Source: an optimization exercise on an open RTL-to-GDS flow (aim: small area, a short achievable clock period and few clock cycles). Production flows keep margins and buffers that such runs may drop. RTL that was checked went through simulation tests only; none was proved equivalent to the original. Some runs may be left out. An edit can pass the tests and still lose a function that they never use. For runs 2 to 9, only the layout was checked, not whether the RTL still works.

==> flow/design.v <==
module alu #(
    parameter INT_W  = 4,
    parameter FRAC_W = 6,
    parameter INST_W = 4,
    parameter DATA_W = INT_W + FRAC_W
)(
    input                     i_clk,
    input                     i_rst_n,
    input                     i_valid,
    input signed [DATA_W-1:0] i_data_a,
    input signed [DATA_W-1:0] i_data_b,
    input        [INST_W-1:0] i_inst,
    output                    o_valid,
    output       [DATA_W-1:0] o_data
);
reg              o_valid_r;
reg signed [9:0] o_data_r;
wire signed [9:0] a = i_data_a;
wire signed [9:0] b = i_data_b;
wire              is_sub = i_inst[0];
wire signed [10:0] addsub = {a[9], a} + (is_sub ? ~{b[9], b} : {b[9], b}) + is_sub;
wire        [9:0] addsub_sat = (addsub[10] != addsub[9]) ? {addsub[10], {9{~addsub[10]}}} : addsub[9:0];
wire              is_mac = i_inst[0];
wire signed [19:0] prod = a * b;
wire signed [19:0] macsum = prod + {{4{o_data_r[9] & is_mac}}, o_data_r & {10{is_mac}}, 6'b100000};
wire signed [13:0] rnd = macsum[19:6];
wire        [9:0] mul_sat = (rnd > 14'sd511) ? 10'h1ff : (rnd < -14'sd512) ? 10'h200 : rnd[9:0];
wire signed [9:0] half = (a + 10'sd1) >>> 1;
reg         [9:0] tanh;
always @(*) begin
    if (a <= -10'sd96)      tanh = -10'sd64;
    else if (a <= -10'sd32) tanh = half - 10'sd16;
    else if (a <= 10'sd32)  tanh = a;
    else if (a <= 10'sd96)  tanh = half + 10'sd16;
    else                    tanh = 10'sd64;
end
reg [3:0] clz, ctz;
integer k;
always @(*) begin
    clz = 4'd10;
    for (k = 0; k < 10; k = k + 1) if (a[k]) clz = 9 - k;
    ctz = 4'd10;
    for (k = 9; k >= 0; k = k - 1) if (a[k]) ctz = k;
end
wire [3:0] cpop = a[0] + a[1] + a[2] + a[3] + a[4] + a[5] + a[6] + a[7] + a[8] + a[9];
wire [19:0] rol2 = {a, a} << b[3:0];
wire [9:0]  rol  = rol2[19:10];
reg [9:0] result;
always @(*) begin
    case (i_inst)
        4'd0, 4'd1: result = addsub_sat;
        4'd2, 4'd3: result = mul_sat;
        4'd4:       result = tanh;
        4'd5:       result = a | ~b;
        4'd6:       result = {6'd0, clz};
        4'd7:       result = {6'd0, ctz};
        4'd8:       result = {6'd0, cpop};
        default:    result = rol;
    endcase
end
always @(posedge i_clk or negedge i_rst_n) begin
    if (!i_rst_n) begin
        o_valid_r <= 1'b0;
        o_data_r  <= 10'd0;
    end else begin
        o_valid_r <= i_valid;
        if (i_valid) o_data_r <= result;
    end
end
assign o_valid = o_valid_r;
assign o_data  = o_data_r;
endmodule
==> flow/run.sh <==
#!/bin/bash
# synth_recipe.tcl (not shown) runs the flow's synth.tcl, then flattens the netlist and writes it again
# the make line also repeats each setting of config.mk as NAME=value (left out here)
make -C /OpenROAD-flow-scripts/flow DESIGN_CONFIG=/design/flow/config.mk WORK_HOME=/design/flow/orfs CLKGATE_MAP_FILE= SYNTH_SCRIPT=/design/flow/synth_recipe.tcl finish
==> flow/config.mk <==
export PLATFORM = sky130hd
export DESIGN_NAME = alu
export DESIGN_NICKNAME = alu
export VERILOG_FILES = /design/flow/design.v
export SDC_FILE = /design/flow/constraint.sdc
export NUM_CORES = 4
export LEC_CHECK = 0
export CAP_MARGIN = 20
export CORE_MARGIN = 2
export CORE_UTILIZATION = 40
export SLEW_MARGIN = 20
==> flow/constraint.sdc <==
create_clock -name core_clock -period 9.0 [get_ports {i_clk}]
set_input_delay 1.8000 -clock core_clock [delete_from_list [all_inputs] [get_ports {i_clk}]]
set_output_delay 1.8000 -clock core_clock [all_outputs]
set_load 0.01 [all_outputs]
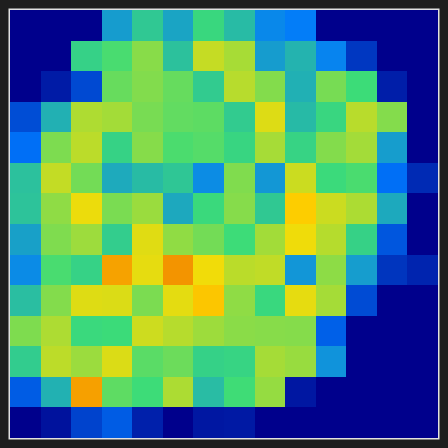
Run 1: cell area per tile
The die is cut into 14 by 14 equal tiles; dark blue is low, red is high, 0 to 100% covered.
tiles over 75% full: 2.6%
nearly empty tiles: 19%
emptiest ninth of the die: bottom right
Initial Utilization: 40.9%
fin util: 44.7%
Core Area: 18,000 um2

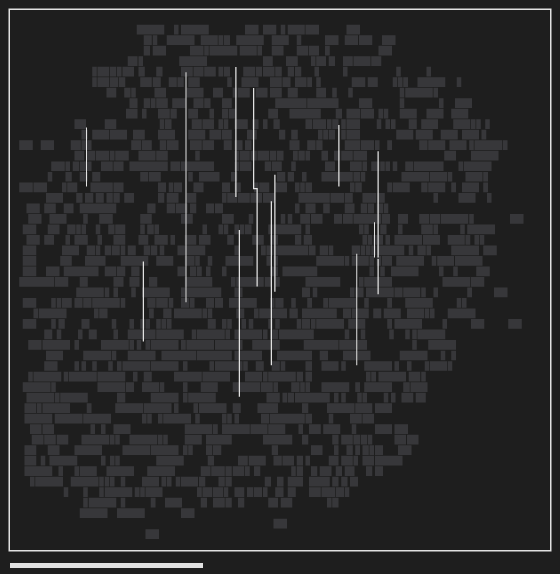
Run 1: signal wires on met4
Scale bar: 50 um.
nets with wire on the layer: 13
wire length on this layer: 384 um
share of all routed wire: 1.8%
main direction: vertical
longest straight run: 59.2 um
drt total wl: 21,200 um
Vias: 6,481

==> flow_summary.ini, run 1 <==
[final_layout]
most-common-layout-cells = inv_1, fa_1, nand2_1
area_delta_synth_final_pct = 9.44
largest_register = o_data_r
final_cells = 1154
seq_area_um2 = 275
largest_reg_flops = 10
mostFrequentLayoutCell = inv_1
multi_input_area_um2 = 6220
top_regs = o_data_r: 10 flops, o_valid_r: 1 flops
fill_cells = 1851
drive_gt1_share_pct = 7.14
nets = 1122
insertedDiodeCount = 0
design_area_um2 = 8060

[drt]
via_per_inst = 5.62
routed.top_layer = met4
met3WireLength_um = 1580
ant_nets = 0
met1Wirelength_um = 9470
drtPass1Iterations = 5
drc_errors = 0
wl_met2_um = 9810
drt_iter0_drc = 515
wl_per_cell_um = 18.4

[synthesis]
ys_top_cells_by_area = fa_1, ha_1, inv_1, nand2_1, dfrtp_1
yosysTopAreaCell = fa_1
synth_cells = 910
synth_edf_count = 0
synth_top_area_share_pct = 29.6
netlist_area_um2 = 7370
async_flop_share_pct = 100
yosysWarnings = 1
synth_most_common_cell = inv_1
yosys.cell_types.count = 83
synthTopCellsByCount = inv_1, fa_1, nand2_1
ys.flop_type = dfrtp_1
synth-seq-area-share_pct = 3.74
synth_seq_cells = 11
synth.avg_cell_area_um2 = 8.09

[placement]
place_ws_ps = 553
post_dp_cell_area_um2 = 7980
placed_cells = 1150
dp_hpwl_um = 17800
portBuffers = 37
place.gp.congestion = 1.00

[hold_path]
min_from = o_data_r[9]
hp-class = reg -> reg

[clock_tree]
clkTransAtPathRegs_ps = 50
post-cts-setup-buffers = 0
hold_buffers = 0
post_cts_resized = 0
cts_tree = yes
cts-root-buf = clkbuf_16
htree_levels = 1
cts_max_path_buffers = 2

[sta]
fmax_ghz = 0.122
finalCritPeriodShare_pct = 91.4
setup-violations-final = 0
tns_ps = 0
skew_ps = 7.98
rsz0062_at_grt = no
hold_viol_final = 0
hold_slack_ps = 545
slew_headroom_pct = 43.3
min_period_ps = 8230
setup_ws_ps = 773
maxSlewViolCount = 0
worstMarginPinSlew_ps = 828

[die]
die_y_um = 140
ioPinCount = 38
rows = 49
die_x_um = 140
die_area_um2 = 19500

[global_route]
busiest_layer = met2
met2_usage_pct = 35.1
grt_pass1_wl_um = 34100
grt_max_degree = 23
grtUsageMet1_pct = 31.9
grt_pass1_vias = 6312
track_usage_pct = 21.8
grt_overflow = 0
antenna_found_initial = 0

[worst_setup_path]
critPathBufInv = 4
crit_chain = clkdlybuf4s50_1 -> nand2_1 -> fa_1 -> fa_1 -> inv_1 -> fa_1 -> fa_1 -> inv_1 -> fa_1 -> inv_1 -> ha_1 -> nand2_1 -> nor3_1 -> nand4_1 -> a211o_1 -> a21oi_1 -> nor2b_1 -> a2111oi_2 -> nor3_2
critPathTopFamily = adder cells
crit_path_start = i_data_a[9]
reg2reg_from = o_data_r[3]
crit_fanout = 11
crit_type = in -> reg
max_stage_delay_ps = 830
worstSetupEndpointType = flip-flop
crit_required_ps = 9110
start_kind = input pin
critical_path_arrival_ps = 8340
critPathSlowestCell = clkdlybuf4s50_1
cpMostUsedCell = fa_1

[job]
max-cap-violations = 0

[status]
outcome = finished clean
Testbench counts for the RTL of run 1, summed over its fixed seeds: cycles 24,000.
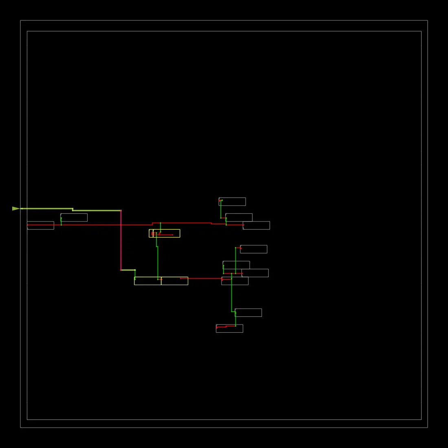
Run 1: the clock network
number of clock sinks: 11
Num CTS Buffers: 3
worst-skew pair later-pin latency: 240 ps

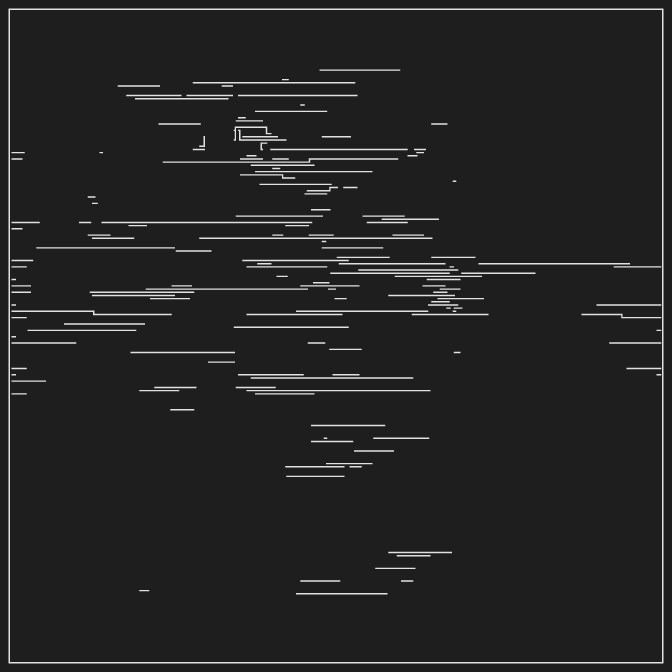
Run 1: M3 wires
main direction: horizontal
longest straight run: 49.7 um
GR Layer Usage met3: 2.51%

[run 1: layout make-up]
type / count / share of cell area (%)
flip-flops and latches: 11 / 3.41
multi-input cells: 673 / 77.2
clock buffers: 4 / 0.978
well taps: 229 / 3.55
inverters: 179 / 8.33
repair buffers: 58 / 6.55
[run 1: worst paths after layout]
check                                    to  slack, ps  cells after the start
worst max-delay path            o_data_r[7]        770                     19
worst max register to register  o_data_r[7]       3670                     18
worst min register to register  o_data_r[9]        550                      1
min in group asynchronous         o_valid_r       1930                      1
max in group asynchronous       o_data_r[5]       6660                      1
worst min-delay path            o_data_r[9]        550                      1
[run 1: kinds of logic after synthesis]
group | Yosys count | synth area share [%]
AO/OA/AOI/OAI | 182 | 18.0
multiplexers | 21 | 3.86
AND/OR/NAND/NOR | 258 | 17.7
flip-flops | 11 | 3.74
adder cells (fa/ha/maj) | 169 | 39.8
buffers and inverters | 226 | 11.8
XOR/XNOR | 43 | 5.11
## Run 2: files that changed since run 1, shown whole
==> flow/design.v <==
module alu #(
    parameter INT_W  = 4,
    parameter FRAC_W = 6,
    parameter INST_W = 4,
    parameter DATA_W = INT_W + FRAC_W
)(
    input                     i_clk,
    input                     i_rst_n,
    input                     i_valid,
    input signed [DATA_W-1:0] i_data_a,
    input signed [DATA_W-1:0] i_data_b,
    input        [INST_W-1:0] i_inst,
    output                    o_valid,
    output       [DATA_W-1:0] o_data
);  
parameter INST_SIGN_ADD = 4'b0000;
parameter INST_SIGN_SUB = 4'b0001;
parameter INST_SIGN_MUL = 4'b0010;
parameter INST_MAC = 4'b0011;
parameter INST_TANH = 4'b0100;
parameter INST_ORN = 4'b0101;
parameter INST_CLZ = 4'b0110;
parameter INST_CTZ = 4'b0111;
parameter INST_CPOP = 4'b1000;
parameter INST_ROL = 4'b1001;
parameter TANH_INTERS_1_X = 10'sb11_1010_0000;  
parameter TANH_INTERS_2_X = 10'sb11_1110_0000;  
parameter TANH_INTERS_3_X = 10'sb00_0010_0000;  
parameter TANH_INTERS_4_X = 10'sb00_0110_0000;  
parameter TANH_INTERS_1_Y = 10'sb11_1100_0000;  
parameter TANH_INTERS_2_Y = 10'sb11_1110_0000;  
parameter TANH_INTERS_3_Y = 10'sb00_0010_0000;  
parameter TANH_INTERS_4_Y = 10'sb00_0100_0000;  
reg i_valid_w, i_valid_r;
reg signed [DATA_W-1:0] o_data_w, o_data_r;
reg signed o_valid_w, o_valid_r;
reg signed [DATA_W-1:0] input_a, input_b;
wire signed [3*DATA_W-1:0] mul_data_w, mul_data_rounded;
wire signed [DATA_W-1:0] mul_data_final;
integer i;
wire signed [3*DATA_W-1:0] mac_w, mac_round;
wire signed [DATA_W-1:0] mac_final;
assign mul_data_w = i_data_a * i_data_b;
assign mul_data_rounded = (mul_data_w[5])? (mul_data_w+'sb100_0000)>>>6: (mul_data_w)>>>6; 
assign mul_data_final = (mul_data_rounded>10'sb01_1111_1111)? (10'sb01_1111_1111): 
                            ((mul_data_rounded<10'sb10_0000_0000)? 10'sb10_0000_0000:mul_data_rounded[9:0]);
assign mac_w = $signed((o_data_r+'sb0)<<<6) + $signed(input_a)*$signed(input_b);
assign mac_round = (mac_w[5])? (mac_w+'sb100_0000)>>>6: (mac_w)>>>6; 
assign mac_final = (mac_round>10'sb01_1111_1111)? (10'sb01_1111_1111): 
                            ((mac_round<10'sb10_0000_0000)? 10'sb10_0000_0000:mac_round[9:0]);
assign o_valid = o_valid_r;
assign o_data = o_data_r;
always@(*) begin
    i_valid_w = i_valid;
    o_data_w = o_data_r;
    o_valid_w = o_valid_r;
    if(o_valid_r) begin
        o_valid_w = 0;
    end
    if(i_valid_r) begin
        case(i_inst)
            INST_SIGN_ADD: begin
                if(i_data_a + i_data_b + 'sb0 > 10'sb01_1111_1111) begin  
                    o_data_w = 10'sb01_1111_1111;
                end
                else if (i_data_a + i_data_b + 'sb0 < 10'sb10_0000_0000) begin
                    o_data_w = 10'sb10_0000_0000;
                end
                else begin
                    o_data_w = i_data_a + i_data_b;
                end
                o_valid_w = 1;
            end
            INST_SIGN_SUB: begin
                if(i_data_a - i_data_b + 'sb0 > 10'sb01_1111_1111) begin  
                    o_data_w = 10'sb01_1111_1111;
                end
                else if (i_data_a - i_data_b + 'sb0 < 10'sb10_0000_0000) begin
                    o_data_w = 10'sb10_0000_0000;
                end
                else begin
                    o_data_w = i_data_a - i_data_b;
                end
                o_valid_w = 1;
            end
            INST_SIGN_MUL: begin
                o_data_w = mul_data_final;
                o_valid_w = 1;
            end
            INST_MAC: begin
                o_data_w = mac_final;
                o_valid_w = 1;
            end
            INST_TANH: begin
                if(i_data_a <= TANH_INTERS_1_X) begin
                    o_data_w = TANH_INTERS_1_Y;
                end
                else if(i_data_a > TANH_INTERS_1_X && i_data_a <= TANH_INTERS_2_X) begin
                    o_data_w = i_data_a[0]? ((i_data_a >>> 1) - 'sd16 + 'sd1):((i_data_a >>> 1) - 'sd16);
                end
                else if(i_data_a > TANH_INTERS_2_X && i_data_a <= TANH_INTERS_3_X) begin
                    o_data_w = i_data_a;
                end
                else if(i_data_a > TANH_INTERS_3_X && i_data_a <= TANH_INTERS_4_X) begin
                    o_data_w = i_data_a[0]? ((i_data_a >>> 1) + 'sd16 + 'sd1):((i_data_a >>> 1) + 'sd16);
                end
                else begin  
                    o_data_w = TANH_INTERS_4_Y;
                end
                o_valid_w = 1;
            end
            INST_ORN: begin
                o_data_w = i_data_a | ~i_data_b;
                o_valid_w = 1;
            end
            INST_CLZ: begin
                if(i_data_a[9] == 1) o_data_w = 0;
                else if(i_data_a[8] == 1) o_data_w = 1;
                else if(i_data_a[7] == 1) o_data_w = 2;
                else if(i_data_a[6] == 1) o_data_w = 3;
                else if(i_data_a[5] == 1) o_data_w = 4;
                else if(i_data_a[4] == 1) o_data_w = 5;
                else if(i_data_a[3] == 1) o_data_w = 6;
                else if(i_data_a[2] == 1) o_data_w = 7;
                else if(i_data_a[1] == 1) o_data_w = 8;
                else if(i_data_a[0] == 1) o_data_w = 9;
                else o_data_w = 10;
                o_valid_w = 1;
            end
            INST_CTZ: begin
                if(i_data_a[0] == 1) o_data_w = 0;
                else if(i_data_a[1] == 1) o_data_w = 1;
                else if(i_data_a[2] == 1) o_data_w = 2;
                else if(i_data_a[3] == 1) o_data_w = 3;
                else if(i_data_a[4] == 1) o_data_w = 4;
                else if(i_data_a[5] == 1) o_data_w = 5;
                else if(i_data_a[6] == 1) o_data_w = 6;
                else if(i_data_a[7] == 1) o_data_w = 7;
                else if(i_data_a[8] == 1) o_data_w = 8;
                else if(i_data_a[9] == 1) o_data_w = 9;
                else o_data_w = 10;
                o_valid_w = 1;
            end
            INST_CPOP: begin
                o_data_w = ((i_data_a[0]+i_data_a[1])+(i_data_a[2]+i_data_a[3]))+
                    (i_data_a[4]+i_data_a[5])+
                    ((i_data_a[6]+i_data_a[7])+(i_data_a[8]+i_data_a[9]));
                o_valid_w = 1;
            end
            INST_ROL: begin
                for(i=0; i<DATA_W; i=i+1) begin
                    o_data_w[i] = i_data_a[(i-i_data_b+DATA_W)%DATA_W];
                end
                o_valid_w = 1;
            end
            default: begin
            end
        endcase
    end
end
always@(posedge i_clk or negedge i_rst_n) begin
    if (!i_rst_n) begin
        o_data_r <= 0;
        o_valid_r <= 0;
        i_valid_r <= 0;
        input_a <= 0;
        input_b <= 0;
    end else begin
        o_data_r <= o_data_w;
        o_valid_r <= o_valid_w;
        i_valid_r <= i_valid_w;
        input_a <= i_data_a;
        input_b <= i_data_b;
    end
end
endmodule
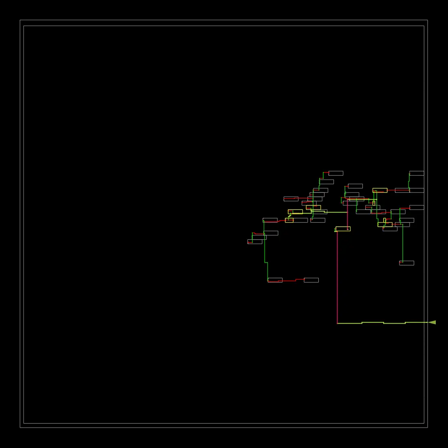
Run 2: the clock network
worst-skew pair later-pin latency: 290 ps
clk_buf instances: 8
Worst Skew: 8.82 ps
Num CTS Buffers: 5

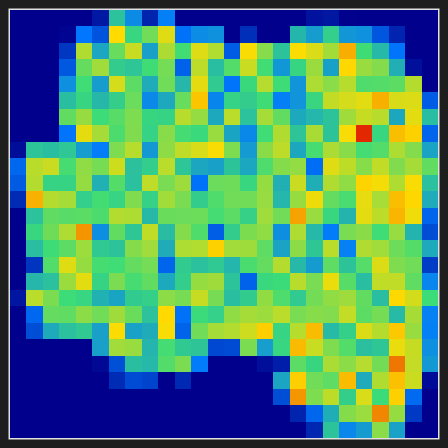
Run 2: cell area per tile
The die is cut into 26 by 26 equal tiles; dark blue is low, red is high, 0 to 100% covered.
densest ninth of the die: right middle
mean over tiles: 40%
emptiest ninth of the die: bottom left
nearly empty tiles: 20%
fullest tile: 96%
Core Area: 64,500 um2
fin util: 43.8%
Initial Utilization: 40.5%

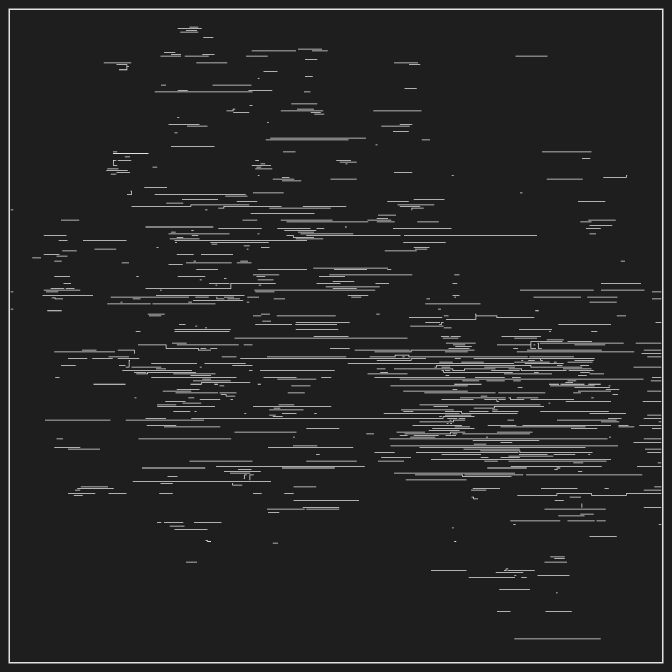
Run 2: M3 wires
longest straight run: 100 um
nets with wire on the layer: 409
wire length on this layer: 7,310 um
main direction: horizontal
GR Layer Usage met3: 3.22%
Vias: 27,500
drt total wl: 91,600 um

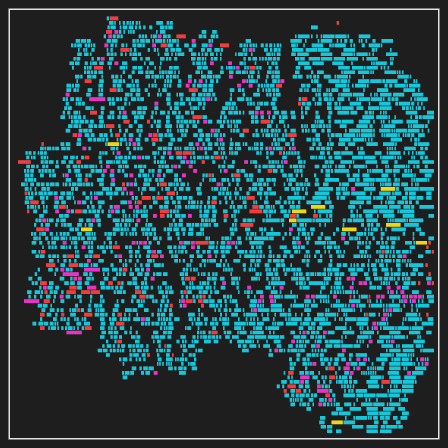
Run 2: drive-strength map
| size | colour | cells | share |
|---|---|---|---|
| _2 cells | red | 125 | 3.5% |
| _6 and larger | yellow | 10 | 0.28% |
| _0 and _1 cells | cyan | 3,265 | 91% |
| _3 and _4 cells | magenta | 175 | 4.9% |
Area Growth Syn to Fin: 8.15%
setup ws final: 243 ps
Final Cell Area: 28,200 um2
Non-CTS buffers: 205

==> run 2 against run 1 <==
Net effect:
- still clean on timing, DRC and antenna
- synthesized cell count grew to 3.9 times the previous value
- synthesized area rose to 3.5 times the previous value
- cell count grew to 3.8 times the previous value
- hold slack improved by 170 ps
- routed wire length rose to 4.3 times the previous value
- critical endpoint is now o_data_r[5]
==> flow_summary.ini, run 2 <==
[final_layout]
fill_cells = 6680
top_regs = input_a: 10 flops, input_b: 10 flops, o_data_r: 10 flops
seq_cell_count = 32
multi_input_area_share_pct = 83.4
final_cells = 4431
nets = 3980
insertedDiodeCount = 1
bufAreaShareNonClock_pct = 5.78
seq_share_pct = 2.84
multi_input_cells = 3054
seq_area_um2 = 801
most-common-layout-cells = nand2_1, nor2_1, inv_1
multi_input_area_um2 = 23500
clk_share_pct = 0.519
area_dominant_class = multi-input combinational cells
mostFrequentLayoutCell = nand2_1
drive_gt1_share_pct = 8.67
nonClockInverterCount = 276

[placement]
dp_hpwl_um = 73100
post_dp_cell_area_um2 = 28000
place_ws_ps = -6.04
placed_cells = 4421
place.gp.congestion = 1.02
portBuffers = 37

[sta]
tns_ps = 0
hold_viol_final = 0
slew_headroom_pct = 38.3
maxSlewViolCount = 0
fmax_ghz = 0.114
hold_slack_ps = 711
finalCritPeriodShare_pct = 97.3
worstMarginPinSlew_ps = 919
min_period_ps = 8760
setup-violations-final = 0

[clock_tree]
clkTransAtPathRegs_ps = 60
cts_max_path_buffers = 2
cts-root-buf = clkbuf_16
cts_tree = yes
htree_levels = 2
clock_sinks = 32

[global_route]
busiest_layer = met2
antenna_found_initial = 0
grtUsageMet1_pct = 38.1
track_usage_pct = 26.7
grt_pass1_wl_um = 145000
grt_max_degree = 57
grt_overflow = 0
grt_pass1_vias = 25400
met2_usage_pct = 42.5

[synthesis]
yosys.cell_types.count = 123
synth_cells = 3538
ys.flop_type = dfrtp_1
yosysWarnings = 1
ys_top_cells_by_area = fa_1, ha_1, xnor2_1, nand2_1, nor2_1
synth_compound_area_share_pct = 29.4
synth_top_area_share_pct = 15.6
yosysTopAreaCell = fa_1
netlist_area_um2 = 26100
synth.avg_cell_area_um2 = 7.37
synth_top_family_by_area = compound AO/OA/AOI/OAI gates
async_flop_share_pct = 100
synth_edf_count = 0
synthAdderAreaFrac_pct = 24.1
synth-seq-area-share_pct = 3.07
synth_xor_area_share_pct = 10.7
muxShareOfSynthArea_pct = 2.93
synth_most_common_cell = nand2_1
synth_seq_cells = 32
synthTopCellsByCount = nand2_1, nor2_1, inv_1
synth-simple-area-share_pct = 22.9

[die]
die_x_um = 259
die_y_um = 259
ioPinCount = 38
die_area_um2 = 67300
n_tap_cell = 855
rows = 93

[drt]
drtPass1Iterations = 7
drc_errors = 0
wl_met2_um = 40800
wl_per_cell_um = 20.7
drt_iter0_drc = 2866
via_per_inst = 6.21
met1Wirelength_um = 41000
met3WireLength_um = 7310
routed.top_layer = met4
ant_nets = 0

[worst_setup_path]
worstSetupEndpointType = flip-flop
critical_path_arrival_ps = 8930
crit_fanout = 8
crit_required_ps = 9170
start_kind = input pin
crit_type = in -> reg

[job]
max-cap-violations = 0

[status]
outcome = finished clean

[hold_path]
hp-class = reg -> reg
-- run 2: critical path: stages --
cell	delay [ps]
clkdlybuf4s50_1	540
buf_4	180
nand2_1	100
inv_1	140
fa_1	450
buf_4	180
fa_1	530
fa_1	440
fa_1	520
fa_1	520
ha_1	320
inv_1	130
o21bai_1	110
a21o_1	220
a21oi_1	180
nor2b_2	90
a211oi_4	290
mux2i_1	120
a31oi_1	150
o2111ai_1	130
a2111oi_2	480
a31oi_1	180
a211oi_1	430
a311oi_1	90
a2111o_1	400
a32o_1	210
-- run 2: path summary, 6_finish.rpt --
kind                            depth (start not counted)  slack [ps]        start     endpoint
worst max register to register                         23        1540   input_a[9]  o_data_r[8]
worst min-delay path                                    2         710  o_data_r[1]  o_data_r[1]
worst max-delay path                                   26         240  i_data_a[9]  o_data_r[5]
max in group asynchronous                               1        6890      i_rst_n  o_data_r[1]
min in group asynchronous                               1        1600      i_rst_n    i_valid_r
worst min register to register                          2         710  o_data_r[1]  o_data_r[1]
-- run 2: repair_timing --
| action | CTS | global route |
|---|---|---|
| hold buffers | 0 | 0 |
| resized for setup | 0 | 9 |
| endpoints found under the setup margin | 0 | 5 |
| setup buffers | 0 | 1 |
Run 2, signal wires on met4:
Scale bar: 100 um.
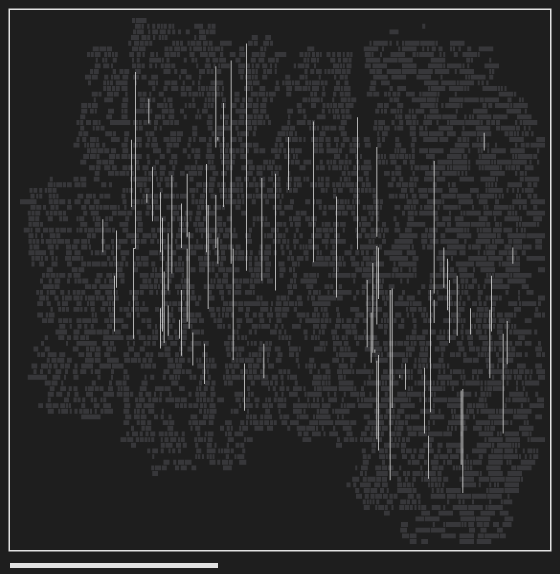

==> run 3: a larger rewrite; changed files in full <==
==> flow/design.v <==
module alu #(
    parameter INT_W  = 4,
    parameter FRAC_W = 6,
    parameter INST_W = 4,
    parameter DATA_W = INT_W + FRAC_W
)(
    input                     i_clk,
    input                     i_rst_n,
    input                     i_valid,
    input signed [DATA_W-1:0] i_data_a,
    input signed [DATA_W-1:0] i_data_b,
    input        [INST_W-1:0] i_inst,
    output                    o_valid,
    output       [DATA_W-1:0] o_data
);
wire signed [9:0] a = i_data_a;
wire signed [9:0] b = i_data_b;
wire               is_sub = i_inst[0];
wire signed [10:0] addsub = {a[9], a} + (is_sub ? ~{b[9], b} : {b[9], b}) + is_sub;
wire         [9:0] addsub_sat = (addsub[10] != addsub[9]) ? {addsub[10], {9{~addsub[10]}}} : addsub[9:0];
wire signed [9:0] half = (a + 10'sd1) >>> 1;
reg         [9:0] tanh;
always @(*) begin
    if (a <= -10'sd96)      tanh = -10'sd64;
    else if (a <= -10'sd32) tanh = half - 10'sd16;
    else if (a <= 10'sd32)  tanh = a;
    else if (a <= 10'sd96)  tanh = half + 10'sd16;
    else                    tanh = 10'sd64;
end
reg [3:0] clz, ctz;
integer k;
always @(*) begin
    clz = 4'd10;
    for (k = 0; k < 10; k = k + 1) if (a[k]) clz = 9 - k;
    ctz = 4'd10;
    for (k = 9; k >= 0; k = k - 1) if (a[k]) ctz = k;
end
wire [3:0] cpop = a[0] + a[1] + a[2] + a[3] + a[4] + a[5] + a[6] + a[7] + a[8] + a[9];
wire [19:0] rol2 = {a, a} << b[3:0];
wire [9:0]  rol  = rol2[19:10];
reg [9:0] simple;
always @(*) begin
    case (i_inst)
        4'd0, 4'd1: simple = addsub_sat;
        4'd4:       simple = tanh;
        4'd5:       simple = a | ~b;
        4'd6:       simple = {6'd0, clz};
        4'd7:       simple = {6'd0, ctz};
        4'd8:       simple = {6'd0, cpop};
        default:    simple = rol;
    endcase
end
wire ts1 = (a[1] & b[8]) ^ (a[2] & b[7]);
wire tc2 = (a[1] & b[8]) & (a[2] & b[7]);
wire ts3 = (a[2] & b[8]) ^ (a[3] & b[7]) ^ (a[4] & b[6]);
wire tc4 = ((a[2] & b[8]) & (a[3] & b[7])) | ((a[2] & b[8]) & (a[4] & b[6])) | ((a[3] & b[7]) & (a[4] & b[6]));
wire ts5 = (a[0] & b[5]) ^ (a[1] & b[4]);
wire tc6 = (a[0] & b[5]) & (a[1] & b[4]);
wire ts7 = (a[0] & b[6]) ^ (a[1] & b[5]) ^ (a[2] & b[4]);
wire tc8 = ((a[0] & b[6]) & (a[1] & b[5])) | ((a[0] & b[6]) & (a[2] & b[4])) | ((a[1] & b[5]) & (a[2] & b[4]));
wire ts9 = (a[0] & b[7]) ^ (a[1] & b[6]) ^ (a[2] & b[5]);
wire tc10 = ((a[0] & b[7]) & (a[1] & b[6])) | ((a[0] & b[7]) & (a[2] & b[5])) | ((a[1] & b[6]) & (a[2] & b[5]));
wire ts11 = (a[3] & b[4]) ^ (a[4] & b[3]);
wire tc12 = (a[3] & b[4]) & (a[4] & b[3]);
wire ts13 = (a[0] & b[8]) ^ (a[1] & b[7]) ^ (a[2] & b[6]);
wire tc14 = ((a[0] & b[8]) & (a[1] & b[7])) | ((a[0] & b[8]) & (a[2] & b[6])) | ((a[1] & b[7]) & (a[2] & b[6]));
wire ts15 = (a[3] & b[5]) ^ (a[4] & b[4]) ^ (a[5] & b[3]);
wire tc16 = ((a[3] & b[5]) & (a[4] & b[4])) | ((a[3] & b[5]) & (a[5] & b[3])) | ((a[4] & b[4]) & (a[5] & b[3]));
wire ts17 = (a[6] & b[2]) ^ (a[7] & b[1]);
wire tc18 = (a[6] & b[2]) & (a[7] & b[1]);
wire ts19 = (a[3] & b[6]) ^ (a[4] & b[5]) ^ (a[5] & b[4]);
wire tc20 = ((a[3] & b[6]) & (a[4] & b[5])) | ((a[3] & b[6]) & (a[5] & b[4])) | ((a[4] & b[5]) & (a[5] & b[4]));
wire ts21 = (a[6] & b[3]) ^ (a[7] & b[2]) ^ (a[8] & b[1]);
wire tc22 = ((a[6] & b[3]) & (a[7] & b[2])) | ((a[6] & b[3]) & (a[8] & b[1])) | ((a[7] & b[2]) & (a[8] & b[1]));
wire ts23 = ~(a[9] & b[0]) ^ ~(a[0] & b[9]) ^ ts1;
wire tc24 = (~(a[9] & b[0]) & ~(a[0] & b[9])) | (~(a[9] & b[0]) & ts1) | (~(a[0] & b[9]) & ts1);
wire ts25 = (a[5] & b[5]) ^ (a[6] & b[4]) ^ (a[7] & b[3]);
wire tc26 = ((a[5] & b[5]) & (a[6] & b[4])) | ((a[5] & b[5]) & (a[7] & b[3])) | ((a[6] & b[4]) & (a[7] & b[3]));
wire ts27 = (a[8] & b[2]) ^ ~(a[9] & b[1]) ^ ~(a[1] & b[9]);
wire tc28 = ((a[8] & b[2]) & ~(a[9] & b[1])) | ((a[8] & b[2]) & ~(a[1] & b[9])) | (~(a[9] & b[1]) & ~(a[1] & b[9]));
wire ts29 = 1'b1 ^ tc2 ^ ts3;
wire tc30 = (1'b1 & tc2) | (1'b1 & ts3) | (tc2 & ts3);
wire ts31 = (a[3] & b[8]) ^ (a[4] & b[7]) ^ (a[5] & b[6]);
wire tc32 = ((a[3] & b[8]) & (a[4] & b[7])) | ((a[3] & b[8]) & (a[5] & b[6])) | ((a[4] & b[7]) & (a[5] & b[6]));
wire ts33 = (a[6] & b[5]) ^ (a[7] & b[4]) ^ (a[8] & b[3]);
wire tc34 = ((a[6] & b[5]) & (a[7] & b[4])) | ((a[6] & b[5]) & (a[8] & b[3])) | ((a[7] & b[4]) & (a[8] & b[3]));
wire ts35 = ~(a[9] & b[2]) ^ ~(a[2] & b[9]) ^ tc4;
wire tc36 = (~(a[9] & b[2]) & ~(a[2] & b[9])) | (~(a[9] & b[2]) & tc4) | (~(a[2] & b[9]) & tc4);
wire ts37 = (a[4] & b[8]) ^ (a[5] & b[7]) ^ (a[6] & b[6]);
wire tc38 = ((a[4] & b[8]) & (a[5] & b[7])) | ((a[4] & b[8]) & (a[6] & b[6])) | ((a[5] & b[7]) & (a[6] & b[6]));
wire ts39 = (a[7] & b[5]) ^ (a[8] & b[4]) ^ ~(a[9] & b[3]);
wire tc40 = ((a[7] & b[5]) & (a[8] & b[4])) | ((a[7] & b[5]) & ~(a[9] & b[3])) | ((a[8] & b[4]) & ~(a[9] & b[3]));
wire ts41 = (a[5] & b[8]) ^ (a[6] & b[7]) ^ (a[7] & b[6]);
wire tc42 = ((a[5] & b[8]) & (a[6] & b[7])) | ((a[5] & b[8]) & (a[7] & b[6])) | ((a[6] & b[7]) & (a[7] & b[6]));
wire ts43 = (a[0] & b[4]) ^ (a[1] & b[3]);
wire tc44 = (a[0] & b[4]) & (a[1] & b[3]);
wire ts45 = (a[2] & b[3]) ^ (a[3] & b[2]) ^ (a[4] & b[1]);
wire tc46 = ((a[2] & b[3]) & (a[3] & b[2])) | ((a[2] & b[3]) & (a[4] & b[1])) | ((a[3] & b[2]) & (a[4] & b[1]));
wire ts47 = (a[5] & b[0]) ^ 1'b1;
wire tc48 = (a[5] & b[0]) & 1'b1;
wire ts49 = (a[3] & b[3]) ^ (a[4] & b[2]) ^ (a[5] & b[1]);
wire tc50 = ((a[3] & b[3]) & (a[4] & b[2])) | ((a[3] & b[3]) & (a[5] & b[1])) | ((a[4] & b[2]) & (a[5] & b[1]));
wire ts51 = (a[6] & b[0]) ^ tc6 ^ ts7;
wire tc52 = ((a[6] & b[0]) & tc6) | ((a[6] & b[0]) & ts7) | (tc6 & ts7);
wire ts53 = (a[5] & b[2]) ^ (a[6] & b[1]) ^ (a[7] & b[0]);
wire tc54 = ((a[5] & b[2]) & (a[6] & b[1])) | ((a[5] & b[2]) & (a[7] & b[0])) | ((a[6] & b[1]) & (a[7] & b[0]));
wire ts55 = tc8 ^ ts9 ^ ts11;
wire tc56 = (tc8 & ts9) | (tc8 & ts11) | (ts9 & ts11);
wire ts57 = (a[8] & b[0]) ^ tc10 ^ tc12;
wire tc58 = ((a[8] & b[0]) & tc10) | ((a[8] & b[0]) & tc12) | (tc10 & tc12);
wire ts59 = ts13 ^ ts15 ^ ts17;
wire tc60 = (ts13 & ts15) | (ts13 & ts17) | (ts15 & ts17);
wire ts61 = tc14 ^ tc16 ^ tc18;
wire tc62 = (tc14 & tc16) | (tc14 & tc18) | (tc16 & tc18);
wire ts63 = ts19 ^ ts21 ^ ts23;
wire tc64 = (ts19 & ts21) | (ts19 & ts23) | (ts21 & ts23);
wire ts65 = tc20 ^ tc22 ^ tc24;
wire tc66 = (tc20 & tc22) | (tc20 & tc24) | (tc22 & tc24);
wire ts67 = ts25 ^ ts27 ^ ts29;
wire tc68 = (ts25 & ts27) | (ts25 & ts29) | (ts27 & ts29);
wire ts69 = tc26 ^ tc28 ^ tc30;
wire tc70 = (tc26 & tc28) | (tc26 & tc30) | (tc28 & tc30);
wire ts71 = ts31 ^ ts33 ^ ts35;
wire tc72 = (ts31 & ts33) | (ts31 & ts35) | (ts33 & ts35);
wire ts73 = ~(a[3] & b[9]) ^ tc32 ^ tc34;
wire tc74 = (~(a[3] & b[9]) & tc32) | (~(a[3] & b[9]) & tc34) | (tc32 & tc34);
wire ts75 = tc36 ^ ts37 ^ ts39;
wire tc76 = (tc36 & ts37) | (tc36 & ts39) | (ts37 & ts39);
wire ts77 = (a[8] & b[5]) ^ ~(a[9] & b[4]) ^ ~(a[4] & b[9]);
wire tc78 = ((a[8] & b[5]) & ~(a[9] & b[4])) | ((a[8] & b[5]) & ~(a[4] & b[9])) | (~(a[9] & b[4]) & ~(a[4] & b[9]));
wire ts79 = tc38 ^ tc40 ^ ts41;
wire tc80 = (tc38 & tc40) | (tc38 & ts41) | (tc40 & ts41);
wire ts81 = (a[6] & b[8]) ^ (a[7] & b[7]) ^ (a[8] & b[6]);
wire tc82 = ((a[6] & b[8]) & (a[7] & b[7])) | ((a[6] & b[8]) & (a[8] & b[6])) | ((a[7] & b[7]) & (a[8] & b[6]));
wire ts83 = ~(a[9] & b[5]) ^ ~(a[5] & b[9]) ^ tc42;
wire tc84 = (~(a[9] & b[5]) & ~(a[5] & b[9])) | (~(a[9] & b[5]) & tc42) | (~(a[5] & b[9]) & tc42);
wire ts85 = (a[7] & b[8]) ^ (a[8] & b[7]) ^ ~(a[9] & b[6]);
wire tc86 = ((a[7] & b[8]) & (a[8] & b[7])) | ((a[7] & b[8]) & ~(a[9] & b[6])) | ((a[8] & b[7]) & ~(a[9] & b[6]));
wire ts87 = ~(a[6] & b[9]) ^ 1'b1;
wire tc88 = ~(a[6] & b[9]) & 1'b1;
wire ts89 = (a[8] & b[8]) ^ ~(a[9] & b[7]) ^ ~(a[7] & b[9]);
wire tc90 = ((a[8] & b[8]) & ~(a[9] & b[7])) | ((a[8] & b[8]) & ~(a[7] & b[9])) | (~(a[9] & b[7]) & ~(a[7] & b[9]));
wire ts91 = (a[0] & b[3]) ^ (a[1] & b[2]);
wire tc92 = (a[0] & b[3]) & (a[1] & b[2]);
wire ts93 = (a[2] & b[2]) ^ (a[3] & b[1]) ^ (a[4] & b[0]);
wire tc94 = ((a[2] & b[2]) & (a[3] & b[1])) | ((a[2] & b[2]) & (a[4] & b[0])) | ((a[3] & b[1]) & (a[4] & b[0]));
wire ts95 = ts5 ^ tc44 ^ ts45;
wire tc96 = (ts5 & tc44) | (ts5 & ts45) | (tc44 & ts45);
wire ts97 = tc46 ^ tc48 ^ ts49;
wire tc98 = (tc46 & tc48) | (tc46 & ts49) | (tc48 & ts49);
wire ts99 = tc50 ^ tc52 ^ ts53;
wire tc100 = (tc50 & tc52) | (tc50 & ts53) | (tc52 & ts53);
wire ts101 = tc54 ^ tc56 ^ ts57;
wire tc102 = (tc54 & tc56) | (tc54 & ts57) | (tc56 & ts57);
wire ts103 = tc58 ^ tc60 ^ ts61;
wire tc104 = (tc58 & tc60) | (tc58 & ts61) | (tc60 & ts61);
wire ts105 = tc62 ^ tc64 ^ ts65;
wire tc106 = (tc62 & tc64) | (tc62 & ts65) | (tc64 & ts65);
wire ts107 = tc66 ^ tc68 ^ ts69;
wire tc108 = (tc66 & tc68) | (tc66 & ts69) | (tc68 & ts69);
wire ts109 = tc70 ^ tc72 ^ ts73;
wire tc110 = (tc70 & tc72) | (tc70 & ts73) | (tc72 & ts73);
wire ts111 = tc74 ^ tc76 ^ ts77;
wire tc112 = (tc74 & tc76) | (tc74 & ts77) | (tc76 & ts77);
wire ts113 = tc78 ^ tc80 ^ ts81;
wire tc114 = (tc78 & tc80) | (tc78 & ts81) | (tc80 & ts81);
wire ts115 = tc82 ^ tc84 ^ ts85;
wire tc116 = (tc82 & tc84) | (tc82 & ts85) | (tc84 & ts85);
wire ts117 = 1'b1 ^ tc86 ^ tc88;
wire tc118 = (1'b1 & tc86) | (1'b1 & tc88) | (tc86 & tc88);
wire ts119 = ~(a[9] & b[8]) ^ ~(a[8] & b[9]) ^ 1'b1;
wire tc120 = (~(a[9] & b[8]) & ~(a[8] & b[9])) | (~(a[9] & b[8]) & 1'b1) | (~(a[8] & b[9]) & 1'b1);
wire ts121 = (a[0] & b[2]) ^ (a[1] & b[1]);
wire tc122 = (a[0] & b[2]) & (a[1] & b[1]);
wire ts123 = (a[2] & b[1]) ^ (a[3] & b[0]) ^ ts91;
wire tc124 = ((a[2] & b[1]) & (a[3] & b[0])) | ((a[2] & b[1]) & ts91) | ((a[3] & b[0]) & ts91);
wire ts125 = ts43 ^ tc92 ^ ts93;
wire tc126 = (ts43 & tc92) | (ts43 & ts93) | (tc92 & ts93);
wire ts127 = ts47 ^ tc94 ^ ts95;
wire tc128 = (ts47 & tc94) | (ts47 & ts95) | (tc94 & ts95);
wire ts129 = ts51 ^ tc96 ^ ts97;
wire tc130 = (ts51 & tc96) | (ts51 & ts97) | (tc96 & ts97);
wire ts131 = ts55 ^ tc98 ^ ts99;
wire tc132 = (ts55 & tc98) | (ts55 & ts99) | (tc98 & ts99);
wire ts133 = ts59 ^ tc100 ^ ts101;
wire tc134 = (ts59 & tc100) | (ts59 & ts101) | (tc100 & ts101);
wire ts135 = ts63 ^ tc102 ^ ts103;
wire tc136 = (ts63 & tc102) | (ts63 & ts103) | (tc102 & ts103);
wire ts137 = ts67 ^ tc104 ^ ts105;
wire tc138 = (ts67 & tc104) | (ts67 & ts105) | (tc104 & ts105);
wire ts139 = ts71 ^ tc106 ^ ts107;
wire tc140 = (ts71 & tc106) | (ts71 & ts107) | (tc106 & ts107);
wire ts141 = ts75 ^ tc108 ^ ts109;
wire tc142 = (ts75 & tc108) | (ts75 & ts109) | (tc108 & ts109);
wire ts143 = ts79 ^ tc110 ^ ts111;
wire tc144 = (ts79 & tc110) | (ts79 & ts111) | (tc110 & ts111);
wire ts145 = ts83 ^ tc112 ^ ts113;
wire tc146 = (ts83 & tc112) | (ts83 & ts113) | (tc112 & ts113);
wire ts147 = ts87 ^ tc114 ^ ts115;
wire tc148 = (ts87 & tc114) | (ts87 & ts115) | (tc114 & ts115);
wire ts149 = ts89 ^ tc116 ^ ts117;
wire tc150 = (ts89 & tc116) | (ts89 & ts117) | (tc116 & ts117);
wire ts151 = tc90 ^ tc118 ^ ts119;
wire tc152 = (tc90 & tc118) | (tc90 & ts119) | (tc118 & ts119);
wire ts153 = (a[9] & b[9]) ^ 1'b1 ^ tc120;
wire tc154 = ((a[9] & b[9]) & 1'b1) | ((a[9] & b[9]) & tc120) | (1'b1 & tc120);
wire [19:0] row0 = {tc154, tc152, tc150, tc148, tc146, tc144, tc142, tc140, tc138, tc136, tc134, tc132, tc130, tc128, tc126, tc124, tc122, (a[2] & b[0]), (a[0] & b[1]), (a[0] & b[0])};
wire [19:0] row1 = {1'b0, ts153, ts151, ts149, ts147, ts145, ts143, ts141, ts139, ts137, ts135, ts133, ts131, ts129, ts127, ts125, ts123, ts121, (a[1] & b[0]), 1'b0};
wire [6:0] lo = row0[5:0] + row1[5:0];
reg        o_valid_r;
reg  [9:0] acc_r;
reg [13:0] r0_r, r1_r;
reg        c6_r;
reg  [9:0] simple_r;
reg        is_mul_r, is_mac_r;
always @(posedge i_clk or negedge i_rst_n) begin
    if (!i_rst_n) begin
        o_valid_r <= 1'b0;
        acc_r     <= 10'd0;
    end else begin
        o_valid_r <= i_valid;
        if (o_valid_r) acc_r <= o_data;
    end
end
always @(posedge i_clk) begin
    r0_r     <= row0[19:6];
    r1_r     <= row1[19:6];
    c6_r     <= lo[6];
    simple_r <= simple;
    is_mul_r <= (i_inst[3:1] == 3'b001);
    is_mac_r <= i_inst[0];
end
wire [13:0] accrow = {4'b0000, ~(acc_r[9] & is_mac_r), acc_r[8:0] & {9{is_mac_r}}};
wire [13:0] xs = r0_r ^ r1_r ^ accrow;
wire [13:0] xc = (r0_r & r1_r) | (r0_r & accrow) | (r1_r & accrow);
wire [14:0] sum = {xs, 1'b1} + {xc[12:0], 1'b0, c6_r};
wire [13:0] S = sum[14:1];
wire        ovf = ~(&S[13:9] | ~|S[13:9]);
wire  [9:0] mul_sat = ovf ? {S[13], {9{~S[13]}}} : S[9:0];
assign o_valid = o_valid_r;
assign o_data  = is_mul_r ? mul_sat : simple_r;
endmodule
==> flow/config.mk <==
export PLATFORM = sky130hd
export DESIGN_NAME = alu
export DESIGN_NICKNAME = alu
export VERILOG_FILES = /design/flow/design.v
export SDC_FILE = /design/flow/constraint.sdc
export NUM_CORES = 4
export LEC_CHECK = 0
export CAP_MARGIN = 20
export CORE_MARGIN = 2
export CORE_UTILIZATION = 40
export SETUP_SLACK_MARGIN = 4
export SLEW_MARGIN = 20
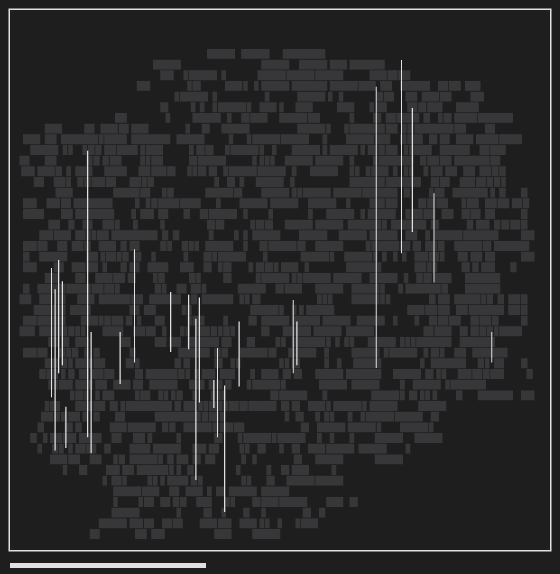
Run 3: signal wires on met4
Scale bar: 50 um.
wire length on this layer: 662 um
longest straight run: 72.8 um
main direction: vertical
drt total wl: 20,500 um
Vias: 6,297

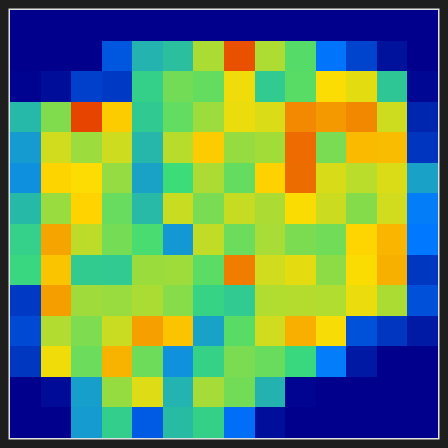
Run 3: cell area per tile
The die is cut into 14 by 14 equal tiles; dark blue is low, red is high, 0 to 100% covered.
nearly empty tiles: 18%
emptiest ninth of the die: bottom right
tiles over 75% full: 13%
mean over tiles: 44%
fullest tile: 92%
fin util: 50.1%
Initial Utilization: 41.2%
Core Area: 17,400 um2

==> run 3 against run 2 <==
Net effect:
- still clean
- routed wire length down 78%
- design area down 69%
- clock skew fell by 0.80 ps
- fmax rose by 60%
- via count decreased by 77%
==> flow_summary.ini, run 3 <==
[sta]
tns_ps = 0
hold_slack_ps = 532
finalCritPeriodShare_pct = 60.9
min_period_ps = 5480
hold_viol_final = 0
slew_headroom_pct = 23.9
worstMarginPinSlew_ps = 1130
maxSlewViolCount = 0
setup-violations-final = 0
fmax_ghz = 0.182
rsz0062_at_grt = yes

[synthesis]
ys_top_cells_by_area = fa_1, dfxtp_1, ha_1, inv_1, and2_1
ys.flop_type = dfxtp_1
async_flop_share_pct = 21.6
synth_cells = 874
synthAdderAreaFrac_pct = 31.2
netlist_area_um2 = 7150
synth_most_common_cell = inv_1
yosysWarnings = 1
synth.avg_cell_area_um2 = 8.18
synth-seq-area-share_pct = 15.1
synth_compound_area_share_pct = 18.7
synth_edf_count = 0
synth_top_area_share_pct = 22.7
synth-simple-area-share_pct = 17.1
yosys.cell_types.count = 74
synth_seq_cells = 51
synthTopCellsByCount = inv_1, nand2_1, fa_1
muxShareOfSynthArea_pct = 3.22
synth_xor_area_share_pct = 4.66
yosysTopAreaCell = fa_1
synth_top_family_by_area = adder cells

[final_layout]
largest_reg_flops = 14
seq_cell_count = 51
multi_input_area_um2 = 5810
multi_input_area_share_pct = 66.8
nets = 1068
largest_register = r0_r
bufAreaShareNonClock_pct = 9.23
seq_area_um2 = 1080
insertedDiodeCount = 0
drive_gt1_share_pct = 18.4
fill_cells = 1671
mostFrequentLayoutCell = inv_1
multi_input_cells = 634
final_cells = 1139
top_regs = r0_r: 14 flops, r1_r: 13 flops
seq_share_pct = 12.4
clk_share_pct = 1.98
area_dominant_class = multi-input combinational cells
nonClockInverterCount = 141
most-common-layout-cells = inv_1, nand2_1, fa_1

[clock_tree]
htree_levels = 2
cts_buffers = 5
clkTransAtPathRegs_ps = 70
hold_buffers = 0
clkLatencyLatePin_ps = 300
cts_tree = yes
cts_max_path_buffers = 2
cts-root-buf = clkbuf_16

[worst_setup_path]
reg2reg_from = is_mac_r
crit_chain = buf_6 -> and2_4 -> fa_1 -> inv_2 -> ha_4 -> buf_6 -> inv_2 -> o21ai_1 -> a21oi_2 -> and3b_1 -> or4_4 -> nor3_4 -> buf_6 -> o21ai_2 -> a21oi_2 -> buf_2
crit_type = reg -> out
max_stage_delay_ps = 580
critPathBufInv = 6
critical_path_arrival_ps = 3680
reg2reg_slack_ps = 5500
crit_path_start = is_mac_r
start_kind = flip-flop
critPathTopFamily = simple AND/OR/NAND/NOR gates
rr_endpoint = acc_r[6]
critPathSlowestCell = or4_4
cpMostUsedCell = buf_6
endpoint = o_data[1]
crit_required_ps = 7200
cp.depth = 16
r2r_cells = 14
crit_fanout = 6
worstSetupEndpointType = primary output

[drt]
drt_iter0_drc = 631
met1Wirelength_um = 9330
routed.top_layer = met4
met3WireLength_um = 1130
drc_errors = 0
ant_nets = 0
drtPass1Iterations = 5
wl_per_cell_um = 18.0
wl_met2_um = 9390
via_per_inst = 5.53

[global_route]
grt_pass1_vias = 6304
busiest_layer = met2
met2_usage_pct = 36.7
grtUsageMet1_pct = 30.9
antenna_found_initial = 0
grt_pass1_wl_um = 33100
grt_max_degree = 33
track_usage_pct = 22.6
grt_overflow = 0
grtUsageMet3_pct = 2.65

[die]
n_tap_cell = 225
ioPinCount = 38
die_x_um = 138
rows = 48
die_y_um = 138
die_area_um2 = 19000

[placement]
placed_cells = 1101
place_ws_ps = 2880
post_dp_cell_area_um2 = 7760
place.gp.congestion = 0.909
dp_hpwl_um = 14400
portBuffers = 37

[job]
max-cap-violations = 0

[hold_path]
hp-class = reg -> reg

[status]
outcome = finished clean
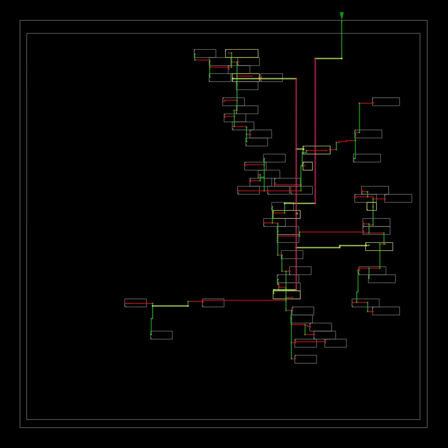
Run 3: the clock network
Worst Skew: 8.02 ps
number of clock sinks: 51
clk_buf instances: 5

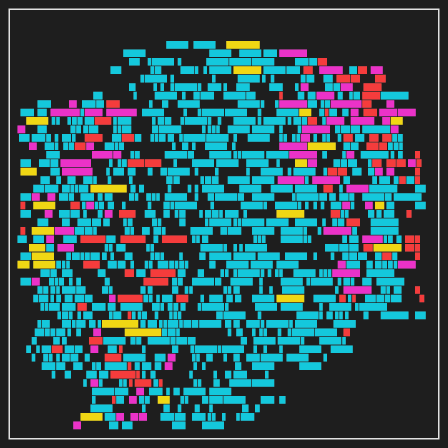
Run 3: drive-strength map
| size | colour | cells | share |
|---|---|---|---|
| _6 and larger | yellow | 23 | 2.5% |
| _2 cells | red | 77 | 8.4% |
| _0 and _1 cells | cyan | 746 | 82% |
| _3 and _4 cells | magenta | 68 | 7.4% |
Area Growth Syn to Fin: 21.7%
Final Cell Area: 8700 um2
Non-CTS buffers: 80
setup ws final: 3520 ps

## run 3: cell count changes after synthesis, sizes merged, moves of 65 or more
| cell | change |
|---|---|
| a21oi | -168 |
| inv | -129 |
| nand2 | -248 |
| ha | -129 |
| fa | -122 |
| xor2 | -70 |
| o21ai | -160 |
| buf | -65 |
| xnor2 | -204 |
| nor3 | -101 |
| nor2 | -234 |
| nand3 | -97 |
## run 3: timing repair
action / 4_1_cts / 5_1_grt
endpoints found under the setup margin: 20 / 20
buffers inserted: 19 / 8
pin swaps: 26 / 40
gates cloned: 3 / 0
resized for setup: 129 / 62
## run 3: cell families (layout without fill, tap and decap cells)
logic type / after synthesis / count (layout)
AO/OA/AOI/OAI: 194 / 194
buffers and inverters: 189 / 229
multiplexers: 16 / 16
flip-flops: 51 / 51
AND/OR/NAND/NOR: 256 / 256
adder cells (fa/ha/maj): 130 / 130
XOR/XNOR: 38 / 38
## run 3: how the worst min path moves through the flow
stage	startpoint	to	cells after the start
global route	acc_r[9]	acc_r[9]	1
global placement	acc_r[9]	acc_r[9]	1
floorplan	acc_r[9]	acc_r[9]	1
finish	acc_r[5]	acc_r[5]	2
CTS	acc_r[5]	acc_r[5]	2
detailed placement	acc_r[5]	acc_r[5]	2
## Run 4: what changed since run 3
--- a/flow/config.mk
+++ b/flow/config.mk
@@ -10,3 +10,2 @@
 export CORE_UTILIZATION = 40
-export SETUP_SLACK_MARGIN = 4
 export SLEW_MARGIN = 20
==> run 4 against run 3 <==
Net effect:
- routed wire length shrank 8.1%
- first-iteration DRC count shrank 18%
- clock-buffer cell count grew 1
- largest cell class unchanged
- synthesized area is the same
- still clean
- critical path depth shrank 3
- core utilization shrank 4.5 points
==> flow_summary.ini, run 4 <==
[status]
outcome = finished clean

[synthesis]
synth-simple-area-share_pct = 17.1
synth_edf_count = 0
synth_xor_area_share_pct = 4.66
synth_top_family_by_area = adder cells
synth_cells = 874
synth-seq-area-share_pct = 15.1
synthTopCellsByCount = inv_1, nand2_1, fa_1
synthAdderAreaFrac_pct = 31.2
synth_seq_cells = 51
yosysWarnings = 1
muxShareOfSynthArea_pct = 3.22
synth.avg_cell_area_um2 = 8.18
synth_most_common_cell = inv_1
synth_top_area_share_pct = 22.7
async_flop_share_pct = 21.6
ys_top_cells_by_area = fa_1, dfxtp_1, ha_1, inv_1, and2_1
yosys.cell_types.count = 74
netlist_area_um2 = 7150
synth_compound_area_share_pct = 18.7
ys.flop_type = dfxtp_1
yosysTopAreaCell = fa_1

[hold_path]
hp-class = reg -> reg
holdPathEnd = acc_r[2]
min_from = acc_r[2]
hold_depth = 2

[worst_setup_path]
cp.depth = 13
crit_chain = nand2_1 -> fa_1 -> inv_1 -> ha_1 -> a211oi_1 -> a211oi_1 -> a31o_1 -> a2111oi_0 -> o22ai_1 -> nor3_1 -> o21ai_1 -> a21oi_1 -> clkdlybuf4s50_1
reg2reg_slack_ps = 5090
critical_path_arrival_ps = 4690
crit_fanout = 10
max_stage_delay_ps = 550
r2r_cells = 12
endpoint = o_data[7]
reg2reg_from = is_mac_r
critPathBufInv = 2
cpMostUsedCell = a211oi_1
crit_type = reg -> out
rr_endpoint = acc_r[4]
critPathSlowestCell = clkdlybuf4s50_1
start_kind = flip-flop
crit_path_start = is_mac_r
worstSetupEndpointType = primary output
crit_required_ps = 7200
critPathTopFamily = compound AO/OA/AOI/OAI gates

[job]
max-cap-violations = 0

[placement]
place_ws_ps = 2740
portBuffers = 37
post_dp_cell_area_um2 = 7730
placed_cells = 1104
dp_hpwl_um = 14400
place.gp.congestion = 0.910

[drt]
via_per_inst = 5.39
drt_iter0_drc = 520
drtPass1Iterations = 5
wl_per_cell_um = 16.9
ant_nets = 0
drc_errors = 0

[sta]
setup_ws_ps = 2510
worstMarginPinSlew_ps = 1000
setup-violations-final = 0
hold_viol_final = 0
min_period_ps = 6490
finalCritPeriodShare_pct = 72.1
hold_slack_ps = 540
rsz0062_at_grt = no
tns_ps = 0
slew_headroom_pct = 32.8
maxSlewViolCount = 0
fmax_ghz = 0.154

[final_layout]
drive_gt1_share_pct = 5.30
final_cells = 1112
most-common-layout-cells = inv_1, nand2_1, fa_1
insertedDiodeCount = 0
fill_cells = 1738
largest_register = r0_r
mostFrequentLayoutCell = inv_1
design_area_um2 = 7920
largest_reg_flops = 14
nets = 1041
top_regs = r0_r: 14 flops, r1_r: 13 flops
area_delta_synth_final_pct = 10.8

[clock_tree]
cts-root-buf = clkbuf_16
post_cts_resized = 0
clock_sinks = 51
clkLatencyLatePin_ps = 290
cts_tree = yes
clkTransAtPathRegs_ps = 70
cts_max_path_buffers = 2
cts_buffers = 5
hold_buffers = 0
htree_levels = 2
post-cts-setup-buffers = 0

[die]
die_x_um = 138
die_y_um = 138
ioPinCount = 38
fp.coreArea_um2 = 17400
rows = 48
die_area_um2 = 19000
start_util_pct = 41.2

[global_route]
grt_overflow = 0
grt_pass1_wl_um = 31700
track_usage_pct = 21.4
grt_max_degree = 33
antenna_found_initial = 0
grt_pass1_vias = 6052
run 4: worst register-to-register path: stages, from the launching register on:
cell	delay [ps]
dfxtp_1	540
nand2_1	120
fa_1	490
inv_1	40
ha_1	370
a211oi_1	330
a211oi_1	180
a31o_1	260
a2111oi_0	470
o22ai_1	190
nor3_1	490
o21bai_1	190
a21oi_1	160
run 4: final cells by class:
type | instances | area [um2] | share of cell area (%)
repair buffers | 53 | 490 | 6.19
multi-input cells | 634 | 5360 | 67.6
clock buffers | 6 | 150 | 1.90
flip-flops and latches | 51 | 1080 | 13.6
well taps | 225 | 282 | 3.56
clock inverters | 2 | 36.3 | 0.458
inverters | 141 | 529 | 6.68
run 4: metal layers:
layer	wire length, um	global-route usage [%]
met4	346	5.50
met3	922	1.88
met2	8820	35.5
met1	8760	29.9
met5	0	0
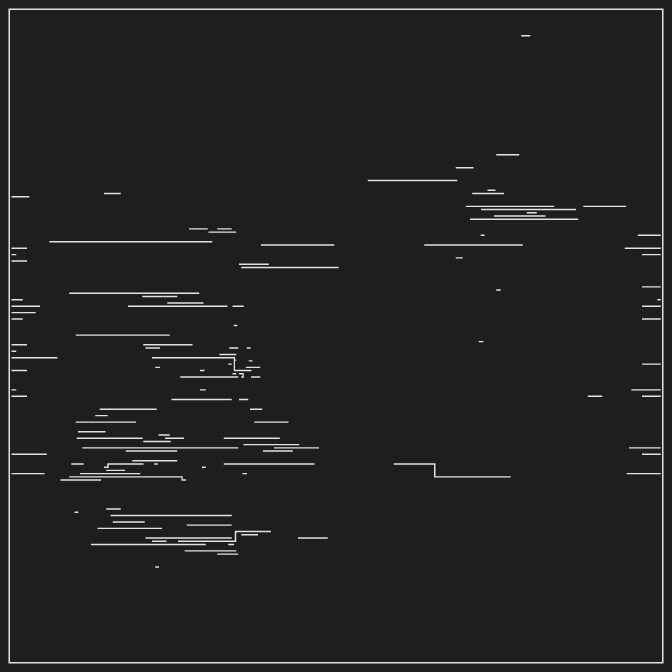
Run 4: M3 wires
wire length on this layer: 923 um
longest straight run: 34.0 um
GR Layer Usage met3: 1.88%
Vias: 5,991

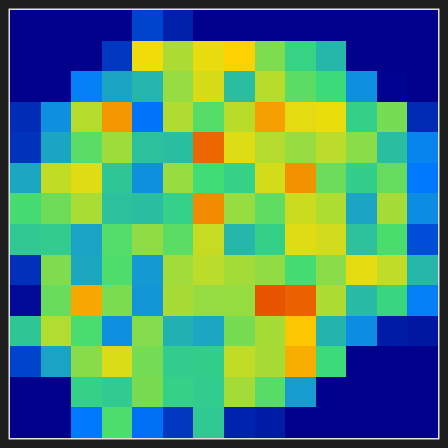
Run 4: cell area per tile
The die is cut into 14 by 14 equal tiles; dark blue is low, red is high, 0 to 100% covered.
tiles over 75% full: 5.6%
emptiest ninth of the die: bottom right
fullest tile: 90%
nearly empty tiles: 19%
fin util: 45.6%

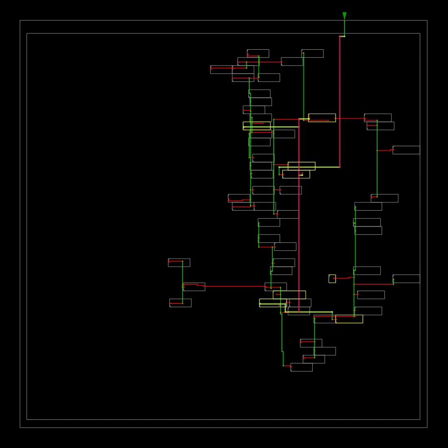
Run 4: the clock network
Seq cells: 51
clk_buf instances: 6
Worst Skew: 7.28 ps

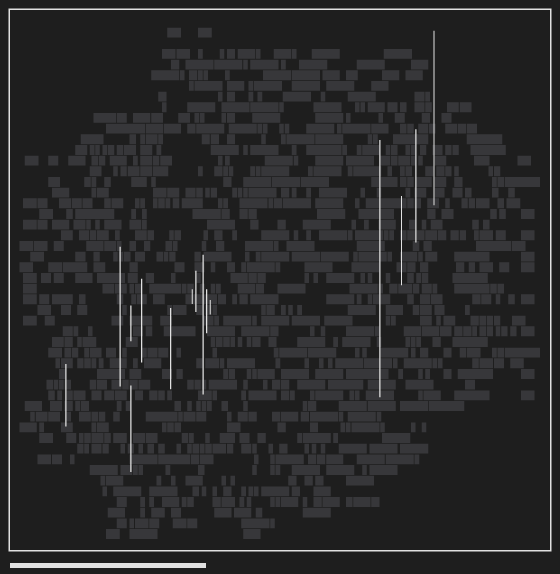
Run 4: signal wires on met4
Scale bar: 50 um.
nets with wire on the layer: 15
wire length on this layer: 347 um
longest straight run: 65.3 um
main direction: vertical
share of all routed wire: 1.8%
drt total wl: 18,800 um

## Run 5: what changed since run 4
--- a/flow/config.mk
+++ b/flow/config.mk
@@ -9,3 +9,4 @@
 export CORE_MARGIN = 2
-export CORE_UTILIZATION = 40
+export CORE_UTILIZATION = 60
+export SETUP_SLACK_MARGIN = 5
 export SLEW_MARGIN = 20
==> run 5 against run 4 <==
Net effect:
- design area is 25% higher
- synthesized area is the same
- fmax increased by 12%
- sequential share of layout area shrank 2.7 points
- cell count grew 1.3%
- register-to-register slack lost 50 ps
- still clean on timing, DRC and antenna
- via count rose by 21%
- hold slack lost 8.0 ps
- clock skew rose by 4.7 ps
- sequential cell count did not move
==> flow_summary.ini, run 5 <==
[status]
outcome = finished clean

[hold_path]
min_from = acc_r[9]
holdPathEnd = acc_r[9]
hp-class = reg -> reg
hold_depth = 1

[final_layout]
nets = 1137
drive_gt1_share_pct = 36.0
final_cells = 1126
design_area_um2 = 9920
largest_register = r0_r
insertedDiodeCount = 0
top_regs = r0_r: 14 flops, r1_r: 13 flops
most-common-layout-cells = inv_1, nand2_1, buf_4
fill_cells = 603
largest_reg_flops = 14
mostFrequentLayoutCell = inv_1

[die]
die_y_um = 113
rows = 39
die_x_um = 113
die_area_um2 = 12800
ioPinCount = 38

[clock_tree]
post_cts_resized = 311
post-cts-setup-buffers = 72
cts-root-buf = clkbuf_16
clkTransAtPathRegs_ps = 70
clock_sinks = 51
clkLatencyLatePin_ps = 290
cts_tree = yes
cts_max_path_buffers = 2
cts_buffers = 5
hold_buffers = 0
htree_levels = 2

[global_route]
grt_overflow = 0
track_usage_pct = 38.5
grt_pass1_vias = 7192
grt_pass1_wl_um = 38400
antenna_found_initial = 0
grt_max_degree = 22

[worst_setup_path]
crit_fanout = 6
critPathTopFamily = simple AND/OR/NAND/NOR gates
worstSetupEndpointType = primary output
crit_path_start = is_mac_r
reg2reg_slack_ps = 5040
critPathSlowestCell = or4_4
crit_chain = buf_6 -> nand2_4 -> fa_1 -> buf_4 -> nand4b_1 -> a211oi_2 -> a31o_1 -> a211oi_2 -> or4_4 -> nor3_4 -> buf_6 -> buf_4 -> o21ai_2 -> a21oi_2 -> buf_2
crit_required_ps = 7200
critPathBufInv = 5
critical_path_arrival_ps = 3990
start_kind = flip-flop
r2r_cells = 15
reg2reg_from = is_mac_r
crit_type = reg -> out
rr_endpoint = acc_r[6]
cp.depth = 15
endpoint = o_data[1]
max_stage_delay_ps = 550

[sta]
worstMarginPinSlew_ps = 1300
slew_headroom_pct = 12.4
fmax_ghz = 0.173
hold_viol_final = 0
tns_ps = 0
finalCritPeriodShare_pct = 64.3
setup-violations-final = 0
maxSlewViolCount = 0
rsz0062_at_grt = yes
min_period_ps = 5790
hold_slack_ps = 532

[synthesis]
synth_seq_cells = 51
synth-seq-area-share_pct = 15.1
netlist_area_um2 = 7150
synth_top_area_share_pct = 22.7
yosys.cell_types.count = 74
synth_cells = 874
yosysTopAreaCell = fa_1
synth_edf_count = 0
ys.flop_type = dfxtp_1
synth_most_common_cell = inv_1
synthTopCellsByCount = inv_1, nand2_1, fa_1
synth.avg_cell_area_um2 = 8.18
async_flop_share_pct = 21.6
ys_top_cells_by_area = fa_1, dfxtp_1, ha_1, inv_1, and2_1
yosysWarnings = 1

[drt]
ant_nets = 0
via_per_inst = 6.44
drc_errors = 0
drt_iter0_drc = 835
wl_per_cell_um = 22.5
drtPass1Iterations = 25

[placement]
dp_hpwl_um = 15500
post_dp_cell_area_um2 = 7870
placed_cells = 1016
place_ws_ps = 3100
portBuffers = 37
place.gp.congestion = 0.972

[job]
max-cap-violations = 0
-- run 5: cell counts after synthesis --
Identical to the previous run, type by type.
-- run 5: final cells by class --
cell class / count / area [um2] / share of cell area, %
well taps: 143 / 179 / 1.80
inverters: 141 / 573 / 5.78
repair buffers: 149 / 1660 / 16.7
flip-flops and latches: 51 / 1080 / 10.9
clock inverters: 3 / 43.8 / 0.442
multi-input cells: 634 / 6260 / 63.1
clock buffers: 5 / 125 / 1.26
-- run 5: cell families (layout without fill, tap and decap cells) --
family	count (synthesis)	after routing	share of synthesized area (%)
compound gates	194	194	18.7
simple gates	256	256	17.1
xor+xnor	38	38	4.66
fa+ha+maj	130	130	31.2
flops	51	51	15.1
mux	16	16	3.22
buf+inv	189	298	10.0
-- run 5: metal layers --
| metal | GRT usage [%] | part of all wire, % |
|---|---|---|
| met5 | 0 | 0 |
| met2 | 65.0 | 48 |
| met1 | 48.6 | 36 |
| met4 | 19.8 | 6.5 |
| met3 | 5.03 | 9.8 |
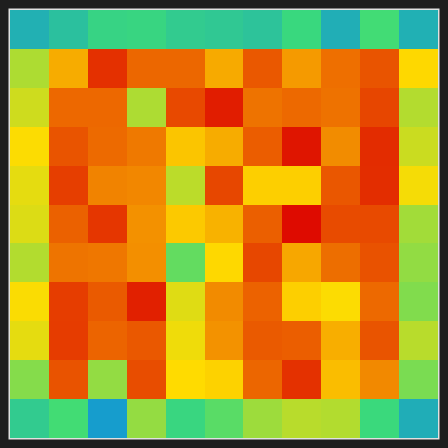
Run 5: cell area per tile
The die is cut into 11 by 11 equal tiles; dark blue is low, red is high, 0 to 100% covered.
fullest tile: 99%
tiles over 75% full: 62%
mean over tiles: 76%
Core Area: 11,500 um2
Initial Utilization: 62.1%
fin util: 86.1%

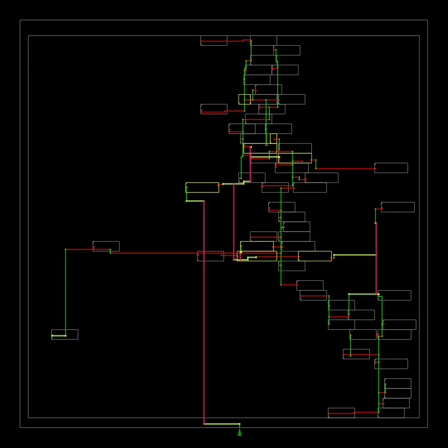
Run 5: the clock network
Worst Skew: 12.0 ps

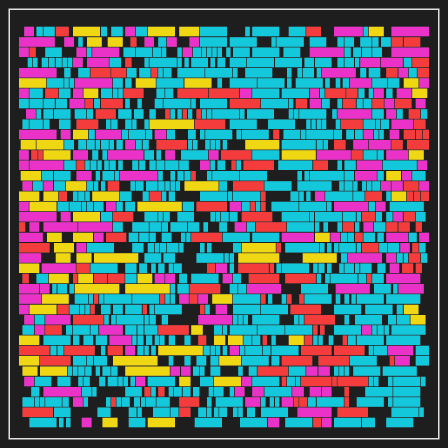
Run 5: drive-strength map
| size | colour | cells | share |
|---|---|---|---|
| _3 and _4 cells | magenta | 142 | 14% |
| _6 and larger | yellow | 68 | 6.9% |
| _2 cells | red | 144 | 15% |
| _0 and _1 cells | cyan | 629 | 64% |
Area Growth Syn to Fin: 38.7%
setup ws final: 3210 ps
Non-CTS buffers: 149

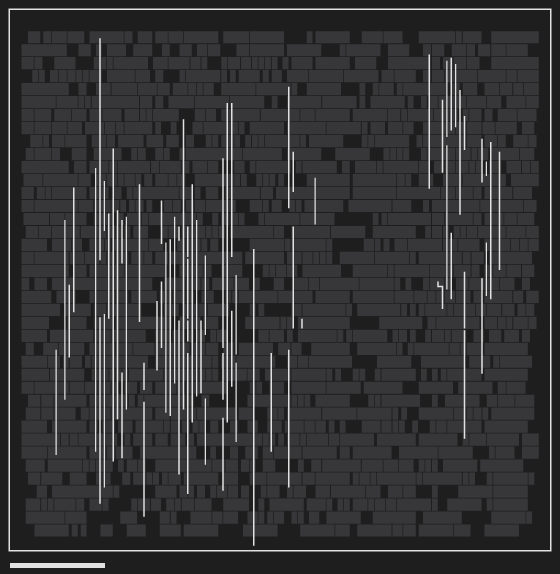
Run 5: signal wires on met4
Scale bar: 20 um.
nets with wire on the layer: 62
wire length on this layer: 1,660 um
share of all routed wire: 6.5%
main direction: vertical
longest straight run: 66.6 um
drt total wl: 25,400 um
Vias: 7,250

Run 5, M3 wires:
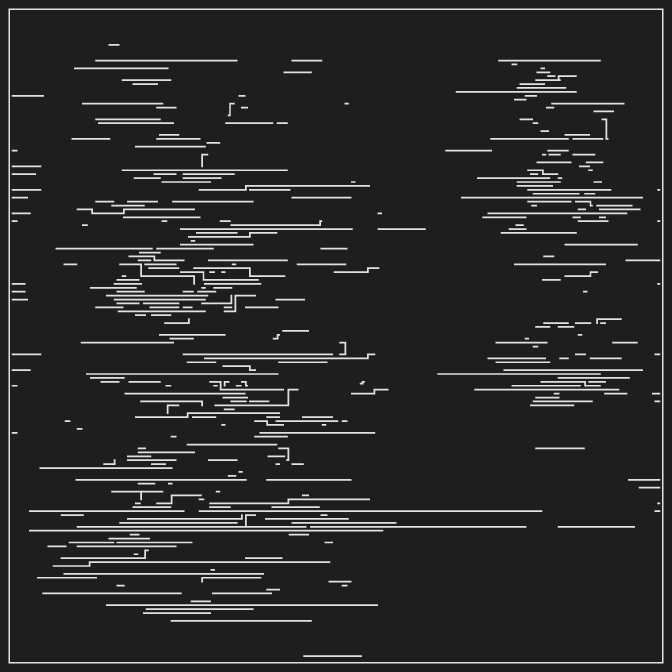

## Run 6: what changed since run 5
--- a/flow/config.mk
+++ b/flow/config.mk
@@ -7,6 +7,7 @@
 export LEC_CHECK = 0
+export ABC_CLOCK_PERIOD_IN_PS = 2500
 export CAP_MARGIN = 20
 export CORE_MARGIN = 2
-export CORE_UTILIZATION = 60
-export SETUP_SLACK_MARGIN = 5
+export CORE_UTILIZATION = 40
+export SETUP_SLACK_MARGIN = 4
 export SLEW_MARGIN = 20
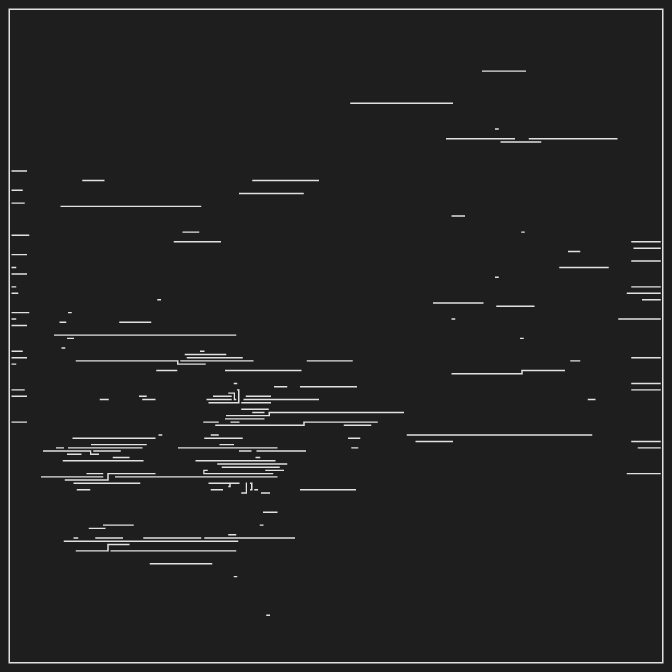
Run 6: M3 wires
main direction: horizontal
nets with wire on the layer: 100
longest straight run: 38.9 um
share of all routed wire: 5.5%
GR Layer Usage met3: 2.65%
drt total wl: 20,500 um

==> run 6 against run 5 <==
Net effect:
- non-clock buffer count fell by 69
- synthesized cell count did not move
- hold slack improved by 0.56 ps
- fmax rose by 5.6%
- register-to-register slack improved by 460 ps
- sequential share of layout area rose by 1.5 points
- design area fell by 12%
- global-route usage fell by 16 points
- critical endpoint unchanged
==> flow_summary.ini, run 6 <==
[worst_setup_path]
crit_type = reg -> out
rr_endpoint = acc_r[6]
reg2reg_from = is_mac_r
worstSetupEndpointType = primary output
crit_required_ps = 7200
reg2reg_slack_ps = 5500
critical_path_arrival_ps = 3680
r2r_cells = 14

[final_layout]
design_area_um2 = 8700
drive_gt1_share_pct = 18.4
multi_input_area_share_pct = 66.8
area_delta_synth_final_pct = 21.7
seq_share_pct = 12.4
insertedDiodeCount = 0
top_regs = r0_r: 14 flops, r1_r: 13 flops
multi_input_area_um2 = 5810
seq_area_um2 = 1080
area_dominant_class = multi-input combinational cells
bufAreaShareNonClock_pct = 9.23
mostFrequentLayoutCell = inv_1
fill_cells = 1671
seq_cell_count = 51

[synthesis]
synth_top_family_by_area = adder cells
ys_top_cells_by_area = fa_1, dfxtp_1, ha_1, inv_1, and2_1
yosysWarnings = 1
synth-simple-area-share_pct = 17.1
yosysTopAreaCell = fa_1
muxShareOfSynthArea_pct = 3.22
synthAdderAreaFrac_pct = 31.2
netlist_area_um2 = 7150
synth_xor_area_share_pct = 4.66
synth_compound_area_share_pct = 18.7
synth_cells = 874
synth-seq-area-share_pct = 15.1
async_flop_share_pct = 21.6
synth.avg_cell_area_um2 = 8.18
synth_most_common_cell = inv_1

[clock_tree]
post_cts_resized = 129
cts_buffers = 5
clock_sinks = 51
hold_buffers = 0
clkLatencyLatePin_ps = 300
post-cts-setup-buffers = 19
cts_tree = yes
cts-root-buf = clkbuf_16

[die]
rows = 48
n_tap_cell = 225
die_y_um = 138
fp.coreArea_um2 = 17400
die_x_um = 138

[global_route]
antenna_found_initial = 0
met2_usage_pct = 36.7
grt_overflow = 0
busiest_layer = met2
grt_pass1_vias = 6304

[drt]
met3WireLength_um = 1130
ant_nets = 0
via_per_inst = 5.53
met1Wirelength_um = 9330
routed.top_layer = met4

[sta]
rsz0062_at_grt = yes
setup-violations-final = 0
min_period_ps = 5480
hold_viol_final = 0

[placement]
post_dp_cell_area_um2 = 7760
dp_hpwl_um = 14400
place.gp.congestion = 0.909
portBuffers = 37

[hold_path]
hold_depth = 2
hp-class = reg -> reg
holdPathEnd = acc_r[5]

[status]
outcome = finished clean
==> run 6: critical path, cell delays in order (launching register included) <==
cell     delay (ps)
dfxtp_4         390
buf_6           140
and2_4          160
fa_1            500
inv_2            50
ha_4            280
buf_6           100
inv_2            40
o21ai_1         190
a21oi_2          80
and3b_1         190
or4_4           580
nor3_4          200
buf_6           160
o21ai_2          70
a21oi_2         120
buf_2           140
==> run 6: logic make-up after synthesis <==
logic type,count (synthesis)
AO/OA/AOI/OAI,194
XOR/XNOR,38
adder cells (fa/ha/maj),130
buffers and inverters,189
flip-flops,51
multiplexers,16
AND/OR/NAND/NOR,256
==> run 6: worst max path at each step <==
stage,endpoint,cells past startpoint,from
finish,o_data[1],16,is_mac_r
global route,o_data[3],14,is_mac_r
global placement,simple_r[1],15,i_data_a[7]
CTS,o_data[1],15,is_mac_r
floorplan,simple_r[1],15,i_data_a[5]
detailed placement,simple_r[1],15,i_data_a[7]
==> run 6: stage by stage <==
stage | setup slack [ps] | hold WS, ps | util (%)
after global routing | 3380 | 562 | 50.1
after global placement | 2970 | 512 | 44.7
after CTS | 3510 | 532 | 48.4
after detailed placement | 2880 | 514 | 44.7
final | 3520 | 532 | 50.1
after floorplan | 3990 | 472 | -
--- run 7 (changed files replaced; the others as in run 6) ---
==> flow/design.v <==
module alu #(
    parameter INT_W  = 4,
    parameter FRAC_W = 6,
    parameter INST_W = 4,
    parameter DATA_W = INT_W + FRAC_W
)(
    input                     i_clk,
    input                     i_rst_n,
    input                     i_valid,
    input signed [DATA_W-1:0] i_data_a,
    input signed [DATA_W-1:0] i_data_b,
    input        [INST_W-1:0] i_inst,
    output                    o_valid,
    output       [DATA_W-1:0] o_data
);
wire signed [9:0] a = i_data_a;
wire signed [9:0] b = i_data_b;
wire is_addsub = (i_inst[3:1] == 3'b000);
wire is_mul    = (i_inst[3:1] == 3'b001);
wire is_sub    = (i_inst == 4'd1);
wire is_mac    = (i_inst == 4'd3);
wire signed [9:0] half = (a + 10'sd1) >>> 1;
reg         [9:0] tanh;
always @(*) begin
    if (a <= -10'sd96)      tanh = -10'sd64;
    else if (a <= -10'sd32) tanh = half - 10'sd16;
    else if (a <= 10'sd32)  tanh = a;
    else if (a <= 10'sd96)  tanh = half + 10'sd16;
    else                    tanh = 10'sd64;
end
reg [3:0] clz, ctz;
integer k;
always @(*) begin
    clz = 4'd10;
    for (k = 0; k < 10; k = k + 1) if (a[k]) clz = 9 - k;
    ctz = 4'd10;
    for (k = 9; k >= 0; k = k - 1) if (a[k]) ctz = k;
end
wire p_s0 = a[0] ^ a[1] ^ a[2], p_c0 = (a[0] & a[1]) | (a[0] & a[2]) | (a[1] & a[2]);
wire p_s1 = a[3] ^ a[4] ^ a[5], p_c1 = (a[3] & a[4]) | (a[3] & a[5]) | (a[4] & a[5]);
wire p_s2 = a[6] ^ a[7] ^ a[8], p_c2 = (a[6] & a[7]) | (a[6] & a[8]) | (a[7] & a[8]);
wire p_s3 = p_s0 ^ p_s1 ^ p_s2, p_c3 = (p_s0 & p_s1) | (p_s0 & p_s2) | (p_s1 & p_s2);
wire p_s4 = p_c0 ^ p_c1 ^ p_c2, p_c4 = (p_c0 & p_c1) | (p_c0 & p_c2) | (p_c1 & p_c2);
wire p_c5 = p_s3 & a[9];
wire p_c6 = (p_s4 & p_c3) | (p_s4 & p_c5) | (p_c3 & p_c5);
wire [3:0] cpop = {p_c4 & p_c6, p_c4 ^ p_c6, p_s4 ^ p_c3 ^ p_c5, p_s3 ^ a[9]};
wire [19:0] rol2 = {a, a} << b[3:0];
wire [9:0]  rol  = rol2[19:10];
reg [9:0] x;
always @(*) begin
    case (i_inst)
        4'd0:    x = b;
        4'd1:    x = ~b;
        4'd4:    x = tanh;
        4'd5:    x = a | ~b;
        4'd6:    x = {6'd0, clz};
        4'd7:    x = {6'd0, ctz};
        4'd8:    x = {6'd0, cpop};
        4'd9:    x = rol;
        default: x = 10'd0;
    endcase
end
wire [9:0] m = {b[9:7] & {3{is_mul}}, (b[6] & is_mul) | is_addsub, b[5:0] & {6{is_mul}}};
wire ts1 = (a[1] & m[8]) ^ (a[2] & m[7]);
wire tc2 = (a[1] & m[8]) & (a[2] & m[7]);
wire ts3 = (a[2] & m[8]) ^ (a[3] & m[7]) ^ (a[4] & m[6]);
wire tc4 = ((a[2] & m[8]) & (a[3] & m[7])) | ((a[2] & m[8]) & (a[4] & m[6])) | ((a[3] & m[7]) & (a[4] & m[6]));
wire ts5 = (a[0] & m[5]) ^ (a[1] & m[4]);
wire tc6 = (a[0] & m[5]) & (a[1] & m[4]);
wire ts7 = (a[0] & m[6]) ^ (a[1] & m[5]) ^ (a[2] & m[4]);
wire tc8 = ((a[0] & m[6]) & (a[1] & m[5])) | ((a[0] & m[6]) & (a[2] & m[4])) | ((a[1] & m[5]) & (a[2] & m[4]));
wire ts9 = (a[0] & m[7]) ^ (a[1] & m[6]) ^ (a[2] & m[5]);
wire tc10 = ((a[0] & m[7]) & (a[1] & m[6])) | ((a[0] & m[7]) & (a[2] & m[5])) | ((a[1] & m[6]) & (a[2] & m[5]));
wire ts11 = (a[3] & m[4]) ^ (a[4] & m[3]);
wire tc12 = (a[3] & m[4]) & (a[4] & m[3]);
wire ts13 = (a[0] & m[8]) ^ (a[1] & m[7]) ^ (a[2] & m[6]);
wire tc14 = ((a[0] & m[8]) & (a[1] & m[7])) | ((a[0] & m[8]) & (a[2] & m[6])) | ((a[1] & m[7]) & (a[2] & m[6]));
wire ts15 = (a[3] & m[5]) ^ (a[4] & m[4]) ^ (a[5] & m[3]);
wire tc16 = ((a[3] & m[5]) & (a[4] & m[4])) | ((a[3] & m[5]) & (a[5] & m[3])) | ((a[4] & m[4]) & (a[5] & m[3]));
wire ts17 = (a[6] & m[2]) ^ (a[7] & m[1]);
wire tc18 = (a[6] & m[2]) & (a[7] & m[1]);
wire ts19 = (a[3] & m[6]) ^ (a[4] & m[5]) ^ (a[5] & m[4]);
wire tc20 = ((a[3] & m[6]) & (a[4] & m[5])) | ((a[3] & m[6]) & (a[5] & m[4])) | ((a[4] & m[5]) & (a[5] & m[4]));
wire ts21 = (a[6] & m[3]) ^ (a[7] & m[2]) ^ (a[8] & m[1]);
wire tc22 = ((a[6] & m[3]) & (a[7] & m[2])) | ((a[6] & m[3]) & (a[8] & m[1])) | ((a[7] & m[2]) & (a[8] & m[1]));
wire ts23 = ~(a[9] & m[0]) ^ ~(a[0] & m[9]) ^ ts1;
wire tc24 = (~(a[9] & m[0]) & ~(a[0] & m[9])) | (~(a[9] & m[0]) & ts1) | (~(a[0] & m[9]) & ts1);
wire ts25 = (a[5] & m[5]) ^ (a[6] & m[4]) ^ (a[7] & m[3]);
wire tc26 = ((a[5] & m[5]) & (a[6] & m[4])) | ((a[5] & m[5]) & (a[7] & m[3])) | ((a[6] & m[4]) & (a[7] & m[3]));
wire ts27 = (a[8] & m[2]) ^ ~(a[9] & m[1]) ^ ~(a[1] & m[9]);
wire tc28 = ((a[8] & m[2]) & ~(a[9] & m[1])) | ((a[8] & m[2]) & ~(a[1] & m[9])) | (~(a[9] & m[1]) & ~(a[1] & m[9]));
wire ts29 = 1'b1 ^ tc2 ^ ts3;
wire tc30 = (1'b1 & tc2) | (1'b1 & ts3) | (tc2 & ts3);
wire ts31 = (a[3] & m[8]) ^ (a[4] & m[7]) ^ (a[5] & m[6]);
wire tc32 = ((a[3] & m[8]) & (a[4] & m[7])) | ((a[3] & m[8]) & (a[5] & m[6])) | ((a[4] & m[7]) & (a[5] & m[6]));
wire ts33 = (a[6] & m[5]) ^ (a[7] & m[4]) ^ (a[8] & m[3]);
wire tc34 = ((a[6] & m[5]) & (a[7] & m[4])) | ((a[6] & m[5]) & (a[8] & m[3])) | ((a[7] & m[4]) & (a[8] & m[3]));
wire ts35 = ~(a[9] & m[2]) ^ ~(a[2] & m[9]) ^ tc4;
wire tc36 = (~(a[9] & m[2]) & ~(a[2] & m[9])) | (~(a[9] & m[2]) & tc4) | (~(a[2] & m[9]) & tc4);
wire ts37 = (a[4] & m[8]) ^ (a[5] & m[7]) ^ (a[6] & m[6]);
wire tc38 = ((a[4] & m[8]) & (a[5] & m[7])) | ((a[4] & m[8]) & (a[6] & m[6])) | ((a[5] & m[7]) & (a[6] & m[6]));
wire ts39 = (a[7] & m[5]) ^ (a[8] & m[4]) ^ ~(a[9] & m[3]);
wire tc40 = ((a[7] & m[5]) & (a[8] & m[4])) | ((a[7] & m[5]) & ~(a[9] & m[3])) | ((a[8] & m[4]) & ~(a[9] & m[3]));
wire ts41 = (a[5] & m[8]) ^ (a[6] & m[7]) ^ (a[7] & m[6]);
wire tc42 = ((a[5] & m[8]) & (a[6] & m[7])) | ((a[5] & m[8]) & (a[7] & m[6])) | ((a[6] & m[7]) & (a[7] & m[6]));
wire ts43 = (a[0] & m[4]) ^ (a[1] & m[3]);
wire tc44 = (a[0] & m[4]) & (a[1] & m[3]);
wire ts45 = (a[2] & m[3]) ^ (a[3] & m[2]) ^ (a[4] & m[1]);
wire tc46 = ((a[2] & m[3]) & (a[3] & m[2])) | ((a[2] & m[3]) & (a[4] & m[1])) | ((a[3] & m[2]) & (a[4] & m[1]));
wire ts47 = (a[5] & m[0]) ^ 1'b1;
wire tc48 = (a[5] & m[0]) & 1'b1;
wire ts49 = (a[3] & m[3]) ^ (a[4] & m[2]) ^ (a[5] & m[1]);
wire tc50 = ((a[3] & m[3]) & (a[4] & m[2])) | ((a[3] & m[3]) & (a[5] & m[1])) | ((a[4] & m[2]) & (a[5] & m[1]));
wire ts51 = (a[6] & m[0]) ^ tc6 ^ ts7;
wire tc52 = ((a[6] & m[0]) & tc6) | ((a[6] & m[0]) & ts7) | (tc6 & ts7);
wire ts53 = (a[5] & m[2]) ^ (a[6] & m[1]) ^ (a[7] & m[0]);
wire tc54 = ((a[5] & m[2]) & (a[6] & m[1])) | ((a[5] & m[2]) & (a[7] & m[0])) | ((a[6] & m[1]) & (a[7] & m[0]));
wire ts55 = tc8 ^ ts9 ^ ts11;
wire tc56 = (tc8 & ts9) | (tc8 & ts11) | (ts9 & ts11);
wire ts57 = (a[8] & m[0]) ^ tc10 ^ tc12;
wire tc58 = ((a[8] & m[0]) & tc10) | ((a[8] & m[0]) & tc12) | (tc10 & tc12);
wire ts59 = ts13 ^ ts15 ^ ts17;
wire tc60 = (ts13 & ts15) | (ts13 & ts17) | (ts15 & ts17);
wire ts61 = tc14 ^ tc16 ^ tc18;
wire tc62 = (tc14 & tc16) | (tc14 & tc18) | (tc16 & tc18);
wire ts63 = ts19 ^ ts21 ^ ts23;
wire tc64 = (ts19 & ts21) | (ts19 & ts23) | (ts21 & ts23);
wire ts65 = tc20 ^ tc22 ^ tc24;
wire tc66 = (tc20 & tc22) | (tc20 & tc24) | (tc22 & tc24);
wire ts67 = ts25 ^ ts27 ^ ts29;
wire tc68 = (ts25 & ts27) | (ts25 & ts29) | (ts27 & ts29);
wire ts69 = tc26 ^ tc28 ^ tc30;
wire tc70 = (tc26 & tc28) | (tc26 & tc30) | (tc28 & tc30);
wire ts71 = ts31 ^ ts33 ^ ts35;
wire tc72 = (ts31 & ts33) | (ts31 & ts35) | (ts33 & ts35);
wire ts73 = ~(a[3] & m[9]) ^ tc32 ^ tc34;
wire tc74 = (~(a[3] & m[9]) & tc32) | (~(a[3] & m[9]) & tc34) | (tc32 & tc34);
wire ts75 = tc36 ^ ts37 ^ ts39;
wire tc76 = (tc36 & ts37) | (tc36 & ts39) | (ts37 & ts39);
wire ts77 = (a[8] & m[5]) ^ ~(a[9] & m[4]) ^ ~(a[4] & m[9]);
wire tc78 = ((a[8] & m[5]) & ~(a[9] & m[4])) | ((a[8] & m[5]) & ~(a[4] & m[9])) | (~(a[9] & m[4]) & ~(a[4] & m[9]));
wire ts79 = tc38 ^ tc40 ^ ts41;
wire tc80 = (tc38 & tc40) | (tc38 & ts41) | (tc40 & ts41);
wire ts81 = (a[6] & m[8]) ^ (a[7] & m[7]) ^ (a[8] & m[6]);
wire tc82 = ((a[6] & m[8]) & (a[7] & m[7])) | ((a[6] & m[8]) & (a[8] & m[6])) | ((a[7] & m[7]) & (a[8] & m[6]));
wire ts83 = ~(a[9] & m[5]) ^ ~(a[5] & m[9]) ^ tc42;
wire tc84 = (~(a[9] & m[5]) & ~(a[5] & m[9])) | (~(a[9] & m[5]) & tc42) | (~(a[5] & m[9]) & tc42);
wire ts85 = (a[7] & m[8]) ^ (a[8] & m[7]) ^ ~(a[9] & m[6]);
wire tc86 = ((a[7] & m[8]) & (a[8] & m[7])) | ((a[7] & m[8]) & ~(a[9] & m[6])) | ((a[8] & m[7]) & ~(a[9] & m[6]));
wire ts87 = (a[0] & m[3]) ^ (a[1] & m[2]);
wire tc88 = (a[0] & m[3]) & (a[1] & m[2]);
wire ts89 = (a[2] & m[2]) ^ (a[3] & m[1]) ^ (a[4] & m[0]);
wire tc90 = ((a[2] & m[2]) & (a[3] & m[1])) | ((a[2] & m[2]) & (a[4] & m[0])) | ((a[3] & m[1]) & (a[4] & m[0]));
wire ts91 = ts5 ^ tc44 ^ ts45;
wire tc92 = (ts5 & tc44) | (ts5 & ts45) | (tc44 & ts45);
wire ts93 = tc46 ^ tc48 ^ ts49;
wire tc94 = (tc46 & tc48) | (tc46 & ts49) | (tc48 & ts49);
wire ts95 = tc50 ^ tc52 ^ ts53;
wire tc96 = (tc50 & tc52) | (tc50 & ts53) | (tc52 & ts53);
wire ts97 = tc54 ^ tc56 ^ ts57;
wire tc98 = (tc54 & tc56) | (tc54 & ts57) | (tc56 & ts57);
wire ts99 = tc58 ^ tc60 ^ ts61;
wire tc100 = (tc58 & tc60) | (tc58 & ts61) | (tc60 & ts61);
wire ts101 = tc62 ^ tc64 ^ ts65;
wire tc102 = (tc62 & tc64) | (tc62 & ts65) | (tc64 & ts65);
wire ts103 = tc66 ^ tc68 ^ ts69;
wire tc104 = (tc66 & tc68) | (tc66 & ts69) | (tc68 & ts69);
wire ts105 = tc70 ^ tc72 ^ ts73;
wire tc106 = (tc70 & tc72) | (tc70 & ts73) | (tc72 & ts73);
wire ts107 = tc74 ^ tc76 ^ ts77;
wire tc108 = (tc74 & tc76) | (tc74 & ts77) | (tc76 & ts77);
wire ts109 = tc78 ^ tc80 ^ ts81;
wire tc110 = (tc78 & tc80) | (tc78 & ts81) | (tc80 & ts81);
wire ts111 = ~(a[6] & m[9]) ^ tc82 ^ tc84;
wire tc112 = (~(a[6] & m[9]) & tc82) | (~(a[6] & m[9]) & tc84) | (tc82 & tc84);
wire ts113 = (a[8] & m[8]) ^ ~(a[9] & m[7]) ^ ~(a[7] & m[9]);
wire tc114 = ((a[8] & m[8]) & ~(a[9] & m[7])) | ((a[8] & m[8]) & ~(a[7] & m[9])) | (~(a[9] & m[7]) & ~(a[7] & m[9]));
wire ts115 = (a[0] & m[2]) ^ (a[1] & m[1]);
wire tc116 = (a[0] & m[2]) & (a[1] & m[1]);
wire ts117 = (a[2] & m[1]) ^ (a[3] & m[0]) ^ ts87;
wire tc118 = ((a[2] & m[1]) & (a[3] & m[0])) | ((a[2] & m[1]) & ts87) | ((a[3] & m[0]) & ts87);
wire ts119 = ts43 ^ tc88 ^ ts89;
wire tc120 = (ts43 & tc88) | (ts43 & ts89) | (tc88 & ts89);
wire ts121 = ts47 ^ tc90 ^ ts91;
wire tc122 = (ts47 & tc90) | (ts47 & ts91) | (tc90 & ts91);
wire ts123 = ts51 ^ tc92 ^ ts93;
wire tc124 = (ts51 & tc92) | (ts51 & ts93) | (tc92 & ts93);
wire ts125 = ts55 ^ tc94 ^ ts95;
wire tc126 = (ts55 & tc94) | (ts55 & ts95) | (tc94 & ts95);
wire ts127 = ts59 ^ tc96 ^ ts97;
wire tc128 = (ts59 & tc96) | (ts59 & ts97) | (tc96 & ts97);
wire ts129 = ts63 ^ tc98 ^ ts99;
wire tc130 = (ts63 & tc98) | (ts63 & ts99) | (tc98 & ts99);
wire ts131 = ts67 ^ tc100 ^ ts101;
wire tc132 = (ts67 & tc100) | (ts67 & ts101) | (tc100 & ts101);
wire ts133 = ts71 ^ tc102 ^ ts103;
wire tc134 = (ts71 & tc102) | (ts71 & ts103) | (tc102 & ts103);
wire ts135 = ts75 ^ tc104 ^ ts105;
wire tc136 = (ts75 & tc104) | (ts75 & ts105) | (tc104 & ts105);
wire ts137 = ts79 ^ tc106 ^ ts107;
wire tc138 = (ts79 & tc106) | (ts79 & ts107) | (tc106 & ts107);
wire ts139 = ts83 ^ tc108 ^ ts109;
wire tc140 = (ts83 & tc108) | (ts83 & ts109) | (tc108 & ts109);
wire ts141 = ts85 ^ tc110 ^ ts111;
wire tc142 = (ts85 & tc110) | (ts85 & ts111) | (tc110 & ts111);
wire ts143 = tc86 ^ tc112 ^ ts113;
wire tc144 = (tc86 & tc112) | (tc86 & ts113) | (tc112 & ts113);
wire ts145 = ~(a[9] & m[8]) ^ ~(a[8] & m[9]) ^ tc114;
wire tc146 = (~(a[9] & m[8]) & ~(a[8] & m[9])) | (~(a[9] & m[8]) & tc114) | (~(a[8] & m[9]) & tc114);
wire [19:0] row0 = {1'b1, (a[9] & m[9]), tc144, tc142, tc140, tc138, tc136, tc134, tc132, tc130, tc128, tc126, tc124, tc122, tc120, tc118, tc116, (a[2] & m[0]), (a[0] & m[1]), (a[0] & m[0])};
wire [19:0] row1 = {1'b0, tc146, ts145, ts143, ts141, ts139, ts137, ts135, ts133, ts131, ts129, ts127, ts125, ts123, ts121, ts119, ts117, ts115, (a[1] & m[0]), 1'b0};
wire [6:0] lo = row0[5:0] + row1[5:0];
reg        o_valid_r;
reg  [9:0] x_r;
reg [13:0] r0_r, r1_r;
reg        c6_r;
always @(posedge i_clk or negedge i_rst_n) begin
    if (!i_rst_n) begin
        o_valid_r <= 1'b0;
        x_r       <= 10'd0;
    end else begin
        o_valid_r <= i_valid;
        if (i_valid && !is_mac) x_r <= x;
        else if (o_valid_r)     x_r <= o_data;
    end
end
always @(posedge i_clk) begin
    r0_r <= row0[19:6];
    r1_r <= row1[19:6];
    c6_r <= lo[6] | is_sub;
end
wire [13:0] xrow = {{4{x_r[9]}}, x_r};
wire [13:0] xs = r0_r ^ r1_r ^ xrow;
wire [13:0] xc = (r0_r & r1_r) | (r0_r & xrow) | (r1_r & xrow);
wire [14:0] sum = {xs, 1'b1} + {xc[12:0], 1'b0, c6_r};
wire [13:0] S = sum[14:1];
wire        ovf = ~(&S[13:9] | ~|S[13:9]);
assign o_valid = o_valid_r;
assign o_data  = ovf ? {S[13], {9{~S[13]}}} : S[9:0];
endmodule
==> flow/config.mk <==
export PLATFORM = sky130hd
export DESIGN_NAME = alu
export DESIGN_NICKNAME = alu
export VERILOG_FILES = /design/flow/design.v
export SDC_FILE = /design/flow/constraint.sdc
export NUM_CORES = 4
export LEC_CHECK = 0
export CAP_MARGIN = 20
export CORE_MARGIN = 2
export CORE_UTILIZATION = 40
export SETUP_SLACK_MARGIN = 4
export SLEW_MARGIN = 20
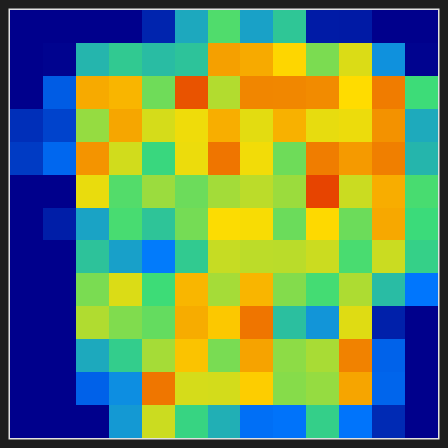
Run 7: cell area per tile
The die is cut into 13 by 13 equal tiles; dark blue is low, red is high, 0 to 100% covered.
emptiest ninth of the die: bottom left
nearly empty tiles: 18%
fullest tile: 92%
tiles over 75% full: 20%
mean over tiles: 47%
Core Area: 15,900 um2
fin util: 52.8%

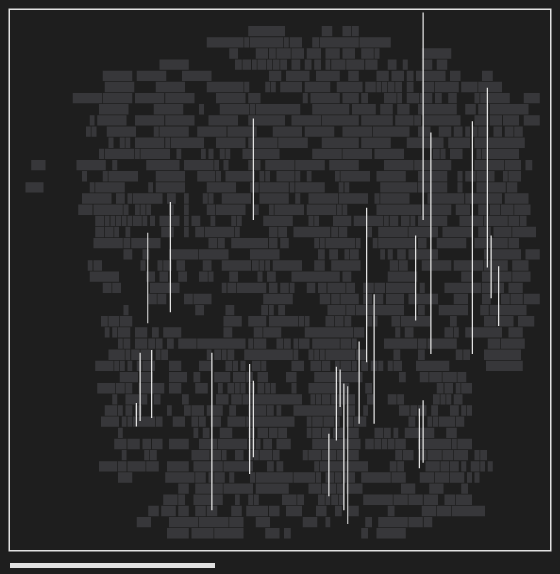
Run 7: signal wires on met4
Scale bar: 50 um.
wire length on this layer: 671 um
nets with wire on the layer: 22
drt total wl: 21,500 um
Vias: 6,172

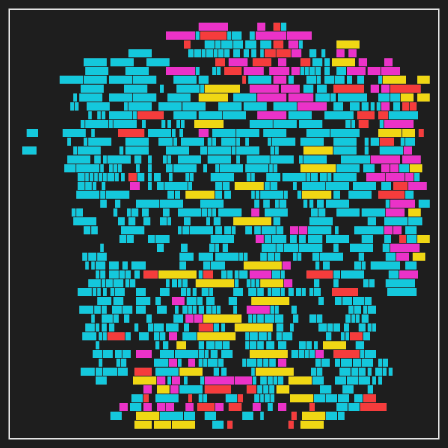
Run 7: drive-strength map
| size | colour | cells | share |
|---|---|---|---|
| _0 and _1 cells | cyan | 649 | 79% |
| _3 and _4 cells | magenta | 80 | 9.7% |
| _6 and larger | yellow | 45 | 5.5% |
| _2 cells | red | 48 | 5.8% |
setup ws final: 3830 ps
Non-CTS buffers: 97

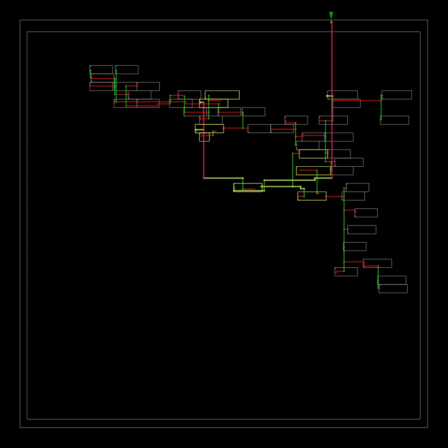
Run 7: the clock network
clk_buf instances: 5
Seq cells: 38

==> run 7 against run 6 <==
Net effect:
- hold slack gained 19 ps
- cell count shrank 8.9%
- global-route usage grew 2.2 points
- core utilization grew 2.7 points
==> flow_summary.ini, run 7 <==
[clock_tree]
clkLatencyLatePin_ps = 280
cts_tree = yes
cts-root-buf = clkbuf_16
clock_sinks = 38
post_cts_resized = 169
post-cts-setup-buffers = 22
clkTransAtPathRegs_ps = 60
cts_buffers = 5
cts_max_path_buffers = 2
htree_levels = 2
hold_buffers = 0

[placement]
portBuffers = 37
place.gp.congestion = 0.984
dp_hpwl_um = 14300

[worst_setup_path]
crit_chain = buf_8 -> buf_12 -> fa_1 -> inv_2 -> fa_1 -> inv_1 -> ha_2 -> fa_2 -> ha_4 -> mux2_4 -> a21oi_2 -> nor2_1 -> a221o_1 -> a311oi_1 -> a21oi_1 -> a311o_1
crit_fanout = 2
reg2reg_slack_ps = 5550
reg2reg_from = x_r[2]
critPathTopFamily = adder cells
r2r_cells = 12
cpMostUsedCell = fa_1
critPathBufInv = 4
max_stage_delay_ps = 540
critical_path_arrival_ps = 5330
critPathSlowestCell = fa_1
worstSetupEndpointType = flip-flop
crit_required_ps = 9160
crit_type = in -> reg
start_kind = input pin
rr_endpoint = x_r[6]

[final_layout]
insertedDiodeCount = 0
fill_cells = 1431
top_regs = r0_r: 13 flops, r1_r: 13 flops, x_r: 10 flops
nonClockInverterCount = 86
multi_input_area_share_pct = 66.1
multi_input_area_um2 = 5550
clk_share_pct = 2.31
area_delta_synth_final_pct = 28.7
seq_area_um2 = 818
mostFrequentLayoutCell = nand2_1
multi_input_cells = 593
bufAreaShareNonClock_pct = 14.6
area_dominant_class = multi-input combinational cells
nets = 969
seq_share_pct = 9.76
drive_gt1_share_pct = 21.0
most-common-layout-cells = nand2_1, inv_1, fa_1

[synthesis]
yosysWarnings = 1
ys.flop_type = dfxtp_1
yosysTopAreaCell = fa_1
synth.avg_cell_area_um2 = 8.40
ys_top_cells_by_area = fa_1, dfxtp_1, ha_1, and3_1, nand2_1
yosys.cell_types.count = 77
synth_edf_count = 0
synth_most_common_cell = nand2_1
netlist_area_um2 = 6520
synth_seq_cells = 38
synthTopCellsByCount = nand2_1, inv_1, fa_1
async_flop_share_pct = 28.9
synth-seq-area-share_pct = 12.5
synth_cells = 776
synth_top_area_share_pct = 25.5

[drt]
routed.top_layer = met4
via_per_inst = 5.95
wl_met2_um = 10000
ant_nets = 0
wl_per_cell_um = 20.7
met1Wirelength_um = 9080
met3WireLength_um = 1750
drc_errors = 0
drtPass1Iterations = 6
drt_iter0_drc = 560

[global_route]
track_usage_pct = 24.8
grt_max_degree = 36
grt_pass1_wl_um = 34300
grt_pass1_vias = 6260
grt_overflow = 0
antenna_found_initial = 0

[hold_path]
hold_depth = 1
hp-class = reg -> reg
holdPathEnd = x_r[6]
min_from = x_r[6]

[sta]
setup-violations-final = 0
min_period_ps = 5170
finalCritPeriodShare_pct = 57.4
skew_ps = 3.38
hold_viol_final = 0
tns_ps = 0
fmax_ghz = 0.193
worstMarginPinSlew_ps = 834
rsz0062_at_grt = yes
maxSlewViolCount = 0
slew_headroom_pct = 44.2

[die]
ioPinCount = 38
die_area_um2 = 17300
die_y_um = 132
n_tap_cell = 216
start_util_pct = 41.0
rows = 46
die_x_um = 132

[job]
max-cap-violations = 0

[status]
outcome = finished clean
run 7: cell families after synthesis:
kind of cell / after synthesis / share of synthesized area [%]
AOI/OAI and AO/OA: 159 / 16.5
adders and majority gates: 121 / 32.8
and+or+nand+nor: 262 / 21.1
muxes: 29 / 5.49
DFF: 38 / 12.5
buffers and inverters: 146 / 8.83
xor gates and xnor gates: 21 / 2.82
run 7: per-layer routing:
layer / vias up / GRT usage [%]
li1: 2738 / -
met1: 3048 / 34.9
met2: 331 / 40.2
met3: 55 / 2.66
met4: 0 / 7.25
met5: - / 0
run 7: worst max path at each step:
stage	slack (ps)	cells after the start	to	start
6_report	3830	16	x_r[2]	i_data_a[8]
2_1_floorplan	3890	16	x_r[2]	i_data_a[2]
3_5_place_dp	2740	13	r1_r[6]	i_inst[2]
5_1_grt	3740	16	x_r[2]	i_data_a[8]
3_3_place_gp	2900	13	r1_r[6]	i_inst[2]
4_1_cts	3790	16	x_r[2]	i_data_a[3]
run 7: per-stage QoR:
stage                     cell area [um2]  instances  hold slack [ps]  setup WS, ps
after detailed placement             7070        984              554          2740
after global routing                 8390       1038              566          3740
after CTS                            8050       1025              566          3790
after global placement               7070        984              548          2900
after floorplan                      6590        776              502          3890
final                                8390       1038              551          3830
--- run 8: outline of the changes from run 7 ---
flow/design.v: 240 -> 242 lines; modules unchanged: 0
  alu: edited, 240 -> 234 lines
  alu_fa: new, 4 lines
  alu_ha: new, 4 lines
==> module alu_fa as of run 8 <==
module alu_fa (input x, input y, input z, output s, output c);
assign s = x ^ y ^ z;
assign c = (x & y) | (x & z) | (y & z);
endmodule
==> module alu_ha as of run 8 <==
module alu_ha (input x, input y, output s, output c);
assign s = x ^ y;
assign c = x & y;
endmodule
--- a/flow/config.mk
+++ b/flow/config.mk
@@ -11,2 +11,4 @@
 export SETUP_SLACK_MARGIN = 4
 export SLEW_MARGIN = 20
+export SYNTH_HIERARCHICAL = 1
+export SYNTH_MINIMUM_KEEP_SIZE = 0
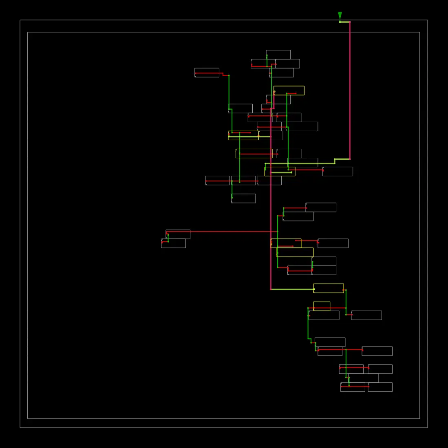
Run 8: the clock network
clk_buf instances: 6
number of clock sinks: 38
Worst Skew: 5.15 ps

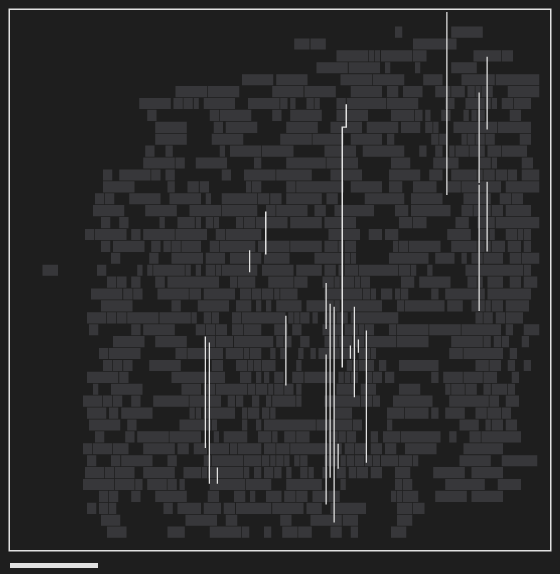
Run 8: signal wires on met4
Scale bar: 20 um.
nets with wire on the layer: 20
wire length on this layer: 467 um
longest straight run: 54.8 um
Vias: 5,131
drt total wl: 18,200 um

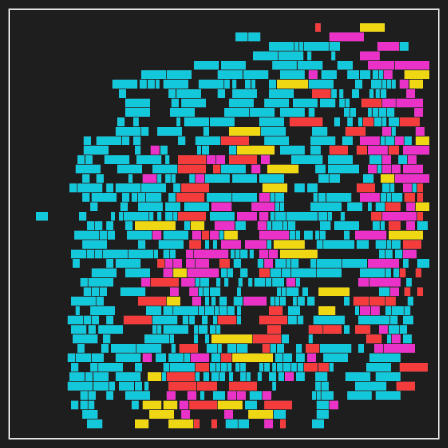
Run 8: drive-strength map
| size | colour | cells | share |
|---|---|---|---|
| _0 and _1 cells | cyan | 476 | 71% |
| _3 and _4 cells | magenta | 94 | 14% |
| _2 cells | red | 69 | 10% |
| _6 and larger | yellow | 31 | 4.6% |
Area Growth Syn to Fin: 29.8%
Final Cell Area: 7400 um2
Non-CTS buffers: 100
setup ws final: 3710 ps

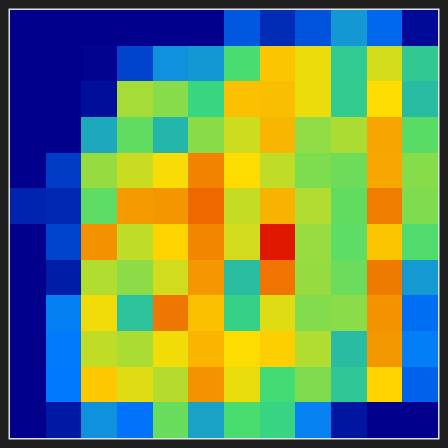
Run 8: cell area per tile
The die is cut into 12 by 12 equal tiles; dark blue is low, red is high, 0 to 100% covered.
densest ninth of the die: middle
mean over tiles: 47%
fullest tile: 98%
nearly empty tiles: 15%
emptiest ninth of the die: top left
tiles over 75% full: 20%
Core Area: 13,900 um2
fin util: 53.3%
Initial Utilization: 41.1%

==> run 8 against run 7 <==
Net effect:
- global-route usage decreased by 0.12 points
- critical path depth shrank 3
- design area fell by 12%
- register-to-register slack worse by 80 ps
- synthesized area is 13% lower
- clock-buffer cell count rose by 1
- fmax decreased by 2.4%
- via count fell by 17%
- clock skew grew 1.8 ps
- critical endpoint is now o_data[6]
==> flow_summary.ini, run 8 <==
[status]
outcome = finished clean

[worst_setup_path]
worstSetupEndpointType = primary output
crit_type = reg -> out
crit_path_start = x_r[3]
rr_endpoint = x_r[8]
max_stage_delay_ps = 590
r2r_cells = 13
crit_chain = fa_1 -> ha_4 -> and3_4 -> a2111oi_4 -> o21ai_2 -> a311o_1 -> xnor2_4 -> buf_12 -> o31ai_4 -> buf_4 -> buf_12 -> a21oi_4 -> buf_6

[synthesis]
synth.avg_cell_area_um2 = 9.40
synth-seq-area-share_pct = 14.3
synthTopCellsByCount = fa_1, and3_1, nand2_1
async_flop_share_pct = 28.9
yosys.cell_types.count = 68
synth_top_area_share_pct = 29.5
ys_top_cells_by_area = fa_1, dfxtp_1, and3_1, ha_1, dfrtp_1
yosysWarnings = 7
yosysTopAreaCell = fa_1

[final_layout]
seq_area_um2 = 817
mostFrequentLayoutCell = fa_1
top_regs = r0_r: 13 flops, r1_r: 13 flops, x_r: 10 flops
seq_cell_count = 38
most-common-layout-cells = fa_1, and3_1, nand2_1
area_dominant_class = multi-input combinational cells
multi_input_area_share_pct = 68.3
seq_share_pct = 11.0
fill_cells = 1195
bufAreaShareNonClock_pct = 13.3

[sta]
maxSlewViolCount = 0
slew_headroom_pct = 48.2
fmax_ghz = 0.189
hold_viol_final = 0

[clock_tree]
post-cts-setup-buffers = 34
htree_levels = 2
post_cts_resized = 171
cts-root-buf = clkbuf_16
clkLatencyLatePin_ps = 280
clkTransAtPathRegs_ps = 60
cts_max_path_buffers = 2
cts_buffers = 5
cts_tree = yes
hold_buffers = 0

[placement]
post_dp_cell_area_um2 = 6230
portBuffers = 37

[drt]
routed.top_layer = met4
wl_per_cell_um = 21.5
met1Wirelength_um = 7400
drt_iter0_drc = 381
via_per_inst = 6.04
drc_errors = 0
drtPass1Iterations = 5

[die]
die_area_um2 = 15200
ioPinCount = 38
die_x_um = 123
rows = 43
die_y_um = 123
n_tap_cell = 180

[global_route]
grt_pass1_wl_um = 28600
grtUsageMet3_pct = 3.37
grtUsageMet1_pct = 32.5

[hold_path]
min_from = x_r[0]
==> run 8: changes by cell type after synthesis, moves of 9 or more <==
cell     change
inv_1       -59
nand2_1     -34
o21ai_0     -14
mux2i_1     -13
ha_1         -9
==> run 8: through the flow <==
stage               utilization [%]  setup slack (ps)
finish                         53.3              3710
global route                   53.3              3600
CTS                            50.7              3690
detailed placement             44.9              2520
global placement               44.9              2540
floorplan                         -              3940
==> run 8: cells by family after synthesis <==
family / count (synthesis) / synth area share (%)
AOI/OAI and AO/OA: 129 / 16.2
xor gates and xnor gates: 13 / 2.33
adders and majority gates: 113 / 35.9
buffers and inverters: 73 / 5.12
DFF: 38 / 14.3
muxes: 24 / 6.56
other: 1 / 0.0658
and+or+nand+nor: 215 / 19.5
==> run 8: modules after synthesis (local to each module, per instance) <==
module,cells inside,cell area (um2),copies in the design,flops+latches
alu_ha,1,12.5,8,0
alu_fa,1,20.0,65,0
alu,533,4300,1,38
Run 8, M3 wires:
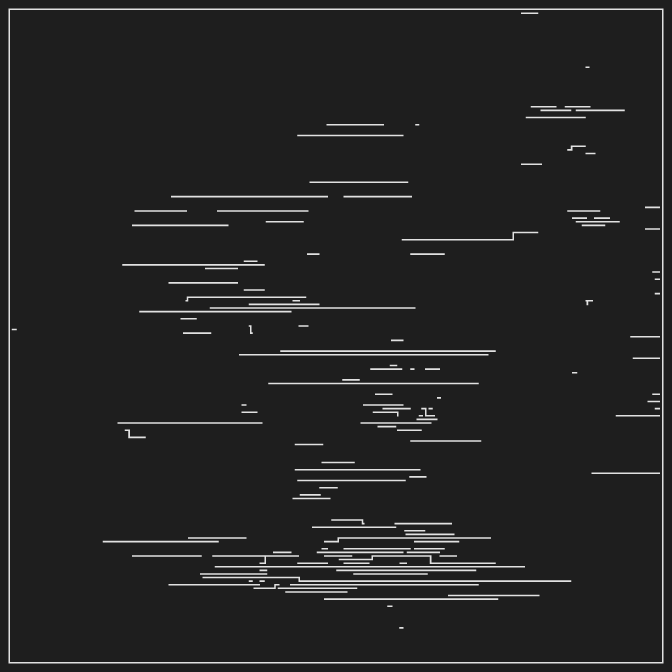

## Run 9: what changed since run 8
--- a/flow/config.mk
+++ b/flow/config.mk
@@ -10,3 +10,3 @@
 export CORE_UTILIZATION = 40
-export SETUP_SLACK_MARGIN = 4
+export SETUP_SLACK_MARGIN = 2.5
 export SLEW_MARGIN = 20
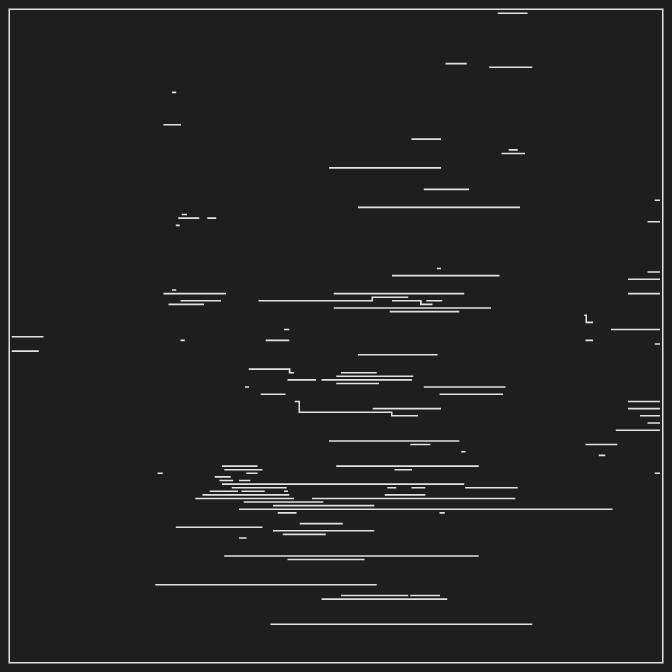
Run 9: M3 wires
main direction: horizontal
share of all routed wire: 6.2%
wire length on this layer: 1,060 um
drt total wl: 17,200 um
GR Layer Usage met3: 3.46%
Vias: 4,804

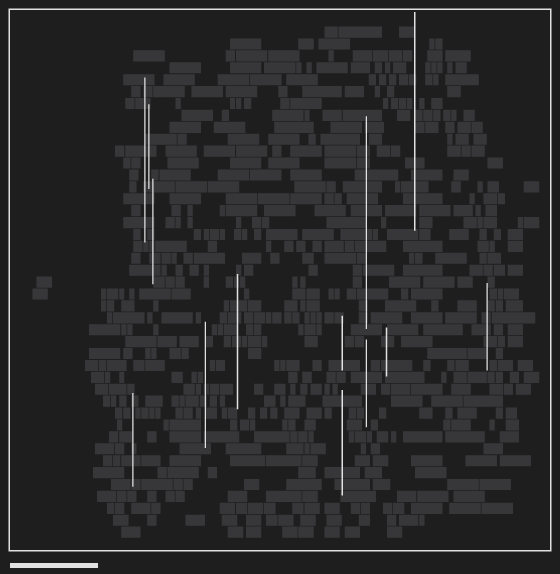
Run 9: signal wires on met4
Scale bar: 20 um.
wire length on this layer: 345 um
longest straight run: 49.6 um
main direction: vertical

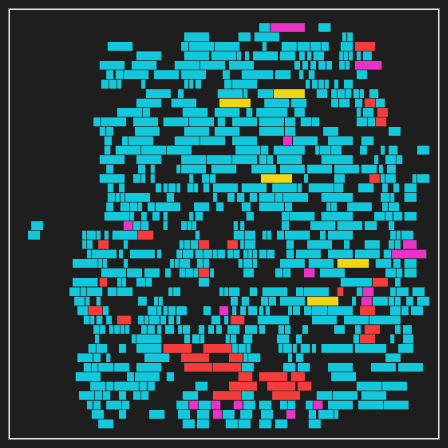
Run 9: drive-strength map
| size | colour | cells | share |
|---|---|---|---|
| _3 and _4 cells | magenta | 16 | 2.6% |
| _0 and _1 cells | cyan | 560 | 91% |
| _6 and larger | yellow | 5 | 0.81% |
| _2 cells | red | 33 | 5.4% |
Area Growth Syn to Fin: 11.1%
setup ws final: 2620 ps

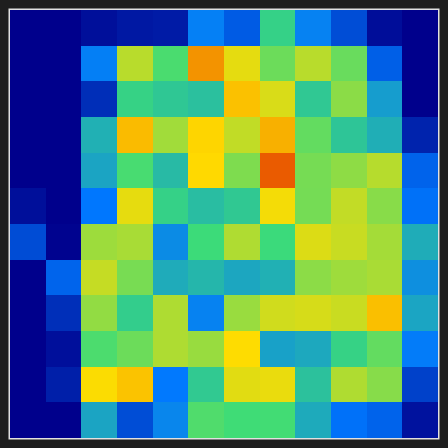
Run 9: cell area per tile
The die is cut into 12 by 12 equal tiles; dark blue is low, red is high, 0 to 100% covered.
nearly empty tiles: 15%
emptiest ninth of the die: top left
tiles over 75% full: 6.2%
mean over tiles: 40%
fullest tile: 90%
fin util: 45.6%

==> run 9 against run 8 <==
Net effect:
- largest cell class unchanged
- synthesized area unchanged
- fmax down 17%
- critical endpoint is now x_r[1]
- global-route usage down 0.63 points
- cell count down 6.6%
- clock-buffer cell count down 1
- sequential cell count unchanged
- clock skew up 0.87 ps
- critical path depth up 2
- critical path type is now in -> reg
- design area down 14%
- still clean on timing, DRC and antenna
- first-iteration DRC count up 10%
==> flow_summary.ini, run 9 <==
[status]
outcome = finished clean

[synthesis]
yosysWarnings = 7
muxShareOfSynthArea_pct = 6.56
synth_compound_area_share_pct = 16.2
netlist_area_um2 = 5700
async_flop_share_pct = 28.9
synth_xor_area_share_pct = 2.33
synth_top_area_share_pct = 29.5
synthTopCellsByCount = fa_1, and3_1, nand2_1
synth_most_common_cell = fa_1
ys_top_cells_by_area = fa_1, dfxtp_1, and3_1, ha_1, dfrtp_1
synth_edf_count = 0
synth-seq-area-share_pct = 14.3
synth_seq_cells = 38
synth.avg_cell_area_um2 = 9.40
synth-simple-area-share_pct = 19.5
yosysTopAreaCell = fa_1
synth_top_family_by_area = adder cells
synthAdderAreaFrac_pct = 35.9
yosys.cell_types.count = 68

[die]
fp.coreArea_um2 = 13900
start_util_pct = 41.1
die_y_um = 123
die_area_um2 = 15200
ioPinCount = 38
die_x_um = 123
rows = 43

[final_layout]
top_regs = r0_r: 13 flops, r1_r: 13 flops, x_r: 10 flops
drive_gt1_share_pct = 8.79
nets = 753
mostFrequentLayoutCell = fa_1
insertedDiodeCount = 0
most-common-layout-cells = fa_1, and3_1, nand2_1

[worst_setup_path]
worstSetupEndpointType = flip-flop
max_stage_delay_ps = 870
r2r_cells = 10
crit_fanout = 15
rr_endpoint = x_r[7]
reg2reg_from = x_r[2]
crit_path_start = i_data_a[1]
crit_type = in -> reg
crit_chain = clkdlybuf4s50_1 -> inv_1 -> fa_1 -> fa_1 -> fa_1 -> inv_1 -> ha_1 -> fa_1 -> mux2_2 -> a21oi_1 -> nor2_1 -> a221oi_1 -> a21oi_1 -> a21oi_1 -> o211ai_2
critPathTopFamily = adder cells
cpMostUsedCell = fa_1
start_kind = input pin
reg2reg_slack_ps = 5040

[clock_tree]
cts-root-buf = clkbuf_16
cts_tree = yes
htree_levels = 2
clkLatencyLatePin_ps = 290
post-cts-setup-buffers = 0
clock_sinks = 38
clkTransAtPathRegs_ps = 60
cts_max_path_buffers = 2
cts_buffers = 5

[global_route]
grt_max_degree = 70
grt_pass1_vias = 5087
grt_pass1_wl_um = 27800

[sta]
hold_viol_final = 0
fmax_ghz = 0.157
min_period_ps = 6380
rsz0062_at_grt = yes
maxSlewViolCount = 0
slew_headroom_pct = 27.0
skew_ps = 6.02
tns_ps = 0

[drt]
wl_per_cell_um = 21.6
drt_iter0_drc = 420
drtPass1Iterations = 7
via_per_inst = 6.05
drc_errors = 0

[placement]
place.gp.congestion = 0.978
dp_hpwl_um = 12700
portBuffers = 37

[hold_path]
holdPathEnd = x_r[1]
min_from = x_r[1]
hold_depth = 2

[job]
max-cap-violations = 0
==> run 9: cell counts after synthesis <==
No cell type changed its count.
==> run 9: cell type report <==
type	count	area [um2]
clock buffers	5	125
well taps	180	225
flip-flops and latches	38	816
fillers	1303	7550
clock inverters	3	21.3
inverters	27	101
multi-input cells	496	4610
repair buffers	45	435
==> run 9: what timing repair did <==
item	in CTS	in global routing
gates resized for setup	1	3
setup endpoints to repair	4	11
hold buffers	0	0
==> run 9: metrics by stage <==
| step | cell area, um2 | std cells | setup slack (ps) |
|---|---|---|---|
| 2_1_floorplan | 5700 | 607 | 3440 |
| 3_3_place_gp | 6170 | 786 | 2340 |
| 3_5_place_dp | 6170 | 786 | 2150 |
| 4_1_cts | 6320 | 794 | 2680 |
| 5_1_grt | 6330 | 794 | 2390 |
| 6_report | 6330 | 794 | 2620 |
==> run 9: routing by layer <==
layer | wire, um | share of wire, % | global-route usage, %
met1 | 7430 | 43 | 31.8
met2 | 8320 | 48 | 41.0
met3 | 1060 | 6.2 | 3.46
met4 | 344 | 2.0 | 6.61
met5 | 0 | 0 | 0

-- re-timing with driven ports --
In the flow no input, the clock included, has a driving cell. The finished layouts below were timed again as built, in two steps. Step 1 sets driving cells, clkbuf_16 on the clock port and buf_2 on the other inputs (assumed; they add their load-dependent delay and slew). Step 2 also shifts input and output timing later by t, the mid clock arrival at the registers, as if the neighbouring blocks saw the same clock. Slacks: no drivers / after step 1 / after step 2; pairs: no drivers / after step 1.
| run | t, ns | setup WS [ns] | slew at the worst register clock pin (ns) |
|---|---|---|---|
| run 1 | 0.272 | 0.773 / 0.783 / 0.511 | 0.05 / 0.05 |
| run 2 | 0.328 | 0.243 / 0.264 / -0.063 | 0.06 / 0.06 |
| run 3 | 0.332 | 3.517 / 3.481 / 3.666 | 0.08 / 0.08 |
| run 4 | 0.325 | 2.510 / 2.476 / 2.656 | 0.07 / 0.07 |
| run 5 | 0.325 | 3.210 / 3.172 / 3.497 | 0.07 / 0.07 |
| run 6 | 0.332 | 3.517 / 3.481 / 3.666 | 0.08 / 0.08 |
| run 7 | 0.315 | 3.832 / 3.829 / 3.514 | 0.06 / 0.06 |
| run 8 | 0.316 | 3.705 / 3.670 / 3.577 | 0.06 / 0.06 |
| run 9 | 0.317 | 2.619 / 2.626 / 2.309 | 0.06 / 0.06 |
With both steps, setup timing fails in run 2, where it was met with ideal ports. The setup slack of run 7, which loses most, moves by -0.003 ns with the drivers and by -0.318 ns with both steps.
